What follows belongs to an exercise in optimizing a design on an open flow for small area; a production flow would make more cautious choices.
Function was checked by simulation only, so behaviour that the tests miss may differ from the original.
Some runs may be left out. An edit can pass the tests and still lose a function that they never use.

--- config.mk ---
export PLATFORM = sky130hd
export DESIGN_NAME = qpsk_chan_emu
export DESIGN_NICKNAME = qpsk_chan_emu
export VERILOG_FILES = /design/flow/design.v
export SDC_FILE = /design/flow/constraint.sdc
export NUM_CORES = 4
export LEC_CHECK = 0
export CAP_MARGIN = 20
export CORE_MARGIN = 2
export CORE_UTILIZATION = 35
export PLACE_DENSITY = 0.5
export SLEW_MARGIN = 20
export SYNTH_MEMORY_MAX_BITS = 16384
--- constraint.sdc ---
create_clock -name core_clock -period 20.0 [get_ports {clk}]
set_input_delay 4.0000 -clock core_clock [delete_from_list [all_inputs] [get_ports {clk}]]
set_output_delay 4.0000 -clock core_clock [all_outputs]
set_load 0.01 [all_outputs]
--- design.v ---
`timescale 1ns/1ps
module control (
    output [1:0] o_counter          ,
    output       o_count_max        ,
    output       o_count_half_or_max,
    output       o_count_max_rate1  ,
    output       o_save_fse_shifters,
    input        i_reset            , 
    input        clk       
);
  reg [1:0] r_counter          ;
  always @(posedge clk) begin: control
    if (i_reset==1'b1) begin
        r_counter <= 2'b10;
    end
    else begin
        if (r_counter<2'b11) begin
            r_counter <= r_counter + 2'b01;
        end
        else begin
            r_counter <= 2'b00;
        end
    end
  end
  assign o_counter           = r_counter                                           ;
  assign o_count_max         = (r_counter==2'b11) ? 1'b1 : 1'b0                    ;
  assign o_count_half_or_max = (r_counter==2'b00 || r_counter==2'b10) ? 1'b1 : 1'b0;
  assign o_count_max_rate1   = (r_counter==2'b10) ? 1'b1 : 1'b0                    ;
  assign o_save_fse_shifters = (r_counter==2'b11) ? 1'b1 : 1'b0                    ;
 endmodule
`timescale 1ns/1ps
module prbs9 #(
    parameter SEED = 9'h1FF 
)
(
    output o_new_bit, 
    input  i_ctrl   ,
    input  i_en     , 
    input  i_reset  , 
    input  clk       
);
  reg [8:0] shiftreg;
  always @(posedge clk) begin
    if (i_reset==1'b1 || i_en==1'b0) begin
        shiftreg <= SEED;
    end
    else begin
        if (i_ctrl==1'b1) begin
            shiftreg <= {shiftreg[7:0], shiftreg[8]^shiftreg[4]};
        end
        else begin
            shiftreg <= shiftreg;
        end
    end
  end
  assign o_new_bit = shiftreg[8];
endmodule
`timescale 1ns/1ps
module polyph_filter #(
    parameter FILE_COEFF = "",
    parameter NBT_COEF   = 8  ,
    parameter NBF_COEF   = 7  , 
    parameter NBT_OUT    = 8  ,
    parameter NBF_OUT    = 7  ,
    parameter NBAUD      = 5+1,
    parameter OS         = 4
)
(
    output signed [   NBT_OUT-1:0] o_os_data           , 
    input                          i_is_data           , 
    input         [$clog2(OS)-1:0] i_phase_num_of_coeff,
    input                          i_ctrl              ,
    input                          i_reset             , 
    input                          clk        
);
  localparam NBT_ADD = NBT_COEF+$clog2(NBAUD);
  localparam NBI_ADD = NBT_ADD - NBF_COEF    ;
  localparam NBI_OUT = NBT_OUT - NBF_OUT     ;
  localparam NB_SAT  = NBI_ADD - NBI_OUT     ; 
  reg         [     NBAUD:1] r_shifter               ; 
  reg  signed [NBT_COEF-1:0] r_coeff    [NBAUD*OS-1:0];
  wire signed [NBT_COEF-1:0] w_part_prod[     NBAUD:1];  
  reg  signed [ NBT_ADD-1:0] w_add                    ;
  initial begin
    $readmemb ("coeffs_txf.dat", r_coeff);    
  end   
  integer i;
  always @(posedge clk) begin:shiftRegister
    if (i_reset==1'b1) begin
        r_shifter <= {6'b0};
    end
    else begin
        if (i_ctrl==1'b1) begin
            for(i=1 ; i<=6 ; i=i+1) begin:shift
                if(i==1) begin
                    r_shifter[i] <= i_is_data;
                end
                else begin
                    r_shifter[i] <= r_shifter[i-1];
                end   
            end
        end
        else begin
            r_shifter <= r_shifter;
        end
    end
  end
  genvar j;
  generate
      for (j=1; j<=NBAUD ; j=j+1) begin
          assign w_part_prod[j] = (r_shifter[j] == 1'b1) 
                                   ? -r_coeff[(j-1)*OS + i_phase_num_of_coeff]
                                   :  r_coeff[(j-1)*OS + i_phase_num_of_coeff];
      end
  endgenerate
  integer k;
  always @(*) begin
    w_add = 0;
    for (k=1 ; k<=NBAUD ; k=k+1) begin
        w_add = w_add + w_part_prod[k];
    end
  end
  assign o_os_data  = ( ~|w_add[(NBT_ADD-1) -: NBI_ADD] || &w_add[(NBT_ADD-1) -: NBI_ADD])
                        ? w_add[(NBT_ADD-1)-NB_SAT -: NBT_OUT]
                        :( (w_add[NBT_ADD-1])
                           ? { 1'b1, {(NBT_OUT-1){1'b0}} }
                           : { 1'b0, {(NBT_OUT-1){1'b1}} } );
endmodule
`timescale 1 ns / 1 ps
module gng_coef (
    input clk,                     
    input [7:0] addr,              
    output reg [17:0] c0,          
    output reg [17:0] c1,          
    output reg [16:0] c2           
);
reg [52:0] d;     
always @ (*) begin
    case (addr)
        8'd0  : d = 53'b000010101100101001_100110111110001110_10100011110000000;
        8'd1  : d = 53'b000001111101000111_101001011111011001_01011111011110011;
        8'd2  : d = 53'b000001010001100100_101010111101101110_00110010101000000;
        8'd3  : d = 53'b000000101000010001_101011101111111001_00001111111010011;
        8'd4  : d = 53'b000100100110011110_101100101100100010_10101101110011100;
        8'd5  : d = 53'b000100000010100011_101111010111110111_01110101000001100;
        8'd6  : d = 53'b000011100011000111_110001001011101011_01010011011010011;
        8'd7  : d = 53'b000011000110110001_110010011110011100_00111101101011001;
        8'd8  : d = 53'b000110001000101110_101111110110101010_10100011001000110;
        8'd9  : d = 53'b000101101010111101_110010010111100001_01101111010111011;
        8'd10 : d = 53'b000101010001011010_110100000101110001_01010000111111000;
        8'd11 : d = 53'b000100111010110110_110101010110001001_00111101100100011;
        8'd12 : d = 53'b000111011100110110_110001111001100101_10010111001100011;
        8'd13 : d = 53'b000111000010111111_110100001110101001_01100111010010101;
        8'd14 : d = 53'b000110101101000010_110101110100111010_01001011010000101;
        8'd15 : d = 53'b000110011001110111_110110111111100110_00111001011001010;
        8'd16 : d = 53'b001000100111011000_110011010110100101_10001100100110110;
        8'd17 : d = 53'b001000010000010000_110101100001001100_01011111111010010;
        8'd18 : d = 53'b000111111100110010_110111000000001000_01000101110011111;
        8'd19 : d = 53'b000111101011110111_111000000101011011_00110101001101001;
        8'd20 : d = 53'b001001101010111000_110100011100101111_10000011100100011;
        8'd21 : d = 53'b001001010101110100_110110011110011100_01011001100101001;
        8'd22 : d = 53'b001001000100001010_110111110111000110_01000001000110100;
        8'd23 : d = 53'b001000110100111000_111000110111101101_00110001100011100;
        8'd24 : d = 53'b001010101000111110_110101010011111110_01111011110111110;
        8'd25 : d = 53'b001010010101100000_110111001110000100_01010100001100011;
        8'd26 : d = 53'b001010000101010000_111000100001011001_00111101000110010;
        8'd27 : d = 53'b001001110111001111_111001011110000001_00101110011100100;
        8'd28 : d = 53'b001011100010101101_110110000000110101_01110101010001000;
        8'd29 : d = 53'b001011010000100011_110111110100011001_01001111100101010;
        8'd30 : d = 53'b001011000001011011_111001000011001010_00111001101011010;
        8'd31 : d = 53'b001010110100011010_111001111100011001_00101011110010110;
        8'd32 : d = 53'b001100011000111001_110110100110001001_01101111100010101;
        8'd33 : d = 53'b001100000111110011_111000010100000101_01001011100110010;
        8'd34 : d = 53'b001011111001100110_111001011110111001_00110110101110100;
        8'd35 : d = 53'b001011101101011011_111010010101001100_00101001100000110;
        8'd36 : d = 53'b001101001100000100_110111000101110100_01101010100010001;
        8'd37 : d = 53'b001100111011111001_111000101110110010_01001000000111110;
        8'd38 : d = 53'b001100101110011110_111001110110001010_00110100001010001;
        8'd39 : d = 53'b001100100010111110_111010101001111011_00100111100001111;
        8'd40 : d = 53'b001101111100101100_110111100001000101_01100110000110111;
        8'd41 : d = 53'b001101101101010011_111001000101101101_01000101000011110;
        8'd42 : d = 53'b001101100000100011_111010001010000011_00110001111001101;
        8'd43 : d = 53'b001101010101101000_111010111011100011_00100101110010101;
        8'd44 : d = 53'b001110101011000101_110111111000111001_01100010001010110;
        8'd45 : d = 53'b001110011100011000_111001011001101000_01000010010101101;
        8'd46 : d = 53'b001110010000001101_111010011011010001_00101111111001101;
        8'd47 : d = 53'b001110000101110011_111011001010110011_00100100010000001;
        8'd48 : d = 53'b001111010111100001_111000001101111010_01011110101000100;
        8'd49 : d = 53'b001111001001011011_111001101011001001_00111111111001110;
        8'd50 : d = 53'b001110111101110000_111010101010011000_00101110000111001;
        8'd51 : d = 53'b001110110011110011_111011011000001000_00100010111000010;
        8'd52 : d = 53'b010000000010001111_111000100000100111_01011011011100010;
        8'd53 : d = 53'b001111110100101011_111001111010101101_00111101101101001;
        8'd54 : d = 53'b001111101001011101_111010110111110001_00101100100000001;
        8'd55 : d = 53'b001111011111111001_111011100011111010_00100001101001010;
        8'd56 : d = 53'b010000101011011010_111000110001011010_01011000100010101;
        8'd57 : d = 53'b010000011110010100_111010001000101001_00111011101101101;
        8'd58 : d = 53'b010000010011100000_111011000011101110_00101011000010110;
        8'd59 : d = 53'b010000001010010010_111011101110011011_00100000100001110;
        8'd60 : d = 53'b010001010011001011_111001000000100110_01010101111001000;
        8'd61 : d = 53'b010001000110100001_111010010101001110_00111001111001011;
        8'd62 : d = 53'b010000111100000101_111011001110100000_00101001101101110;
        8'd63 : d = 53'b010000110011001011_111011110111111001_00011111100000110;
        8'd64 : d = 53'b010001111001101011_111001001110011010_01010011011101011;
        8'd65 : d = 53'b010001101101011010_111010100000101000_00111000001110110;
        8'd66 : d = 53'b010001100011010011_111011011000010001_00101000011111111;
        8'd67 : d = 53'b010001011010101100_111100000000011100_00011110100101010;
        8'd68 : d = 53'b010010011111000010_111001011011000010_01010001001101111;
        8'd69 : d = 53'b010010010011001000_111010101011000011_00110110101100101;
        8'd70 : d = 53'b010010001001010100_111011100001001011_00100111011000011;
        8'd71 : d = 53'b010010000000111110_111100001000001111_00011101101110101;
        8'd72 : d = 53'b010011000011010100_111001100110101010_01001111001001001;
        8'd73 : d = 53'b010010110111110000_111010110100101000_00110101010001111;
        8'd74 : d = 53'b010010101110001110_111011101001010101_00100110010110010;
        8'd75 : d = 53'b010010100110000111_111100001111011000_00011100111100001;
        8'd76 : d = 53'b010011100110101001_111001110001011000_01001101001101110;
        8'd77 : d = 53'b010011011011011000_111010111101011100_00110011111101110;
        8'd78 : d = 53'b010011010010000110_111011110000110110_00100101011000111;
        8'd79 : d = 53'b010011001010001101_111100010101111100_00011100001101100;
        8'd80 : d = 53'b010100001001000100_111001111011010100_01001011011010110;
        8'd81 : d = 53'b010011111110000101_111011000101100111_00110010101111010;
        8'd82 : d = 53'b010011110101000010_111011110111110011_00100100011111111;
        8'd83 : d = 53'b010011101101010110_111100011100000001_00011011100010000;
        8'd84 : d = 53'b010100101010101001_111010000100100011_01001001101111010;
        8'd85 : d = 53'b010100011111111011_111011001101001100_00110001100110000;
        8'd86 : d = 53'b010100010111000110_111011111110010000_00100011101010101;
        8'd87 : d = 53'b010100001111100110_111100100001101001_00011010111001100;
        8'd88 : d = 53'b010101001011011100_111010001101001011_01001000001010100;
        8'd89 : d = 53'b010101000000111110_111011010100010000_00110000100001100;
        8'd90 : d = 53'b010100111000010110_111100000100010001_00100010111000110;
        8'd91 : d = 53'b010100110001000001_111100100110111000_00011010010011100;
        8'd92 : d = 53'b010101101011100000_111010010101001111_01000110101011110;
        8'd93 : d = 53'b010101100001010001_111011011010111000_00101111100001000;
        8'd94 : d = 53'b010101011000110110_111100001001111000_00100010001010000;
        8'd95 : d = 53'b010101010001101011_111100101011110001_00011001110000000;
        8'd96 : d = 53'b010110001010111001_111010011100110100_01000101010010101;
        8'd97 : d = 53'b010110000000110111_111011100001000100_00101110100100011;
        8'd98 : d = 53'b010101111000101000_111100001111001001_00100001011110000;
        8'd99 : d = 53'b010101110001100111_111100110000010110_00011001001110100;
        8'd100: d = 53'b010110101001101001_111010100011111100_01000011111110011;
        8'd101: d = 53'b010110011111110100_111011100110111001_00101101101011001;
        8'd102: d = 53'b010110010111101111_111100010100000101_00100000110100100;
        8'd103: d = 53'b010110010000111000_111100110100101001_00011000101111000;
        8'd104: d = 53'b010111000111110010_111010101010101010_01000010101110101;
        8'd105: d = 53'b010110111110001010_111011101100011001_00101100110101000;
        8'd106: d = 53'b010110110110001111_111100011000101111_00100000001101010;
        8'd107: d = 53'b010110101111100000_111100111000101100_00011000010001010;
        8'd108: d = 53'b010111100101010111_111010110001000000_01000001100011001;
        8'd109: d = 53'b010111011011111010_111011110001100101_00101100000001110;
        8'd110: d = 53'b010111010100001000_111100011101001000_00011111101000001;
        8'd111: d = 53'b010111001101100010_111100111100100000_00010111110101000;
        8'd112: d = 53'b011000000010011001_111010110111000001_01000000011011011;
        8'd113: d = 53'b010111111001000111_111011110110011111_00101011010001001;
        8'd114: d = 53'b010111110001011110_111100100001010011_00011111000100111;
        8'd115: d = 53'b010111101011000000_111101000000000111_00010111011010010;
        8'd116: d = 53'b011000011110111010_111010111100101110_00111111010111001;
        8'd117: d = 53'b011000010101110010_111011111011001001_00101010100010111;
        8'd118: d = 53'b011000001110010011_111100100101001111_00011110100011011;
        8'd119: d = 53'b011000000111111011_111101000011100010_00010111000000111;
        8'd120: d = 53'b011000111010111100_111011000010001010_00111110010110001;
        8'd121: d = 53'b011000110001111110_111011111111100100_00101001110110111;
        8'd122: d = 53'b011000101010100111_111100101000111110_00011110000011100;
        8'd123: d = 53'b011000100100010110_111101000110110010_00010110101000110;
        8'd124: d = 53'b011001010110100001_111011000111010100_00111101011000001;
        8'd125: d = 53'b011001001101101100_111100000011110001_00101001001100110;
        8'd126: d = 53'b011001000110011100_111100101100100010_00011101100101001;
        8'd127: d = 53'b011001000000010011_111101001001111000_00010110010001110;
        8'd128: d = 53'b011001110001101001_111011001100001111_00111100011100111;
        8'd129: d = 53'b011001101000111101_111100000111110010_00101000100100101;
        8'd130: d = 53'b011001100001110101_111100101111111011_00011101001000001;
        8'd131: d = 53'b011001011011110010_111101001100110100_00010101111011110;
        8'd132: d = 53'b011010001100010110_111011010000111100_00111011100100001;
        8'd133: d = 53'b011010000011110011_111100001011100111_00100111111110010;
        8'd134: d = 53'b011001111100110010_111100110011001001_00011100101100011;
        8'd135: d = 53'b011001110110110101_111101001111100111_00010101100110101;
        8'd136: d = 53'b011010100110101010_111011010101011011_00111010101101111;
        8'd137: d = 53'b011010011110001111_111100001111010001_00100111011001101;
        8'd138: d = 53'b011010010111010101_111100110110001111_00011100010001111;
        8'd139: d = 53'b011010010001011101_111101010010010010_00010101010010101;
        8'd140: d = 53'b011011000000100101_111011011001101110_00111001111001110;
        8'd141: d = 53'b011010111000010010_111100010010110001_00100110110110011;
        8'd142: d = 53'b011010110001011110_111100111001001100_00011011111000011;
        8'd143: d = 53'b011010101011101100_111101010100110110_00010100111111010;
        8'd144: d = 53'b011011011010001001_111011011101110110_00111001000111110;
        8'd145: d = 53'b011011010001111101_111100010110000111_00100110010100100;
        8'd146: d = 53'b011011001011001111_111100111100000001_00011011100000000;
        8'd147: d = 53'b011011000101100010_111101010111010011_00010100101100111;
        8'd148: d = 53'b011011110011010110_111011100001110011_00111000010111101;
        8'd149: d = 53'b011011101011010001_111100011001010101_00100101110100000;
        8'd150: d = 53'b011011100100101001_111100111110101111_00011011001000100;
        8'd151: d = 53'b011011011111000010_111101011001101010_00010100011011000;
        8'd152: d = 53'b011100001100001101_111011100101100111_00110111101001100;
        8'd153: d = 53'b011100000100001111_111100011100011011_00100101010100110;
        8'd154: d = 53'b011011111101101101_111101000001010110_00011010110001111;
        8'd155: d = 53'b011011111000001010_111101011011111010_00010100001010000;
        8'd156: d = 53'b011100100100110000_111011101001010001_00110110111100111;
        8'd157: d = 53'b011100011100111000_111100011111011001_00100100110110110;
        8'd158: d = 53'b011100010110011100_111101000011110110_00011010011100010;
        8'd159: d = 53'b011100010000111110_111101011110000101_00010011111001101;
        8'd160: d = 53'b011100111100111110_111011101100110010_00110110010010000;
        8'd161: d = 53'b011100110101001101_111100100010001111_00100100011001110;
        8'd162: d = 53'b011100101110110110_111101000110010000_00011010000111010;
        8'd163: d = 53'b011100101001011100_111101100000001010_00010011101001110;
        8'd164: d = 53'b011101010100111001_111011110000001011_00110101101000101;
        8'd165: d = 53'b011101001101001110_111100100101000000_00100011111101110;
        8'd166: d = 53'b011101000110111100_111101001000100101_00011001110011001;
        8'd167: d = 53'b011101000001100111_111101100010001010_00010011011010100;
        8'd168: d = 53'b011101101100100001_111011110011011100_00110101000000101;
        8'd169: d = 53'b011101100100111101_111100100111101001_00100011100010111;
        8'd170: d = 53'b011101011110101111_111101001010110100_00011001011111101;
        8'd171: d = 53'b011101011001011110_111101100100000110_00010011001011110;
        8'd172: d = 53'b011110000011111000_111011110110100110_00110100011010000;
        8'd173: d = 53'b011101111100011001_111100101010001101_00100011001000110;
        8'd174: d = 53'b011101110110010000_111101001100111110_00011001001100111;
        8'd175: d = 53'b011101110001000011_111101100101111110_00010010111101101;
        8'd176: d = 53'b011110011010111101_111011111001101001_00110011110100110;
        8'd177: d = 53'b011110010011100100_111100101100101011_00100010101111100;
        8'd178: d = 53'b011110001101011111_111101001111000011_00011000111010110;
        8'd179: d = 53'b011110001000010110_111101100111110001_00010010101111111;
        8'd180: d = 53'b011110110001110001_111011111100100101_00110011010000101;
        8'd181: d = 53'b011110101010011101_111100101111000100_00100010010111001;
        8'd182: d = 53'b011110100100011101_111101010001000100_00011000101001001;
        8'd183: d = 53'b011110011111011000_111101101001100000_00010010100010100;
        8'd184: d = 53'b011111001000010110_111011111111011011_00110010101101101;
        8'd185: d = 53'b011111000001000111_111100110001011000_00100001111111101;
        8'd186: d = 53'b011110111011001011_111101010011000000_00011000011000001;
        8'd187: d = 53'b011110110110001001_111101101011001100_00010010010101110;
        8'd188: d = 53'b011111011110101010_111100000010001100_00110010001011110;
        8'd189: d = 53'b011111010111100000_111100110011100111_00100001101000110;
        8'd190: d = 53'b011111010001101001_111101010100111001_00011000000111101;
        8'd191: d = 53'b011111001100101010_111101101100110100_00010010001001010;
        8'd192: d = 53'b011111110100101111_111100000100110111_00110001101011000;
        8'd193: d = 53'b011111101101101010_111100110101110010_00100001010010101;
        8'd194: d = 53'b011111100111110111_111101010110101101_00010111110111110;
        8'd195: d = 53'b011111100010111100_111101101110011001_00010001111101010;
        8'd196: d = 53'b100000001010100110_111100000111011101_00110001001011010;
        8'd197: d = 53'b100000000011100101_111100110111111000_00100000111101010;
        8'd198: d = 53'b011111111101110110_111101011000011110_00010111101000010;
        8'd199: d = 53'b011111111000111110_111101101111111010_00010001110001100;
        8'd200: d = 53'b100000100000001110_111100001001111101_00110000101100101;
        8'd201: d = 53'b100000011001010010_111100111001111010_00100000101000100;
        8'd202: d = 53'b100000010011100110_111101011010001100_00010111011001011;
        8'd203: d = 53'b100000001110110010_111101110001011001_00010001100110010;
        8'd204: d = 53'b100000110101101001_111100001100011001_00110000001111001;
        8'd205: d = 53'b100000101110110001_111100111011111000_00100000010100101;
        8'd206: d = 53'b100000101001001001_111101011011110110_00010111001011000;
        8'd207: d = 53'b100000100100011000_111101110010110101_00010001011011011;
        8'd208: d = 53'b100001001010110110_111100001110110000_00101111110011010;
        8'd209: d = 53'b100001000100000010_111100111101110011_00100000000001101;
        8'd210: d = 53'b100000111110011110_111101011101011101_00010110111101010;
        8'd211: d = 53'b100000111001101111_111101110100001110_00010001010001000;
        8'd212: d = 53'b100001011111110110_111100010001000010_00101111011001100;
        8'd213: d = 53'b100001011001000111_111100111111101001_00011111101111111;
        8'd214: d = 53'b100001010011100101_111101011111000001_00010110110000010;
        8'd215: d = 53'b100001001110111010_111101110101100100_00010001000111001;
        8'd216: d = 53'b100001110100101001_111100010011001110_00101111000011000;
        8'd217: d = 53'b100001101101111110_111101000001011100_00011111100000001;
        8'd218: d = 53'b100001101000100000_111101100000100010_00010110100100101;
        8'd219: d = 53'b100001100011110111_111101110110111000_00010000111110001;
        8'd220: d = 53'b100010001001010000_111100010101010100_00101110110010010;
        8'd221: d = 53'b100010000010101001_111101000011001010_00011111010011101;
        8'd222: d = 53'b100001111101001110_111101100001111111_00010110011011000;
        8'd223: d = 53'b100001111000101000_111101111000001001_00010000110110100;
        8'd224: d = 53'b100010011101101011_111100010111010010_00101110101100100;
        8'd225: d = 53'b100010010111000111_111101000100110010_00011111001101001;
        8'd226: d = 53'b100010010001110000_111101100011011000_00010110010101000;
        8'd227: d = 53'b100010001101001101_111101111001010110_00010000110001010;
        8'd228: d = 53'b100010110001111010_111100011001000101_00101110111011101;
        8'd229: d = 53'b100010101011011010_111101000110010011_00011111010010001;
        8'd230: d = 53'b100010100110000110_111101100100101100_00010110010110000;
        8'd231: d = 53'b100010100001100101_111101111010100000_00010000110000101;
        8'd232: d = 53'b100011000101111110_111100011010100111_00101111110100001;
        8'd233: d = 53'b100010111111100010_111101000111101011_00011111101101110;
        8'd234: d = 53'b100010111010010000_111101100101111001_00010110100100111;
        8'd235: d = 53'b100010110101110010_111101111011100101_00010000111001000;
        8'd236: d = 53'b100011011001110111_111100101000100000_00000000000000000;
        8'd237: d = 53'b100011010011011110_111101010001001010_00000000000000000;
        8'd238: d = 53'b100011001110010000_111101101100110110_00000000000000000;
        8'd239: d = 53'b100011001001110100_111110000000111011_00000000000000000;
        8'd240: d = 53'b100011101101100101_000000000000000000_00000000000000000;
        8'd241: d = 53'b100011100111010000_000000000000000000_00000000000000000;
        8'd242: d = 53'b100011100010000100_000000000000000000_00000000000000000;
        8'd243: d = 53'b100011011101101011_000000000000000000_00000000000000000;
        8'd244: d = 53'b100100100111110000_000000000000000000_00000000000000000;
        8'd245: d = 53'b100100010100100001_000000000000000000_00000000000000000;
        8'd246: d = 53'b100100000001001000_000000000000000000_00000000000000000;
        8'd247: d = 53'b100011110101101101_000000000000000000_00000000000000000;
        default: d = 53'd0;
    endcase
end
always @ (posedge clk) begin
    c0 <= d[52:35];
    c1 <= d[34:17];
    c2 <= d[16:0];
end
endmodule
`timescale 1 ns / 1 ps
module gng_lzd (
    input [60:0] data_in,         
    output [5:0] data_out         
);
wire [63:0] d;
wire p1 [31:0];
wire [31:0] v1;
wire [1:0] p2 [15:0];
wire [15:0] v2;
wire [2:0] p3 [7:0];
wire [7:0] v3;
wire [3:0] p4 [3:0];
wire [3:0] v4;
wire [4:0] p5 [1:0];
wire [1:0] v5;
wire [5:0] p6;
assign d = {data_in, 3'b111};     
assign p1[0 ] = ~d[1 ];
assign p1[1 ] = ~d[3 ];
assign p1[2 ] = ~d[5 ];
assign p1[3 ] = ~d[7 ];
assign p1[4 ] = ~d[9 ];
assign p1[5 ] = ~d[11];
assign p1[6 ] = ~d[13];
assign p1[7 ] = ~d[15];
assign p1[8 ] = ~d[17];
assign p1[9 ] = ~d[19];
assign p1[10] = ~d[21];
assign p1[11] = ~d[23];
assign p1[12] = ~d[25];
assign p1[13] = ~d[27];
assign p1[14] = ~d[29];
assign p1[15] = ~d[31];
assign p1[16] = ~d[33];
assign p1[17] = ~d[35];
assign p1[18] = ~d[37];
assign p1[19] = ~d[39];
assign p1[20] = ~d[41];
assign p1[21] = ~d[43];
assign p1[22] = ~d[45];
assign p1[23] = ~d[47];
assign p1[24] = ~d[49];
assign p1[25] = ~d[51];
assign p1[26] = ~d[53];
assign p1[27] = ~d[55];
assign p1[28] = ~d[57];
assign p1[29] = ~d[59];
assign p1[30] = ~d[61];
assign p1[31] = ~d[63];
assign v1[0 ] = d[0 ] | d[1 ];
assign v1[1 ] = d[2 ] | d[3 ];
assign v1[2 ] = d[4 ] | d[5 ];
assign v1[3 ] = d[6 ] | d[7 ];
assign v1[4 ] = d[8 ] | d[9 ];
assign v1[5 ] = d[10] | d[11];
assign v1[6 ] = d[12] | d[13];
assign v1[7 ] = d[14] | d[15];
assign v1[8 ] = d[16] | d[17];
assign v1[9 ] = d[18] | d[19];
assign v1[10] = d[20] | d[21];
assign v1[11] = d[22] | d[23];
assign v1[12] = d[24] | d[25];
assign v1[13] = d[26] | d[27];
assign v1[14] = d[28] | d[29];
assign v1[15] = d[30] | d[31];
assign v1[16] = d[32] | d[33];
assign v1[17] = d[34] | d[35];
assign v1[18] = d[36] | d[37];
assign v1[19] = d[38] | d[39];
assign v1[20] = d[40] | d[41];
assign v1[21] = d[42] | d[43];
assign v1[22] = d[44] | d[45];
assign v1[23] = d[46] | d[47];
assign v1[24] = d[48] | d[49];
assign v1[25] = d[50] | d[51];
assign v1[26] = d[52] | d[53];
assign v1[27] = d[54] | d[55];
assign v1[28] = d[56] | d[57];
assign v1[29] = d[58] | d[59];
assign v1[30] = d[60] | d[61];
assign v1[31] = d[62] | d[63];
assign p2[0 ] = {~v1[1 ], (v1[1 ] ? p1[1 ] : p1[0 ])};
assign p2[1 ] = {~v1[3 ], (v1[3 ] ? p1[3 ] : p1[2 ])};
assign p2[2 ] = {~v1[5 ], (v1[5 ] ? p1[5 ] : p1[4 ])};
assign p2[3 ] = {~v1[7 ], (v1[7 ] ? p1[7 ] : p1[6 ])};
assign p2[4 ] = {~v1[9 ], (v1[9 ] ? p1[9 ] : p1[8 ])};
assign p2[5 ] = {~v1[11], (v1[11] ? p1[11] : p1[10])};
assign p2[6 ] = {~v1[13], (v1[13] ? p1[13] : p1[12])};
assign p2[7 ] = {~v1[15], (v1[15] ? p1[15] : p1[14])};
assign p2[8 ] = {~v1[17], (v1[17] ? p1[17] : p1[16])};
assign p2[9 ] = {~v1[19], (v1[19] ? p1[19] : p1[18])};
assign p2[10] = {~v1[21], (v1[21] ? p1[21] : p1[20])};
assign p2[11] = {~v1[23], (v1[23] ? p1[23] : p1[22])};
assign p2[12] = {~v1[25], (v1[25] ? p1[25] : p1[24])};
assign p2[13] = {~v1[27], (v1[27] ? p1[27] : p1[26])};
assign p2[14] = {~v1[29], (v1[29] ? p1[29] : p1[28])};
assign p2[15] = {~v1[31], (v1[31] ? p1[31] : p1[30])};
assign v2[0 ] = v1[1 ] | v1[0 ];
assign v2[1 ] = v1[3 ] | v1[2 ];
assign v2[2 ] = v1[5 ] | v1[4 ];
assign v2[3 ] = v1[7 ] | v1[6 ];
assign v2[4 ] = v1[9 ] | v1[8 ];
assign v2[5 ] = v1[11] | v1[10];
assign v2[6 ] = v1[13] | v1[12];
assign v2[7 ] = v1[15] | v1[14];
assign v2[8 ] = v1[17] | v1[16];
assign v2[9 ] = v1[19] | v1[18];
assign v2[10] = v1[21] | v1[20];
assign v2[11] = v1[23] | v1[22];
assign v2[12] = v1[25] | v1[24];
assign v2[13] = v1[27] | v1[26];
assign v2[14] = v1[29] | v1[28];
assign v2[15] = v1[31] | v1[30];
assign p3[0] = {~v2[1 ], (v2[1 ] ? p2[1 ] : p2[0 ])};
assign p3[1] = {~v2[3 ], (v2[3 ] ? p2[3 ] : p2[2 ])};
assign p3[2] = {~v2[5 ], (v2[5 ] ? p2[5 ] : p2[4 ])};
assign p3[3] = {~v2[7 ], (v2[7 ] ? p2[7 ] : p2[6 ])};
assign p3[4] = {~v2[9 ], (v2[9 ] ? p2[9 ] : p2[8 ])};
assign p3[5] = {~v2[11], (v2[11] ? p2[11] : p2[10])};
assign p3[6] = {~v2[13], (v2[13] ? p2[13] : p2[12])};
assign p3[7] = {~v2[15], (v2[15] ? p2[15] : p2[14])};
assign v3[0] = v2[1 ] | v2[0 ];
assign v3[1] = v2[3 ] | v2[2 ];
assign v3[2] = v2[5 ] | v2[4 ];
assign v3[3] = v2[7 ] | v2[6 ];
assign v3[4] = v2[9 ] | v2[8 ];
assign v3[5] = v2[11] | v2[10];
assign v3[6] = v2[13] | v2[12];
assign v3[7] = v2[15] | v2[14];
assign p4[0] = {~v3[1], (v3[1] ? p3[1] : p3[0])};
assign p4[1] = {~v3[3], (v3[3] ? p3[3] : p3[2])};
assign p4[2] = {~v3[5], (v3[5] ? p3[5] : p3[4])};
assign p4[3] = {~v3[7], (v3[7] ? p3[7] : p3[6])};
assign v4[0] = v3[1] | v3[0];
assign v4[1] = v3[3] | v3[2];
assign v4[2] = v3[5] | v3[4];
assign v4[3] = v3[7] | v3[6];
assign p5[0] = {~v4[1], (v4[1] ? p4[1] : p4[0])};
assign p5[1] = {~v4[3], (v4[3] ? p4[3] : p4[2])};
assign v5[0] = v4[1] | v4[0];
assign v5[1] = v4[3] | v4[2];
assign p6 = {~v5[1], (v5[1] ? p5[1] : p5[0])};
assign data_out = p6;
endmodule
`timescale 1 ns / 1 ps
module gng_smul_16_18 (
    input clk,                   
    input [15:0] a,              
    input [17:0] b,              
    output [33:0] p              
);
reg signed [15:0] a_reg;
reg signed [17:0] b_reg;
reg signed [33:0] prod;
always @ (posedge clk) begin
    a_reg <= a;
    b_reg <= b;
end
always @ (posedge clk) begin
    prod <= a_reg * b_reg;
end
assign p = prod;
endmodule
`timescale 1 ns / 1 ps
module gng_smul_16_18_sadd_37 (
    input clk,                   
    input [15:0] a,              
    input [17:0] b,              
    input [36:0] c,              
    output [37:0] p              
);
reg signed [15:0] a_reg;
reg signed [17:0] b_reg;
reg signed [36:0] c_reg;
reg signed [33:0] prod;
wire signed [37:0] sum;
reg [37:0] result;
always @ (posedge clk) begin
    a_reg <= a;
    b_reg <= b;
    c_reg <= c;
end
always @ (posedge clk) begin
    prod <= a_reg * b_reg;
end
assign sum = c_reg + prod;
always @ (posedge clk) begin
    result <= sum;
end
assign p = result;
endmodule
`timescale 1 ns / 1 ps
module gng_ctg #(
    parameter INIT_Z1 = 64'd5030521883283424767,
    parameter INIT_Z2 = 64'd18445829279364155008,
    parameter INIT_Z3 = 64'd18436106298727503359
)
(
    input clk,                     
    input rstn,                    
    input ce,                      
    output reg valid_out,          
    output reg [63:0] data_out     
);
reg [63:0] z1, z2, z3;
wire [63:0] z1_next, z2_next, z3_next;
assign z1_next = {z1[39:1], z1[58:34] ^ z1[63:39]};
assign z2_next = {z2[50:6], z2[44:26] ^ z2[63:45]};
assign z3_next = {z3[56:9], z3[39:24] ^ z3[63:48]};
always @ (posedge clk) begin
    if (~rstn) begin
        z1 <= INIT_Z1;
        z2 <= INIT_Z2;
        z3 <= INIT_Z3;
    end
    else if (ce) begin
        z1 <= z1_next;
        z2 <= z2_next;
        z3 <= z3_next;
    end
end
always @ (posedge clk) begin
    if (~rstn)
        valid_out <= 1'b0;
    else
        valid_out <= ce;
end
always @ (posedge clk) begin
    if (~rstn)
        data_out <= 64'd0;
    else
        data_out <= z1_next ^ z2_next ^ z3_next;
end
endmodule
`timescale 1 ns / 1 ps
module gng_interp (
    input clk,                     
    input rstn,                    
    input valid_in,                
    input [63:0] data_in,          
    output reg valid_out,          
    output reg signed [15:0] data_out     
);
wire [5:0] num_lzd;
reg [5:0] num_lzd_r;
reg [14:0] mask;
reg [1:0] offset;
wire [7:0] addr;
wire [17:0] c0;     
wire [17:0] c1;     
wire [16:0] c2;     
reg [14:0] x;       
reg [14:0] x_r1, x_r2, x_r3, x_r4;    
reg [17:0] c1_r1;     
wire [37:0] sum1;     
wire [17:0] sum1_new;     
wire [33:0] mul1;     
wire signed [13:0] mul1_new;     
reg [17:0] c0_r1, c0_r2, c0_r3, c0_r4, c0_r5;    
reg signed [18:0] sum2;     
reg [14:0] sum2_rnd;     
reg [8:0] sign_r;
reg [8:0] valid_in_r;
gng_lzd u_gng_lzd (
    .data_in(data_in[63:3]),
    .data_out(num_lzd)
);
always @ (posedge clk) begin
    if (!rstn)
        num_lzd_r <= 6'd0;
    else
        num_lzd_r <= num_lzd;
end
always @ (posedge clk) begin
    if (!rstn)
        mask <= 15'b111111111111111;
    else begin
        case (num_lzd_r)
            6'd61:   mask <= 15'b111111111111111;
            6'd60:   mask <= 15'b011111111111111;
            6'd59:   mask <= 15'b101111111111111;
            6'd58:   mask <= 15'b110111111111111;
            6'd57:   mask <= 15'b111011111111111;
            6'd56:   mask <= 15'b111101111111111;
            6'd55:   mask <= 15'b111110111111111;
            6'd54:   mask <= 15'b111111011111111;
            6'd53:   mask <= 15'b111111101111111;
            6'd52:   mask <= 15'b111111110111111;
            6'd51:   mask <= 15'b111111111011111;
            6'd50:   mask <= 15'b111111111101111;
            6'd49:   mask <= 15'b111111111110111;
            6'd48:   mask <= 15'b111111111111011;
            6'd47:   mask <= 15'b111111111111101;
            6'd46:   mask <= 15'b111111111111110;
            default: mask <= 15'b111111111111111;
        endcase
    end
end
always @ (posedge clk) begin
    if (!rstn)
        offset <= 2'd0;
    else
        offset <= {data_in[1], data_in[2]};
end
assign addr = {num_lzd_r, offset};
gng_coef u_gng_coef (
    .clk(clk),
    .addr(addr),
    .c0(c0),
    .c1(c1),
    .c2(c2)
);
always @ (posedge clk) begin
    if (!rstn)
        x <= 15'd0;
    else
        x <= {data_in[3], data_in[4], data_in[5], data_in[6], data_in[7],
              data_in[8], data_in[9], data_in[10], data_in[11], data_in[12],
              data_in[13], data_in[14], data_in[15], data_in[16], data_in[17]};
end
always @ (posedge clk) begin
    x_r1 <= x & mask;
    x_r2 <= x_r1;
    x_r3 <= x_r2;
    x_r4 <= x_r3;
end
always @ (posedge clk) begin
    c1_r1 <= c1;
end
always @ (posedge clk) begin
    c0_r1 <= c0;
    c0_r2 <= c0_r1;
    c0_r3 <= c0_r2;
    c0_r4 <= c0_r3;
    c0_r5 <= c0_r4;
end
always @ (posedge clk) begin
    sign_r <= {sign_r[7:0], data_in[0]};
end
always @ (posedge clk) begin
    if (!rstn)
        valid_in_r <= 9'd0;
    else
        valid_in_r <= {valid_in_r[7:0], valid_in};
end
gng_smul_16_18_sadd_37 u_gng_smul_16_18_sadd_37 (
    .clk(clk),
    .a({1'b0, x_r1}),
    .b({1'b0, c2}),
    .c({c1_r1, 19'd0}),
    .p(sum1)
);
assign sum1_new = sum1[37:20];
gng_smul_16_18 u_gng_smul_16_18 (
    .clk(clk),
    .a({1'b0, x_r4}),
    .b(sum1_new),
    .p(mul1)
);
assign mul1_new = mul1[32:19];
always @ (posedge clk) begin
    sum2 <= $signed({1'b0, c0_r5}) + mul1_new;
end
always @ (posedge clk) begin
    sum2_rnd <= sum2[17:3] + sum2[2];
end
always @ (posedge clk) begin
    if (!rstn)
        valid_out <= 1'b0;
    else
        valid_out <= valid_in_r[8];
end
always @ (posedge clk) begin
    if (!rstn)
        data_out <= 16'd0;
    else if (sign_r[8])
        data_out <= {1'b1, ~sum2_rnd} + 1'b1;
    else
        data_out <= {1'b0, sum2_rnd};
end
endmodule
`timescale 1 ns / 1 ps
module gng #(
    parameter INIT_Z1 = 64'd5030521883283424767,
    parameter INIT_Z2 = 64'd18445829279364155008,
    parameter INIT_Z3 = 64'd18436106298727503359
)
(
    input i_clock,                     
    input i_reset,                    
    input ce,                      
    output valid_out,              
    output signed [15:0] data_out         
);
wire valid_out_ctg;
wire [63:0] data_out_ctg;
gng_ctg #(
    .INIT_Z1(INIT_Z1),
    .INIT_Z2(INIT_Z2),
    .INIT_Z3(INIT_Z3)
) u_gng_ctg (
    .clk(i_clock),
    .rstn(i_reset),
    .ce(ce),
    .valid_out(valid_out_ctg),
    .data_out(data_out_ctg)
);
gng_interp u_gng_interp (
    .clk(i_clock),
    .rstn(i_reset),
    .valid_in(valid_out_ctg),
    .data_in(data_out_ctg),
    .valid_out(valid_out),
    .data_out(data_out)
);
endmodule
`timescale 1 ns / 1 ps
module gng_top #(
    parameter Z1_I      = 64'd5030521883283424767 ,  
    parameter Z2_I      = 64'd18445829279364155008,  
    parameter Z3_I      = 64'd18436106298727503359,  
    parameter Z1_Q      = 64'd14533118196545751551,  
    parameter Z2_Q      = 64'd18444914485018758400,  
    parameter Z3_Q      = 64'd18425749998705519615,  
    parameter NBT_SIGMA =  8,  
    parameter NBF_SIGMA =  7,  
    parameter NBT_NOISE =  8,  
    parameter NBF_NOISE =  7   
)
(
    output signed [NBT_NOISE-1 : 0] o_noise_I,  
    output signed [NBT_NOISE-1 : 0] o_noise_Q,  
    input  signed [          7 : 0] i_sigma,  
    input                           i_reset,    
    input                           clk         
);
  localparam NBT_DATA_GNG   = 16                             ;  
  localparam NBF_DATA_GNG   = 11                             ;  
  localparam NBT_NOISE_FRES = NBT_DATA_GNG + NBT_SIGMA       ;  
  localparam NBF_NOISE_FRES = NBF_DATA_GNG + NBF_SIGMA       ;  
  localparam NBI_NOISE_FRES = NBT_NOISE_FRES - NBF_NOISE_FRES;  
  localparam NBI_NOISE      = NBT_NOISE - NBF_NOISE          ;  
  localparam NB_SAT         = NBI_NOISE_FRES - NBI_NOISE     ;  
  wire                             w_valid_gng_I;
  wire                             w_valid_gng_Q; 
  wire signed [NBT_DATA_GNG-1 : 0] w_gng_Q      ;  
  wire signed [NBT_DATA_GNG-1 : 0] w_gng_I      ;  
  wire signed [NBT_NOISE_FRES-1:0] w_noise_fres_I, w_noise_fres_Q;  
  gng#(
    .INIT_Z1(Z1_I), 
    .INIT_Z2(Z2_I), 
    .INIT_Z3(Z3_I)
  ) u_gng_I (
      .i_clock   (clk            ),
      .i_reset   (i_reset        ),
      .ce        (1'b1           ),
      .valid_out (w_valid_gng_I  ),
      .data_out  (w_gng_I        )  
  );
  gng#(
    .INIT_Z1(Z1_Q), 
    .INIT_Z2(Z2_Q), 
    .INIT_Z3(Z3_Q)
  ) u_gng_Q (
      .i_clock   (clk            ),
      .i_reset   (i_reset        ),
      .ce        (1'b1           ),
      .valid_out (w_valid_gng_Q  ),
      .data_out  (w_gng_Q        )  
  );
  assign w_noise_fres_I = w_gng_I * i_sigma;  
  assign w_noise_fres_Q = w_gng_Q * i_sigma;  
  assign o_noise_I = ( w_valid_gng_I==1'b1 )
                       ? ( ~|w_noise_fres_I[NBT_NOISE_FRES-1 -: NBI_NOISE_FRES] || &w_noise_fres_I[NBT_NOISE_FRES-1 -: NBI_NOISE_FRES] ) 
                           ? w_noise_fres_I[(NBT_NOISE_FRES-1)-NB_SAT -: NBT_NOISE] 
                           : ( ( w_noise_fres_I[NBT_NOISE_FRES-1]==1'b1 ) 
                                 ? {1'b1, {NBT_NOISE-1{1'b0}}}    
                                 : {1'b0, {NBT_NOISE-1{1'b1}}} )  
                       : {NBT_NOISE{1'b0}};
  assign o_noise_Q = ( w_valid_gng_Q==1'b1 )
                       ? ( ~|w_noise_fres_Q[NBT_NOISE_FRES-1 -: NBI_NOISE_FRES] || &w_noise_fres_Q[NBT_NOISE_FRES-1 -: NBI_NOISE_FRES] ) 
                           ? w_noise_fres_Q[(NBT_NOISE_FRES-1)-NB_SAT -: NBT_NOISE] 
                           : ( ( w_noise_fres_Q[NBT_NOISE_FRES-1]==1'b1 ) 
                                 ? {1'b1, {NBT_NOISE-1{1'b0}}}    
                                 : {1'b0, {NBT_NOISE-1{1'b1}}} )  
                       : {NBT_NOISE{1'b0}};
endmodule
`timescale 1ns/1ps
module fir_filter_multi
#(
    parameter NUM_COEFF    = 17, 
    parameter FILE_COEFF_0 = "",
    parameter FILE_COEFF_1 = "",
    parameter FILE_COEFF_2 = "",
    parameter FILE_COEFF_3 = "",
    parameter NBT_IN       =  8, 
    parameter NBF_IN       =  7, 
    parameter NBT_COEFF    =  8, 
    parameter NBF_COEFF    =  7, 
    parameter NBT_OUT      =  8, 
    parameter NBF_OUT      =  7 
)
(
    output signed [NBT_OUT-1:0] o_os_data , 
    input         [        1:0] i_sel_taps,
    input  signed [ NBT_IN-1:0] i_is_data ,
    input                       i_en      ,
    input                       i_reset   ,
    input                       clk       
);
  localparam NBT_PROD = NBT_IN + NBT_COEFF          ;
  localparam NBF_PROD = NBF_IN + NBF_COEFF          ;
  localparam NBT_ADD  = NBT_PROD + $clog2(NUM_COEFF);
  localparam NBF_ADD  = NBF_PROD                    ;
  localparam NBI_ADD  = NBT_ADD - NBF_PROD          ;
  localparam NBI_OUT  = NBT_OUT - NBF_OUT           ;
  localparam NB_SAT   = NBI_ADD - NBI_OUT           ; 
  reg  signed [   NBT_IN-1:0] r_shifter  [NUM_COEFF-1:0]; 
  reg  signed [NBT_COEFF-1:0] r_coeff_0  [NUM_COEFF-1:0];
  reg  signed [NBT_COEFF-1:0] r_coeff_1  [NUM_COEFF-1:0];
  reg  signed [NBT_COEFF-1:0] r_coeff_2  [NUM_COEFF-1:0];
  reg  signed [NBT_COEFF-1:0] r_coeff_3  [NUM_COEFF-1:0];
  reg  signed [NBT_COEFF-1:0] r_coeff    [NUM_COEFF-1:0];
  reg  signed [ NBT_PROD-1:0] r_part_prod[NUM_COEFF-1:0];
  reg  signed [  NBT_ADD-1:0] w_sum1_a                  ;
  reg  signed [  NBT_ADD-1:0] w_sum1_b                  ;
  reg  signed [  NBT_ADD-1:0] w_sum1_c                  ;
  reg  signed [  NBT_ADD-1:0] w_sum1_d                  ;
  reg  signed [  NBT_ADD-1:0] r_sum1_a                  ;
  reg  signed [  NBT_ADD-1:0] r_sum1_b                  ;
  reg  signed [  NBT_ADD-1:0] r_sum1_c                  ;
  reg  signed [  NBT_ADD-1:0] r_sum1_d                  ;
  reg  signed [  NBT_ADD-1:0] r_sum2_a                  ;
  reg  signed [  NBT_ADD-1:0] r_sum2_b                  ;
  reg  signed [  NBT_ADD-1:0] r_sum_final               ;
  initial begin
    $readmemb ("coeffs_chfilt_12M.dat", r_coeff_0);    
    $readmemb ("coeffs_chfilt_impulso.dat", r_coeff_1);    
    $readmemb ("coeffs_chfilt_10M.dat", r_coeff_2);    
    $readmemb ("coeffs_chfilt_12M.dat", r_coeff_3);    
  end   
  integer m;
  always @(posedge clk) begin
    if (i_sel_taps == 2'b00) begin
        for (m=0; m<NUM_COEFF ; m=m+1)
          r_coeff[m] <= r_coeff_0[m];
    end
    else if (i_sel_taps == 2'b01) begin
        for (m=0; m<NUM_COEFF ; m=m+1)
          r_coeff[m] <= r_coeff_1[m];
    end
    else if (i_sel_taps == 2'b10) begin
        for (m=0; m<NUM_COEFF ; m=m+1)
          r_coeff[m] <= r_coeff_2[m];
    end
    else begin  
        for (m=0; m<NUM_COEFF ; m=m+1)
          r_coeff[m] <= r_coeff_3[m];
    end 
  end
  integer i;
  always @(posedge clk) begin
    if (i_reset==1'b1 || i_en==1'b0) begin
        for (i=0 ; i< NUM_COEFF ; i=i+1) begin
            r_shifter[i] <= {NBT_IN{1'b0}};
        end
    end
    else begin
        for (i=0 ; i< NUM_COEFF ; i=i+1) begin:shift
            if (i==0) begin
                r_shifter[i] <= i_is_data;
            end
            else begin
                r_shifter[i] <= r_shifter[i-1];
            end   
        end
    end
  end
  integer j;
  always @(posedge clk) begin
    if (i_reset==1'b1 || i_en==1'b0) begin
        for (j=0 ; j< NUM_COEFF ; j=j+1) begin
            r_part_prod[j] <= {NBT_PROD{1'b0}};
        end
    end
    else begin
        for (j=0; j<NUM_COEFF ; j=j+1) begin
            r_part_prod[j] <= r_shifter[j] * r_coeff[j];
        end
    end
  end
  integer k;
  always @(*) begin
      w_sum1_a = 0;
      w_sum1_b = 0;
      w_sum1_c = 0;
      w_sum1_d = 0;
      for (k=0 ; k<NUM_COEFF ; k=k+1) begin
          if (k<5) begin
              w_sum1_a = w_sum1_a + r_part_prod[k];
          end
          else if (k<9) begin
              w_sum1_b = w_sum1_b + r_part_prod[k];
          end
          else if (k<13) begin
              w_sum1_c = w_sum1_c + r_part_prod[k];
          end
          else begin
              w_sum1_d = w_sum1_d + r_part_prod[k];
          end
      end
  end
  always @(posedge clk) begin
      if (i_reset==1'b1 || i_en==1'b0) begin
          r_sum1_a <= {NBT_ADD{1'b0}};
          r_sum1_b <= {NBT_ADD{1'b0}};
          r_sum1_c <= {NBT_ADD{1'b0}};
          r_sum1_d <= {NBT_ADD{1'b0}};
      end
      else begin
          r_sum1_a <= w_sum1_a;
          r_sum1_b <= w_sum1_b;
          r_sum1_c <= w_sum1_c;
          r_sum1_d <= w_sum1_d;
      end
  end
  always @(posedge clk) begin
      if (i_reset==1'b1 || i_en==1'b0) begin
          r_sum2_a <= {NBT_ADD{1'b0}};
          r_sum2_b <= {NBT_ADD{1'b0}};
      end
      else begin
          r_sum2_a <= r_sum1_a+r_sum1_b;
          r_sum2_b <= r_sum1_c+r_sum1_d;
      end
  end
  always @(posedge clk) begin
      if (i_reset==1'b1 || i_en==1'b0) begin
          r_sum_final <= {NBT_ADD{1'b0}};
      end
      else begin
          r_sum_final <= r_sum2_a+r_sum2_b;
      end
  end
  assign o_os_data  = ( ~|r_sum_final[(NBT_ADD-1) -: NBI_ADD] || &r_sum_final[(NBT_ADD-1) -: NBI_ADD])
                        ? r_sum_final[(NBT_ADD-1)-NB_SAT -: NBT_OUT]
                        :( (r_sum_final[NBT_ADD-1])
                           ? { 1'b1, {(NBT_OUT-1){1'b0}} }
                           : { 1'b0, {(NBT_OUT-1){1'b1}} } );
endmodule
`timescale 1ns/1ps
module qpsk_chan_emu (
  output signed [7:0] o_nsig_I     ,
  output signed [7:0] o_nsig_Q     ,
  output signed [7:0] o_ch_I       ,
  output signed [7:0] o_ch_Q       ,
  input         [1:0] i_sel_ch_taps,
  input  signed [7:0] i_sigma      ,
  input               i_reset      ,
  input               clk
);
  wire              w_reset;
  wire [1:0]        w_control_phase_select;
  wire              w_control_poly_filt;
  wire              w_control_for_rate_2;
  wire              w_control_for_rate_1;
  wire              w_save_fse_shifters;
  wire              w_tx_prbsI_bit_to_tx_filtI;
  wire              w_tx_prbsQ_bit_to_tx_filtQ;
  wire signed [7:0] w_tx_filtI_to_noiseI;
  wire signed [7:0] w_tx_filtQ_to_noiseQ;
  wire signed [7:0] w_noiseI_to_add;
  wire signed [7:0] w_noiseQ_to_add;
  wire signed [7:0] w_ch_nsigI_to_chfiltI;
  wire signed [7:0] w_ch_nsigQ_to_chfiltQ;
  assign w_reset = ~i_reset;
  control
    u_control (
      .o_counter          (w_control_phase_select),
      .o_count_max        (w_control_poly_filt   ),
      .o_count_half_or_max(w_control_for_rate_2  ),
      .o_count_max_rate1  (w_control_for_rate_1  ),
      .o_save_fse_shifters(w_save_fse_shifters   ),
      .i_reset            (w_reset               ),
      .clk                (clk                   )
    );
  prbs9 #(.SEED(9'h1AA)) u_tx_prbs9_I (
    .o_new_bit(w_tx_prbsI_bit_to_tx_filtI),
    .i_ctrl   (w_control_for_rate_1      ),
    .i_en     (1'b1                      ),
    .i_reset  (w_reset                   ),
    .clk      (clk                       )
  );
  prbs9 #(.SEED(9'h1FE)) u_tx_prbs9_Q (
    .o_new_bit(w_tx_prbsQ_bit_to_tx_filtQ),
    .i_ctrl   (w_control_for_rate_1      ),
    .i_en     (1'b1                      ),
    .i_reset  (w_reset                   ),
    .clk      (clk                       )
  );
  polyph_filter #(
    .NBT_COEF(8), .NBF_COEF(7), .NBT_OUT(8), .NBF_OUT(7), .NBAUD(6), .OS(4)
  ) u_tx_filter_I (
    .o_os_data           (w_tx_filtI_to_noiseI      ),
    .i_is_data           (w_tx_prbsI_bit_to_tx_filtI),
    .i_phase_num_of_coeff(w_control_phase_select    ),
    .i_ctrl              (w_control_poly_filt       ),
    .i_reset             (w_reset                   ),
    .clk                 (clk                       )
  );
  polyph_filter #(
    .NBT_COEF(8), .NBF_COEF(7), .NBT_OUT(8), .NBF_OUT(7), .NBAUD(6), .OS(4)
  ) u_tx_filter_Q (
    .o_os_data           (w_tx_filtQ_to_noiseQ      ),
    .i_is_data           (w_tx_prbsQ_bit_to_tx_filtQ),
    .i_phase_num_of_coeff(w_control_phase_select    ),
    .i_ctrl              (w_control_poly_filt       ),
    .i_reset             (w_reset                   ),
    .clk                 (clk                       )
  );
  gng_top #(
    .Z1_I(64'd5030521883283424767 ),
    .Z2_I(64'd18445829279364155008),
    .Z3_I(64'd18436106298727503359),
    .Z1_Q(64'd14533118196545751551),
    .Z2_Q(64'd18444914485018758400),
    .Z3_Q(64'd18425749998705519615),
    .NBT_SIGMA(8), .NBF_SIGMA(7), .NBT_NOISE(8), .NBF_NOISE(7)
  ) u_ch_gng_top (
    .o_noise_I(w_noiseI_to_add),
    .o_noise_Q(w_noiseQ_to_add),
    .i_sigma  (i_sigma        ),
    .i_reset  (i_reset        ),
    .clk      (clk            )
  );
  assign w_ch_nsigI_to_chfiltI = w_tx_filtI_to_noiseI + w_noiseI_to_add;
  assign w_ch_nsigQ_to_chfiltQ = w_tx_filtQ_to_noiseQ + w_noiseQ_to_add;
  fir_filter_multi #(
    .NUM_COEFF(17), .NBT_IN(8), .NBF_IN(7), .NBT_COEFF(8), .NBF_COEFF(7),
    .NBT_OUT(8), .NBF_OUT(7)
  ) u_ch_filt_I (
    .o_os_data (o_ch_I               ),
    .i_sel_taps(i_sel_ch_taps        ),
    .i_is_data (w_ch_nsigI_to_chfiltI),
    .i_en      (1'b1                 ),
    .i_reset   (w_reset              ),
    .clk       (clk                  )
  );
  fir_filter_multi #(
    .NUM_COEFF(17), .NBT_IN(8), .NBF_IN(7), .NBT_COEFF(8), .NBF_COEFF(7),
    .NBT_OUT(8), .NBF_OUT(7)
  ) u_ch_filt_Q (
    .o_os_data (o_ch_Q               ),
    .i_sel_taps(i_sel_ch_taps        ),
    .i_is_data (w_ch_nsigQ_to_chfiltQ),
    .i_en      (1'b1                 ),
    .i_reset   (w_reset              ),
    .clk       (clk                  )
  );
  assign o_nsig_I = w_ch_nsigI_to_chfiltI;
  assign o_nsig_Q = w_ch_nsigQ_to_chfiltQ;
endmodule
--- coeffs_chfilt_10M.dat ---
11111110
11111100
11111100
11111111
00000110
00001111
00010111
00011101
00011101
00010111
00001111
00000110
11111111
11111100
11111100
11111110
00000000
--- coeffs_chfilt_12M.dat ---
00000001
00000000
11111101
11111011
11111100
00000010
00001110
00011011
00100010
00100001
00010111
00001010
11111111
11111011
11111011
11111110
00000001
--- coeffs_chfilt_impulso.dat ---
00000000
00000000
00000000
00000000
00000000
00000000
00000000
00000000
01111111
00000000
00000000
00000000
00000000
00000000
00000000
00000000
00000000
--- coeffs_txf.dat ---
11111111
00000000
00000001
00000000
11111101
11111010
11111100
00000101
00010010
00011111
00100100
00011111
00010010
00000101
11111100
11111010
11111101
00000000
00000001
00000000
11111111
00000000
00000000
00000000
--- run.sh ---
#!/bin/bash
# synth_recipe.tcl (not shown) runs the flow's synth.tcl, then flattens the netlist and writes it again
# the make line also repeats each setting of config.mk as NAME=value (left out here)
make -C /OpenROAD-flow-scripts/flow DESIGN_CONFIG=/design/flow/config.mk WORK_HOME=/design/flow/orfs CLKGATE_MAP_FILE= SYNTH_SCRIPT=/design/flow/synth_recipe.tcl finish
==> results.cfg, run 1 <==
[placed_design]
dp_hpwl_um = 575000
place_worst_setup_slack_ns = 3.41
placedCellCount = 30600
globalplace.congestion = 1.07

[routing]
drt_pre_antenna_iters = 9
drc_errors = 0

[clocking]
path_clk_slew_ns = 0.07
insertion_delay_ns = 0.98
cts_tree = done
cts_sinks = 2456

[worst_setup_path]
critPathMaxFanout = 28
setup.worst_path.end_class = output port

[synth]
syn_inst = 23300
synth.distinct_cells = 100
ys_seq_area_frac = 0.235
ys_top_cells_by_count = inv_1, dfxtp_1, fa_1

[global_routing]
antenna_found_initial = 93
grt_max_degree = 255
grt_pass1_vias = 164000

[floorplanning]
initial_core_util = 0.351

[sta]
tightest_slew_ns = 1.32
fin_skew_ns = 0.0800
slew_headroom = 0.119

[final_layout]
final_layout_size_suffix_gt1_frac = 0.0464
area_growth_pct = 9.60
seqCellArea_mm2 = 0.0492

[run_status]
status = no timing/DRC/antenna violations
run 1: final cells by class:
class	count	area share
Multi-Input combinational cell	16200	0.621
Clock inverter	144	0.00785
Inverter	3716	0.0610
Timing Repair Buffer	404	0.0143
Tap cell	7837	0.0428
Antenna cell	39	0.000426
Sequential cell	2456	0.215
Clock buffer	397	0.0371
run 1: per-layer routing:
metal	global-route usage	up-vias	share of wire
met5	0	-	0.00045
met4	0.0903	52	0.043
met3	0.0647	1575	0.086
met2	0.355	5741	0.40
met1	0.360	79700	0.47
li1	-	74300	-
run 1: per-stage QoR:
| step | utilization | area (µm²) |
|---|---|---|
| 2_1_floorplan | - | 209000 |
| 3_3_place_gp | 0.368 | 218000 |
| 3_5_place_dp | 0.368 | 218000 |
| 4_1_cts | 0.385 | 229000 |
| 5_1_grt | 0.385 | 229000 |
| 6_report | 0.385 | 229000 |
run 1: final timing paths:
| check | from | end | slack (ns) | cells past startpoint |
|---|---|---|---|---|
| worst max-delay path | i_sigma[7] | o_nsig_Q[7] | 3.33 | 30 |
| worst min register to register | u_ch_gng_top.u_gng_Q.u_gng_interp.sign_r[0] | u_ch_gng_top.u_gng_Q.u_gng_interp.sign_r[1] | 0.25 | 0 |
| worst max register to register | u_control.r_counter[1] | u_ch_filt_I.r_shifter[0][7] | 11.31 | 34 |
| worst min-delay path | u_ch_gng_top.u_gng_Q.u_gng_interp.sign_r[0] | u_ch_gng_top.u_gng_Q.u_gng_interp.sign_r[1] | 0.25 | 0 |
run 1: critical path: cells and delay by family:
family / cells / cell delay [ns]
and+or+nand+nor: 3 / 0.57
adders and majority gates: 6 / 2.67
xor gates and xnor gates: 2 / 0.42
buffers and inverters: 6 / 1.67
AOI/OAI and AO/OA: 13 / 3.29
run 1: cell usage in the layout (no fill, tap or decap), types with 749 or more instances in the layout:
| master | n |
|---|---|
| inv_1 | 3698 |
| xnor2_1 | 749 |
| dfxtp_1 | 2432 |
| and2_1 | 1704 |
| a21oi_1 | 1032 |
| fa_1 | 2423 |
| ha_1 | 1989 |
| o21ai_0 | 916 |
| nor2_1 | 1546 |
| nand2_1 | 1812 |
run 1: kinds of logic after synthesis:
family / synth area share
flops: 0.235
mux: 0.00549
other cells: 0.0000180
buf+inv: 0.0848
simple gates: 0.160
fa+ha+maj: 0.353
xor+xnor: 0.0508
compound gates: 0.110
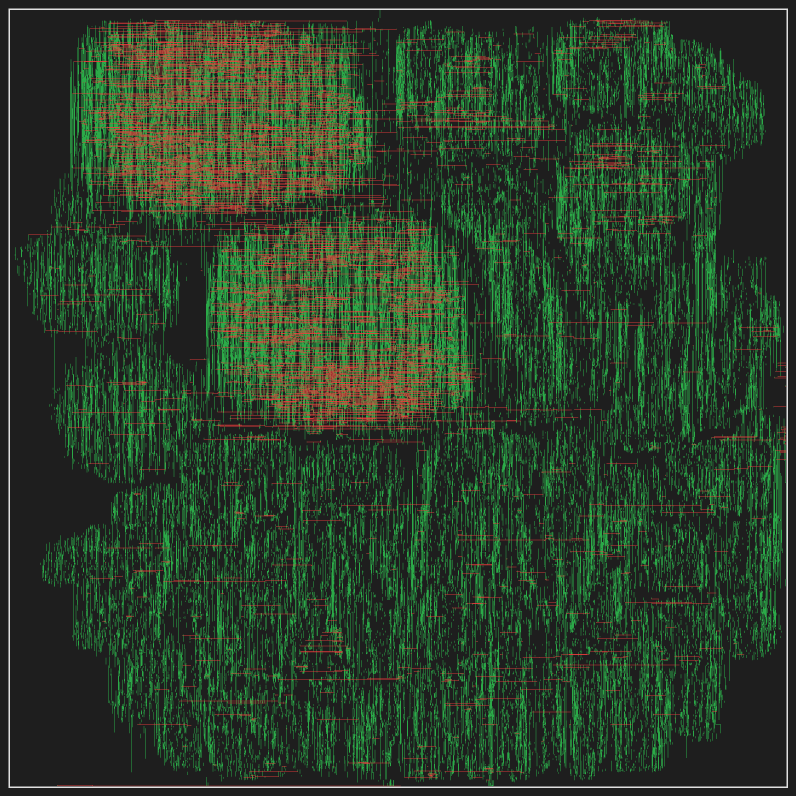
Run 1: wiring by layer
Scale: 1 px per µm. Two of the layers only.
layer	color	wire length
metal 3	red	65.4 mm
metal 2	green	307 mm
final wirelength: 763,000 µm
Avg WL per Cell: 24.5 µm
vias: 161,000
All-Layer GR Usage: 0.249

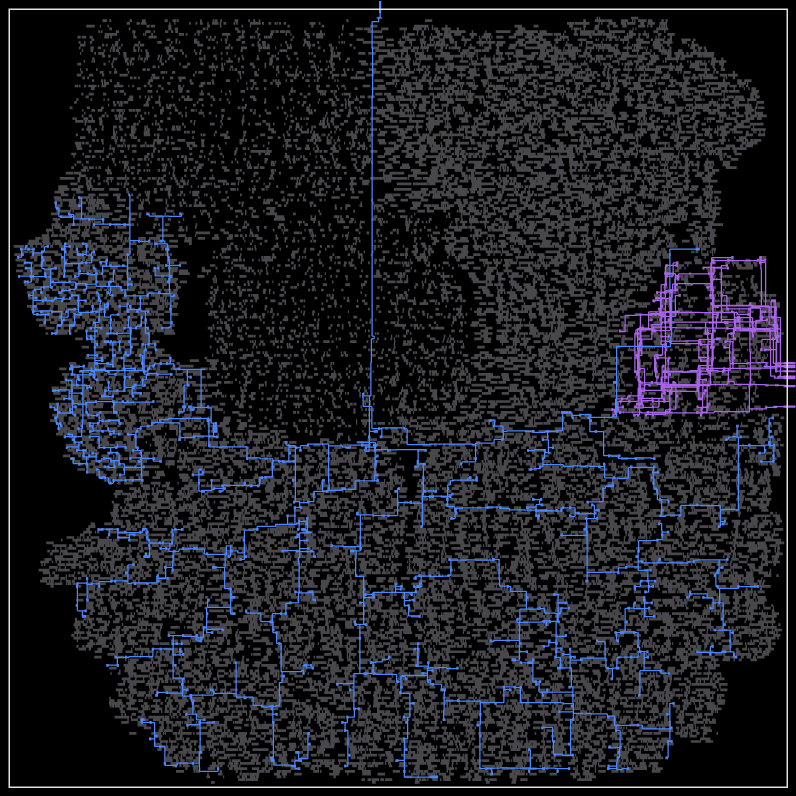
Run 1: nets reached from selected ports
Scale: 1 px per µm.
port	color	direction	edge	end cells	buffers	wire
`i_sigma`	purple	input	right	227	14	5,000 µm
`i_reset`	blue	input	top	979	12	12,700 µm

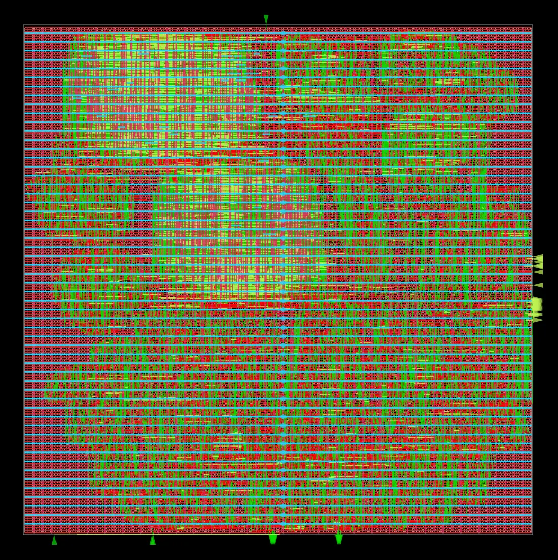
Run 1: the whole layout, all layers
# IOs: 44
die height: 776 µm

--- run 2: outline of the changes from run 1 ---
design.v: 1159 -> 945 lines; modules unchanged: 4
  gng_coef: edited, 267 -> 264 lines
  gng_ctg: edited, 42 -> 35 lines
  gng_interp: edited, 146 -> 77 lines
  gng: edited, 34 -> 28 lines
  gng_top: edited, 70 -> 75 lines
  fir_filter_multi: edited, 162 -> 70 lines
  qpsk_chan_emu: edited, 111 -> 116 lines
  removed: gng_smul_16_18, gng_smul_16_18_sadd_37
==> module gng_ctg as of run 2 <==
module gng_ctg #(
    parameter INIT_Z1 = 64'd0,
    parameter INIT_Z2 = 64'd0,
    parameter INIT_Z3 = 64'd0
)
(
    input clk,                     
    input rstn,                    
    output [63:0] data_out         
);
reg [63:1] z1;
reg [63:6] z2;
reg [63:9] z3;
wire [63:0] f1, f2, f3;
wire [63:0] z1_next, z2_next, z3_next;
assign f1 = {z1[63:1], z1[58] ^ z1[63]};
assign f2 = {z2[63:6], z2[44:39] ^ z2[63:58]};
assign f3 = {z3[63:9], z3[39:31] ^ z3[63:55]};
assign z1_next = {f1[39:1], f1[58:34] ^ f1[63:39]};
assign z2_next = {f2[50:6], f2[44:26] ^ f2[63:45]};
assign z3_next = {f3[56:9], f3[39:24] ^ f3[63:48]};
always @ (posedge clk) begin
    if (~rstn) begin
        z1 <= INIT_Z1[63:1];
        z2 <= INIT_Z2[63:6];
        z3 <= INIT_Z3[63:9];
    end
    else begin
        z1 <= z1_next[63:1];
        z2 <= z2_next[63:6];
        z3 <= z3_next[63:9];
    end
end
assign data_out = f1 ^ f2 ^ f3;
endmodule
==> module gng_top as of run 2 <==
module gng_top #(
    parameter Z1_I      = 64'd0,  
    parameter Z2_I      = 64'd0,
    parameter Z3_I      = 64'd0,
    parameter Z1_Q      = 64'd0,  
    parameter Z2_Q      = 64'd0,
    parameter Z3_Q      = 64'd0,
    parameter NBT_SIGMA =  8,  
    parameter NBF_SIGMA =  7,  
    parameter NBT_NOISE =  8,  
    parameter NBF_NOISE =  7   
)
(
    output signed [NBT_NOISE-1 : 0] o_noise_I,  
    output signed [NBT_NOISE-1 : 0] o_noise_Q,  
    input  signed [          7 : 0] i_sigma,
    input                           i_reset,    
    input                           clk         
);
  localparam NBT_DATA_GNG   = 16                             ;
  localparam NBF_DATA_GNG   = 11                             ;
  localparam NBT_NOISE_FRES = NBT_DATA_GNG + NBT_SIGMA       ;
  localparam NBF_NOISE_FRES = NBF_DATA_GNG + NBF_SIGMA       ;
  localparam NBI_NOISE_FRES = NBT_NOISE_FRES - NBF_NOISE_FRES;
  localparam NBI_NOISE      = NBT_NOISE - NBF_NOISE          ;
  localparam NB_SAT         = NBI_NOISE_FRES - NBI_NOISE     ;
  reg         [3:0]                r_cnt;
  wire                             w_valid;
  wire signed [NBT_DATA_GNG-1 : 0] w_gng_Q      ;  
  wire signed [NBT_DATA_GNG-1 : 0] w_gng_I      ;  
  wire signed [NBT_NOISE_FRES-1:0] w_noise_fres_I, w_noise_fres_Q;
  always @(posedge clk) begin
    if (!i_reset)
      r_cnt <= 4'd0;
    else if (r_cnt != 4'd11)
      r_cnt <= r_cnt + 4'd1;
  end
  assign w_valid = (r_cnt == 4'd11);
  gng#(
    .INIT_Z1(Z1_I),
    .INIT_Z2(Z2_I),
    .INIT_Z3(Z3_I)
  ) u_gng_I (
      .i_clock   (clk            ),
      .i_reset   (i_reset        ),
      .mask_en   (r_cnt > 4'd8   ),
      .data_out  (w_gng_I        )
  );
  gng#(
    .INIT_Z1(Z1_Q),
    .INIT_Z2(Z2_Q),
    .INIT_Z3(Z3_Q)
  ) u_gng_Q (
      .i_clock   (clk            ),
      .i_reset   (i_reset        ),
      .mask_en   (r_cnt > 4'd8   ),
      .data_out  (w_gng_Q        )
  );
  assign w_noise_fres_I = w_gng_I * i_sigma;  
  assign w_noise_fres_Q = w_gng_Q * i_sigma;  
  assign o_noise_I = ( w_valid==1'b1 )
                       ? ( ~|w_noise_fres_I[NBT_NOISE_FRES-1 -: NBI_NOISE_FRES] || &w_noise_fres_I[NBT_NOISE_FRES-1 -: NBI_NOISE_FRES] )
                           ? w_noise_fres_I[(NBT_NOISE_FRES-1)-NB_SAT -: NBT_NOISE]
                           : ( ( w_noise_fres_I[NBT_NOISE_FRES-1]==1'b1 )
                                 ? {1'b1, {NBT_NOISE-1{1'b0}}}
                                 : {1'b0, {NBT_NOISE-1{1'b1}}} )
                       : {NBT_NOISE{1'b0}};
  assign o_noise_Q = ( w_valid==1'b1 )
                       ? ( ~|w_noise_fres_Q[NBT_NOISE_FRES-1 -: NBI_NOISE_FRES] || &w_noise_fres_Q[NBT_NOISE_FRES-1 -: NBI_NOISE_FRES] )
                           ? w_noise_fres_Q[(NBT_NOISE_FRES-1)-NB_SAT -: NBT_NOISE]
                           : ( ( w_noise_fres_Q[NBT_NOISE_FRES-1]==1'b1 )
                                 ? {1'b1, {NBT_NOISE-1{1'b0}}}
                                 : {1'b0, {NBT_NOISE-1{1'b1}}} )
                       : {NBT_NOISE{1'b0}};
endmodule
==> module gng as of run 2 <==
module gng #(
    parameter INIT_Z1 = 64'd0,
    parameter INIT_Z2 = 64'd0,
    parameter INIT_Z3 = 64'd0
)
(
    input i_clock,                 
    input i_reset,                 
    input mask_en,                 
    output signed [15:0] data_out  
);
wire [63:0] data_out_ctg;
gng_ctg #(
    .INIT_Z1(INIT_Z1),
    .INIT_Z2(INIT_Z2),
    .INIT_Z3(INIT_Z3)
) u_gng_ctg (
    .clk(i_clock),
    .rstn(i_reset),
    .data_out(data_out_ctg)
);
gng_interp u_gng_interp (
    .clk(i_clock),
    .mask_en(mask_en),
    .data_in(data_out_ctg),
    .data_out(data_out)
);
endmodule
==> module qpsk_chan_emu as of run 2 <==
module qpsk_chan_emu (
  output signed [7:0] o_nsig_I     ,
  output signed [7:0] o_nsig_Q     ,
  output signed [7:0] o_ch_I       ,
  output signed [7:0] o_ch_Q       ,
  input         [1:0] i_sel_ch_taps,
  input  signed [7:0] i_sigma      ,
  input               i_reset      ,
  input               clk
);
  wire              w_reset;
  wire [1:0]        w_control_phase_select;
  wire              w_control_poly_filt;
  wire              w_control_for_rate_2;
  wire              w_control_for_rate_1;
  wire              w_save_fse_shifters;
  wire              w_tx_prbsI_bit_to_tx_filtI;
  wire              w_tx_prbsQ_bit_to_tx_filtQ;
  wire signed [7:0] w_tx_filtI_to_noiseI;
  wire signed [7:0] w_tx_filtQ_to_noiseQ;
  wire signed [7:0] w_noiseI_to_add;
  wire signed [7:0] w_noiseQ_to_add;
  wire signed [7:0] w_ch_nsigI_to_chfiltI;
  wire signed [7:0] w_ch_nsigQ_to_chfiltQ;
  reg         [1:0] r_sel_taps [0:3];
  assign w_reset = ~i_reset;
  control
    u_control (
      .o_counter          (w_control_phase_select),
      .o_count_max        (w_control_poly_filt   ),
      .o_count_half_or_max(w_control_for_rate_2  ),
      .o_count_max_rate1  (w_control_for_rate_1  ),
      .o_save_fse_shifters(w_save_fse_shifters   ),
      .i_reset            (w_reset               ),
      .clk                (clk                   )
    );
  prbs9 #(.SEED(9'h1AA)) u_tx_prbs9_I (
    .o_new_bit(w_tx_prbsI_bit_to_tx_filtI),
    .i_ctrl   (w_control_for_rate_1      ),
    .i_en     (1'b1                      ),
    .i_reset  (w_reset                   ),
    .clk      (clk                       )
  );
  prbs9 #(.SEED(9'h1FE)) u_tx_prbs9_Q (
    .o_new_bit(w_tx_prbsQ_bit_to_tx_filtQ),
    .i_ctrl   (w_control_for_rate_1      ),
    .i_en     (1'b1                      ),
    .i_reset  (w_reset                   ),
    .clk      (clk                       )
  );
  polyph_filter #(
    .NBT_COEF(8), .NBF_COEF(7), .NBT_OUT(8), .NBF_OUT(7), .NBAUD(6), .OS(4)
  ) u_tx_filter_I (
    .o_os_data           (w_tx_filtI_to_noiseI      ),
    .i_is_data           (w_tx_prbsI_bit_to_tx_filtI),
    .i_phase_num_of_coeff(w_control_phase_select    ),
    .i_ctrl              (w_control_poly_filt       ),
    .i_reset             (w_reset                   ),
    .clk                 (clk                       )
  );
  polyph_filter #(
    .NBT_COEF(8), .NBF_COEF(7), .NBT_OUT(8), .NBF_OUT(7), .NBAUD(6), .OS(4)
  ) u_tx_filter_Q (
    .o_os_data           (w_tx_filtQ_to_noiseQ      ),
    .i_is_data           (w_tx_prbsQ_bit_to_tx_filtQ),
    .i_phase_num_of_coeff(w_control_phase_select    ),
    .i_ctrl              (w_control_poly_filt       ),
    .i_reset             (w_reset                   ),
    .clk                 (clk                       )
  );
  gng_top #(
    .Z1_I(64'hfffa0000003e0000),
    .Z2_I(64'hd8000000004fffc0),
    .Z3_I(64'h0012bfffffa57e00),
    .Z1_Q(64'hfff60000007c0000),
    .Z2_Q(64'hb0000000009fffc0),
    .Z3_Q(64'h00257fffffcafe00),
    .NBT_SIGMA(8), .NBF_SIGMA(7), .NBT_NOISE(8), .NBF_NOISE(7)
  ) u_ch_gng_top (
    .o_noise_I(w_noiseI_to_add),
    .o_noise_Q(w_noiseQ_to_add),
    .i_sigma  (i_sigma        ),
    .i_reset  (i_reset        ),
    .clk      (clk            )
  );
  assign w_ch_nsigI_to_chfiltI = w_tx_filtI_to_noiseI + w_noiseI_to_add;
  assign w_ch_nsigQ_to_chfiltQ = w_tx_filtQ_to_noiseQ + w_noiseQ_to_add;
  integer n;
  always @(posedge clk) begin
    r_sel_taps[0] <= i_sel_ch_taps;
    for (n=1; n<4; n=n+1)
      r_sel_taps[n] <= r_sel_taps[n-1];
  end
  fir_filter_multi #(
    .NUM_COEFF(17), .NBT_IN(8), .NBF_IN(7), .NBT_COEFF(8), .NBF_COEFF(7),
    .NBT_OUT(8), .NBF_OUT(7)
  ) u_ch_filt_I (
    .o_os_data (o_ch_I               ),
    .i_sel_taps(r_sel_taps[3]        ),
    .i_is_data (w_ch_nsigI_to_chfiltI),
    .i_reset   (w_reset              ),
    .clk       (clk                  )
  );
  fir_filter_multi #(
    .NUM_COEFF(17), .NBT_IN(8), .NBF_IN(7), .NBT_COEFF(8), .NBF_COEFF(7),
    .NBT_OUT(8), .NBF_OUT(7)
  ) u_ch_filt_Q (
    .o_os_data (o_ch_Q               ),
    .i_sel_taps(r_sel_taps[3]        ),
    .i_is_data (w_ch_nsigQ_to_chfiltQ),
    .i_reset   (w_reset              ),
    .clk       (clk                  )
  );
  assign o_nsig_I = w_ch_nsigI_to_chfiltI;
  assign o_nsig_Q = w_ch_nsigQ_to_chfiltQ;
endmodule
==> module gng_interp as of run 2 <==
module gng_interp (
    input clk,                     
    input mask_en,                 
    input [63:0] data_in,          
    output reg signed [15:0] data_out     
);
wire [5:0] num_lzd;
wire [7:0] addr;
wire [17:0] c0;     
wire [17:0] c1;     
wire [16:0] c2;     
wire [14:0] x;      
wire [14:0] mask;
wire [14:0] xm;
wire [31:0] prod1;  
wire [37:0] sum1;   
reg  [3:0]  mpos_r;     
reg  [14:0] xm_r;
reg  [17:0] sum1_r;     
reg  [7:0]  addr_r;
reg         sign_r;
wire [33:0] mul1;   
wire signed [13:0] mul1_new;    
wire signed [18:0] sum2;        
wire [14:0] sum2_rnd;           
gng_lzd u_gng_lzd (
    .data_in(data_in[63:3]),
    .data_out(num_lzd)
);
assign addr = {num_lzd, data_in[1], data_in[2]};
assign x = {data_in[3], data_in[4], data_in[5], data_in[6], data_in[7],
            data_in[8], data_in[9], data_in[10], data_in[11], data_in[12],
            data_in[13], data_in[14], data_in[15], data_in[16], data_in[17]};
always @ (posedge clk) begin
    if (!mask_en || num_lzd < 6'd46 || num_lzd > 6'd60)
        mpos_r <= 4'd15;
    else
        mpos_r <= num_lzd[3:0] + 4'd2;     
end
genvar g;
generate
    for (g = 0; g < 15; g = g + 1) begin : gen_mask
        assign mask[g] = (mpos_r != g);
    end
endgenerate
assign xm = x & mask;
gng_coef u_gng_coef_1 (
    .addr(addr),
    .c0(),
    .c1(c1),
    .c2(c2)
);
assign prod1 = xm * c2;
assign sum1 = $signed({c1, 19'd0}) + $signed({6'd0, prod1});
always @ (posedge clk) begin
    xm_r   <= xm;
    sum1_r <= sum1[37:20];
    addr_r <= addr;
    sign_r <= data_in[0];
end
gng_coef u_gng_coef_0 (
    .addr(addr_r),
    .c0(c0),
    .c1(),
    .c2()
);
assign mul1 = $signed({1'b0, xm_r}) * $signed(sum1_r);
assign mul1_new = mul1[32:19];
assign sum2 = $signed({1'b0, c0}) + mul1_new;
assign sum2_rnd = sum2[17:3] + sum2[2];
always @ (posedge clk) begin
    if (sign_r)
        data_out <= {1'b1, ~sum2_rnd} + 1'b1;
    else
        data_out <= {1'b0, sum2_rnd};
end
endmodule
==> module fir_filter_multi as of run 2 <==
module fir_filter_multi
#(
    parameter NUM_COEFF    = 17,
    parameter NBT_IN       =  8,
    parameter NBF_IN       =  7,
    parameter NBT_COEFF    =  8,
    parameter NBF_COEFF    =  7,
    parameter NBT_OUT      =  8,
    parameter NBF_OUT      =  7
)
(
    output reg signed [NBT_OUT-1:0] o_os_data ,
    input             [        1:0] i_sel_taps,
    input      signed [ NBT_IN-1:0] i_is_data ,
    input                           i_reset   ,
    input                           clk
);
  localparam NDLY = 3;                   
  localparam NSH  = NUM_COEFF + NDLY;
  localparam NBT_SUM = 16;
  reg  signed [NBT_IN-1:0]  r_shifter [0:NSH-1];
  wire signed [NBT_IN-1:0]  x         [0:NUM_COEFF-1];
  reg  signed [NBT_SUM-1:0] w_sum;
  wire signed [NBT_SUM-1:0] w_sum_12M, w_sum_10M, w_sum_imp;
  wire signed [NBT_OUT-1:0] w_sat;
  integer i;
  always @(posedge clk) begin
    if (i_reset==1'b1) begin
        for (i=0 ; i<NSH ; i=i+1)
            r_shifter[i] <= {NBT_IN{1'b0}};
    end
    else begin
        r_shifter[0] <= i_is_data;
        for (i=1 ; i<NSH ; i=i+1)
            r_shifter[i] <= r_shifter[i-1];
    end
  end
  genvar k;
  generate
    for (k=0; k<NUM_COEFF; k=k+1) begin : gen_x
      assign x[k] = r_shifter[k+NDLY];
    end
  endgenerate
  assign w_sum_12M =   x[0]        - 3*x[2]    - 5*x[3]  - 4*x[4]
                     + 2*x[5]      + 14*x[6]   + 27*x[7] + 34*x[8]
                     + 33*x[9]     + 23*x[10]  + 10*x[11] - x[12]
                     - 5*x[13]     - 5*x[14]   - 2*x[15] + x[16];
  assign w_sum_10M = - 2*(x[0] + x[15]) - 4*(x[1] + x[14]) - 4*(x[2] + x[13])
                     -   (x[3] + x[12]) + 6*(x[4] + x[11]) + 15*(x[5] + x[10])
                     + 23*(x[6] + x[9]) + 29*(x[7] + x[8]);
  assign w_sum_imp = 127*x[8];
  always @(*) begin
    case (i_sel_taps)
      2'b01:   w_sum = w_sum_imp;
      2'b10:   w_sum = w_sum_10M;
      default: w_sum = w_sum_12M;
    endcase
  end
  assign w_sat = (w_sum[NBT_SUM-1] == w_sum[NBT_SUM-2])
                   ? w_sum[NBT_SUM-2 -: NBT_OUT]
                   : ( (w_sum[NBT_SUM-1])
                       ? { 1'b1, {(NBT_OUT-1){1'b0}} }
                       : { 1'b0, {(NBT_OUT-1){1'b1}} } );
  always @(posedge clk) begin
    if (i_reset==1'b1)
        o_os_data <= {NBT_OUT{1'b0}};
    else
        o_os_data <= w_sat;
  end
endmodule
removed: coeffs_chfilt_10M.dat
removed: coeffs_chfilt_12M.dat
removed: coeffs_chfilt_impulso.dat
==> run 2 against run 1 <==
Effect of this change:
- still clean on timing, DRC and antenna
- final cell count down 33%
- routed wire length decreased by 14%
- cell area down 35%
- synthesized area shrank 34%
- critical path depth increased by 4
==> results.cfg, run 2 <==
[run_status]
status = no timing/DRC/antenna violations

[routing]
drc_errors = 0
maxUsedRoutingLayer = met5

[worst_setup_path]
crit_family = compound AO/OA/AOI/OAI gates
r2r-start = u_ch_gng_top.u_gng_Q.u_gng_ctg.z3[61]
setup.worst_path.end_class = output port
critPathMaxFanout = 22
r2r_cells = 58
ff2ff_setup_slack_ns = 2.89

[final_layout]
layout_common_cells = inv_1, fa_1, ha_1
seqCellArea_mm2 = 0.0175
area_growth_pct = 9.02
layout_commonest_cell = inv_1

[synth]
ys_seq_area_frac = 0.128
synth.distinct_cells = 103
syn_inst = 15800

[sta]
slew_headroom = 0.0808
tightest_slew_ns = 1.37

[global_routing]
grt_pass1_vias = 122000
antenna_found_initial = 74

[floorplanning]
die-height_um = 629
initial_core_util = 0.352
io_pins = 44

[clocking]
cts_tree = done
cts_sinks = 876
insertion_delay_ns = 0.94

[placed_design]
globalplace.congestion = 1.11

[min_path]
whs_endpoint = r_sel_taps[3][0]

[power]
run 2: cell count changes after synthesis, sizes merged, moves of 455 or more:
cell and change:
and2 -884, inv -1141, fa -455, ha -660, dfxtp -1580, nor2 -565
nand2 -493
run 2: worst max path at each step:
stage                     from           to  cells past startpoint
finish              i_sigma[1]  o_nsig_I[7]                     34
global route        i_sigma[1]  o_nsig_I[7]                     34
CTS                 i_sigma[1]  o_nsig_I[7]                     34
detailed placement  i_sigma[1]  o_nsig_I[7]                     34
global placement    i_sigma[1]  o_nsig_I[7]                     34
floorplan           i_sigma[1]  o_nsig_I[7]                     34
run 2: routing by layer:
| layer | GRT usage | vias up |
|---|---|---|
| met4 | 0.192 | 40 |
| met5 | 0 | - |
| li1 | - | 51400 |
| met3 | 0.0996 | 2043 |
| met2 | 0.489 | 6047 |
| met1 | 0.420 | 59700 |
run 2: cell families (layout without fill, tap and decap cells):
logic type / after synthesis / in the layout / synth area share
other: 0 / 53 / 0
xor gates and xnor gates: 920 / 920 / 0.0717
AOI/OAI and AO/OA: 3142 / 3142 / 0.148
adders and majority gates: 3318 / 3318 / 0.411
and+or+nand+nor: 4120 / 4120 / 0.143
buffers and inverters: 3362 / 3314 / 0.0926
muxes: 63 / 63 / 0.00475
DFF: 876 / 876 / 0.128
run 2: final cells by class:
class,count,share of cell area
Inverter,2577,0.0650
Multi-Input combinational cell,11600,0.718
Clock inverter,67,0.00479
Clock buffer,147,0.0214
Tap cell,5197,0.0436
Sequential cell,876,0.118
Antenna cell,53,0.000889
Timing Repair Buffer,523,0.0285
run 2: through the flow:
| stage | util | hold slack (ns) | instance area (µm²) | instances | worst slack, ns |
|---|---|---|---|---|---|
| after floorplan | - | 0.310 | 137000 | 15800 | 4.50 |
| after global placement | 0.373 | 0.312 | 145000 | 20700 | 1.71 |
| after detailed placement | 0.373 | 0.314 | 145000 | 20700 | 1.67 |
| after CTS | 0.383 | 0.328 | 149000 | 20900 | 1.59 |
| after global routing | 0.383 | 0.330 | 149000 | 21000 | 1.12 |
| final | 0.384 | 0.326 | 149000 | 21000 | 1.68 |
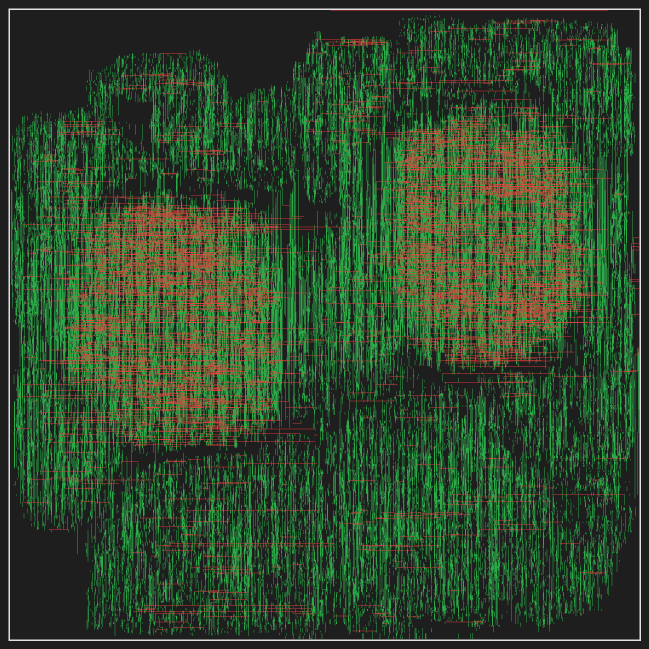
Run 2: wiring by layer
Scale: 1 px per µm. Two of the layers only.
layer	color	wire length
metal 2	green	278 mm
metal 3	red	61.9 mm
vias: 119,000
final wirelength: 656,000 µm
All-Layer GR Usage: 0.329
Avg WL per Cell: 31.2 µm

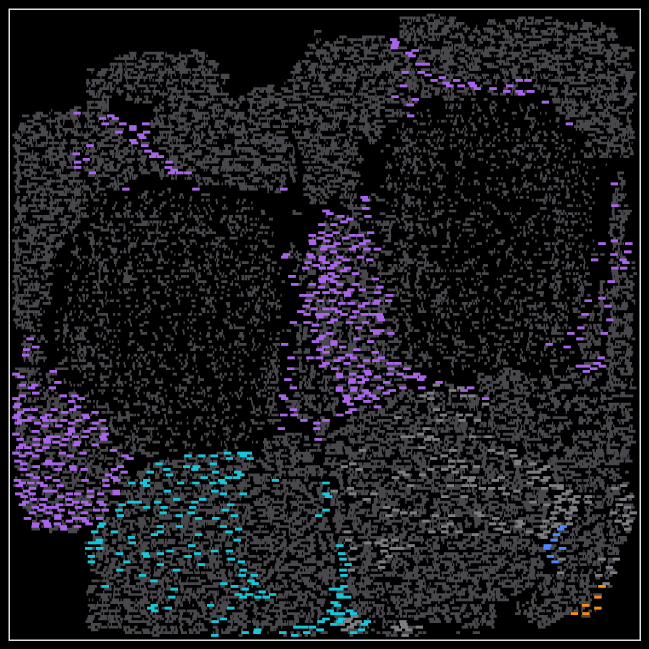
Run 2: flops by top-level scope
Scale: 1 px per µm. Other sequential cells in the stronger gray, the rest of the logic in the fainter gray.
scope	color	flops
`u_ch_filt_Q`	cyan	168
`u_tx_prbs9_I`	blue	9
`u_tx_filter_Q`	orange	6
`u_ch_gng_top`	purple	500
not colored	193
die area: 0.396 mm²
final core utilization: 0.384

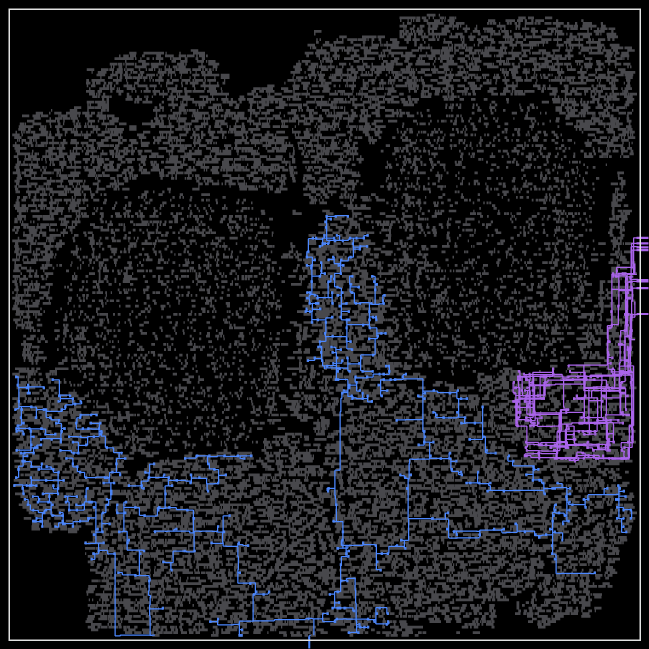
Run 2: nets reached from selected ports
Scale: 1 px per µm.
port	color	direction	edge	end cells	buffers	wire
`i_reset`	blue	input	bottom	547	6	6,200 µm
`i_sigma`	purple	input	right	251	16	4,640 µm

[static timing again, ports no longer ideal]
In the flow no input, the clock included, has a driving cell. The finished layouts below were timed again as built, in two steps.
Step 1: set_driving_cell puts a clkbuf_16 on clk and a buf_2 on each other input, an assumption about the parent block.
Step 2 times the ports against the registers' clock, not the clock port: input delays grow and output delays shrink by t, the midpoint of the rising clock arrivals with the driver on.
a / b / c = no drivers / after step 1 / after step 2; a / b = the first two.
| run | t, ns | setup slack, ns | hold WS [ns] | worst data-port slew with drivers (ns) | pins driven straight from the clock port |
|---|---|---|---|---|---|
| run 1 | 1.075 | 3.330 / 3.304 / 3.304 | 0.248 / 0.248 / 0.248 | 0.05 | 1 |
| run 2 | 1.021 | 1.680 / 1.640 / 1.640 | 0.326 / 0.326 / 0.326 | 0.06 | 1 |
After both steps setup and hold are still met in every run listed. For run 2, which loses most, drivers alone change the setup slack by -0.040 ns; drivers and shift together by -0.040 ns.
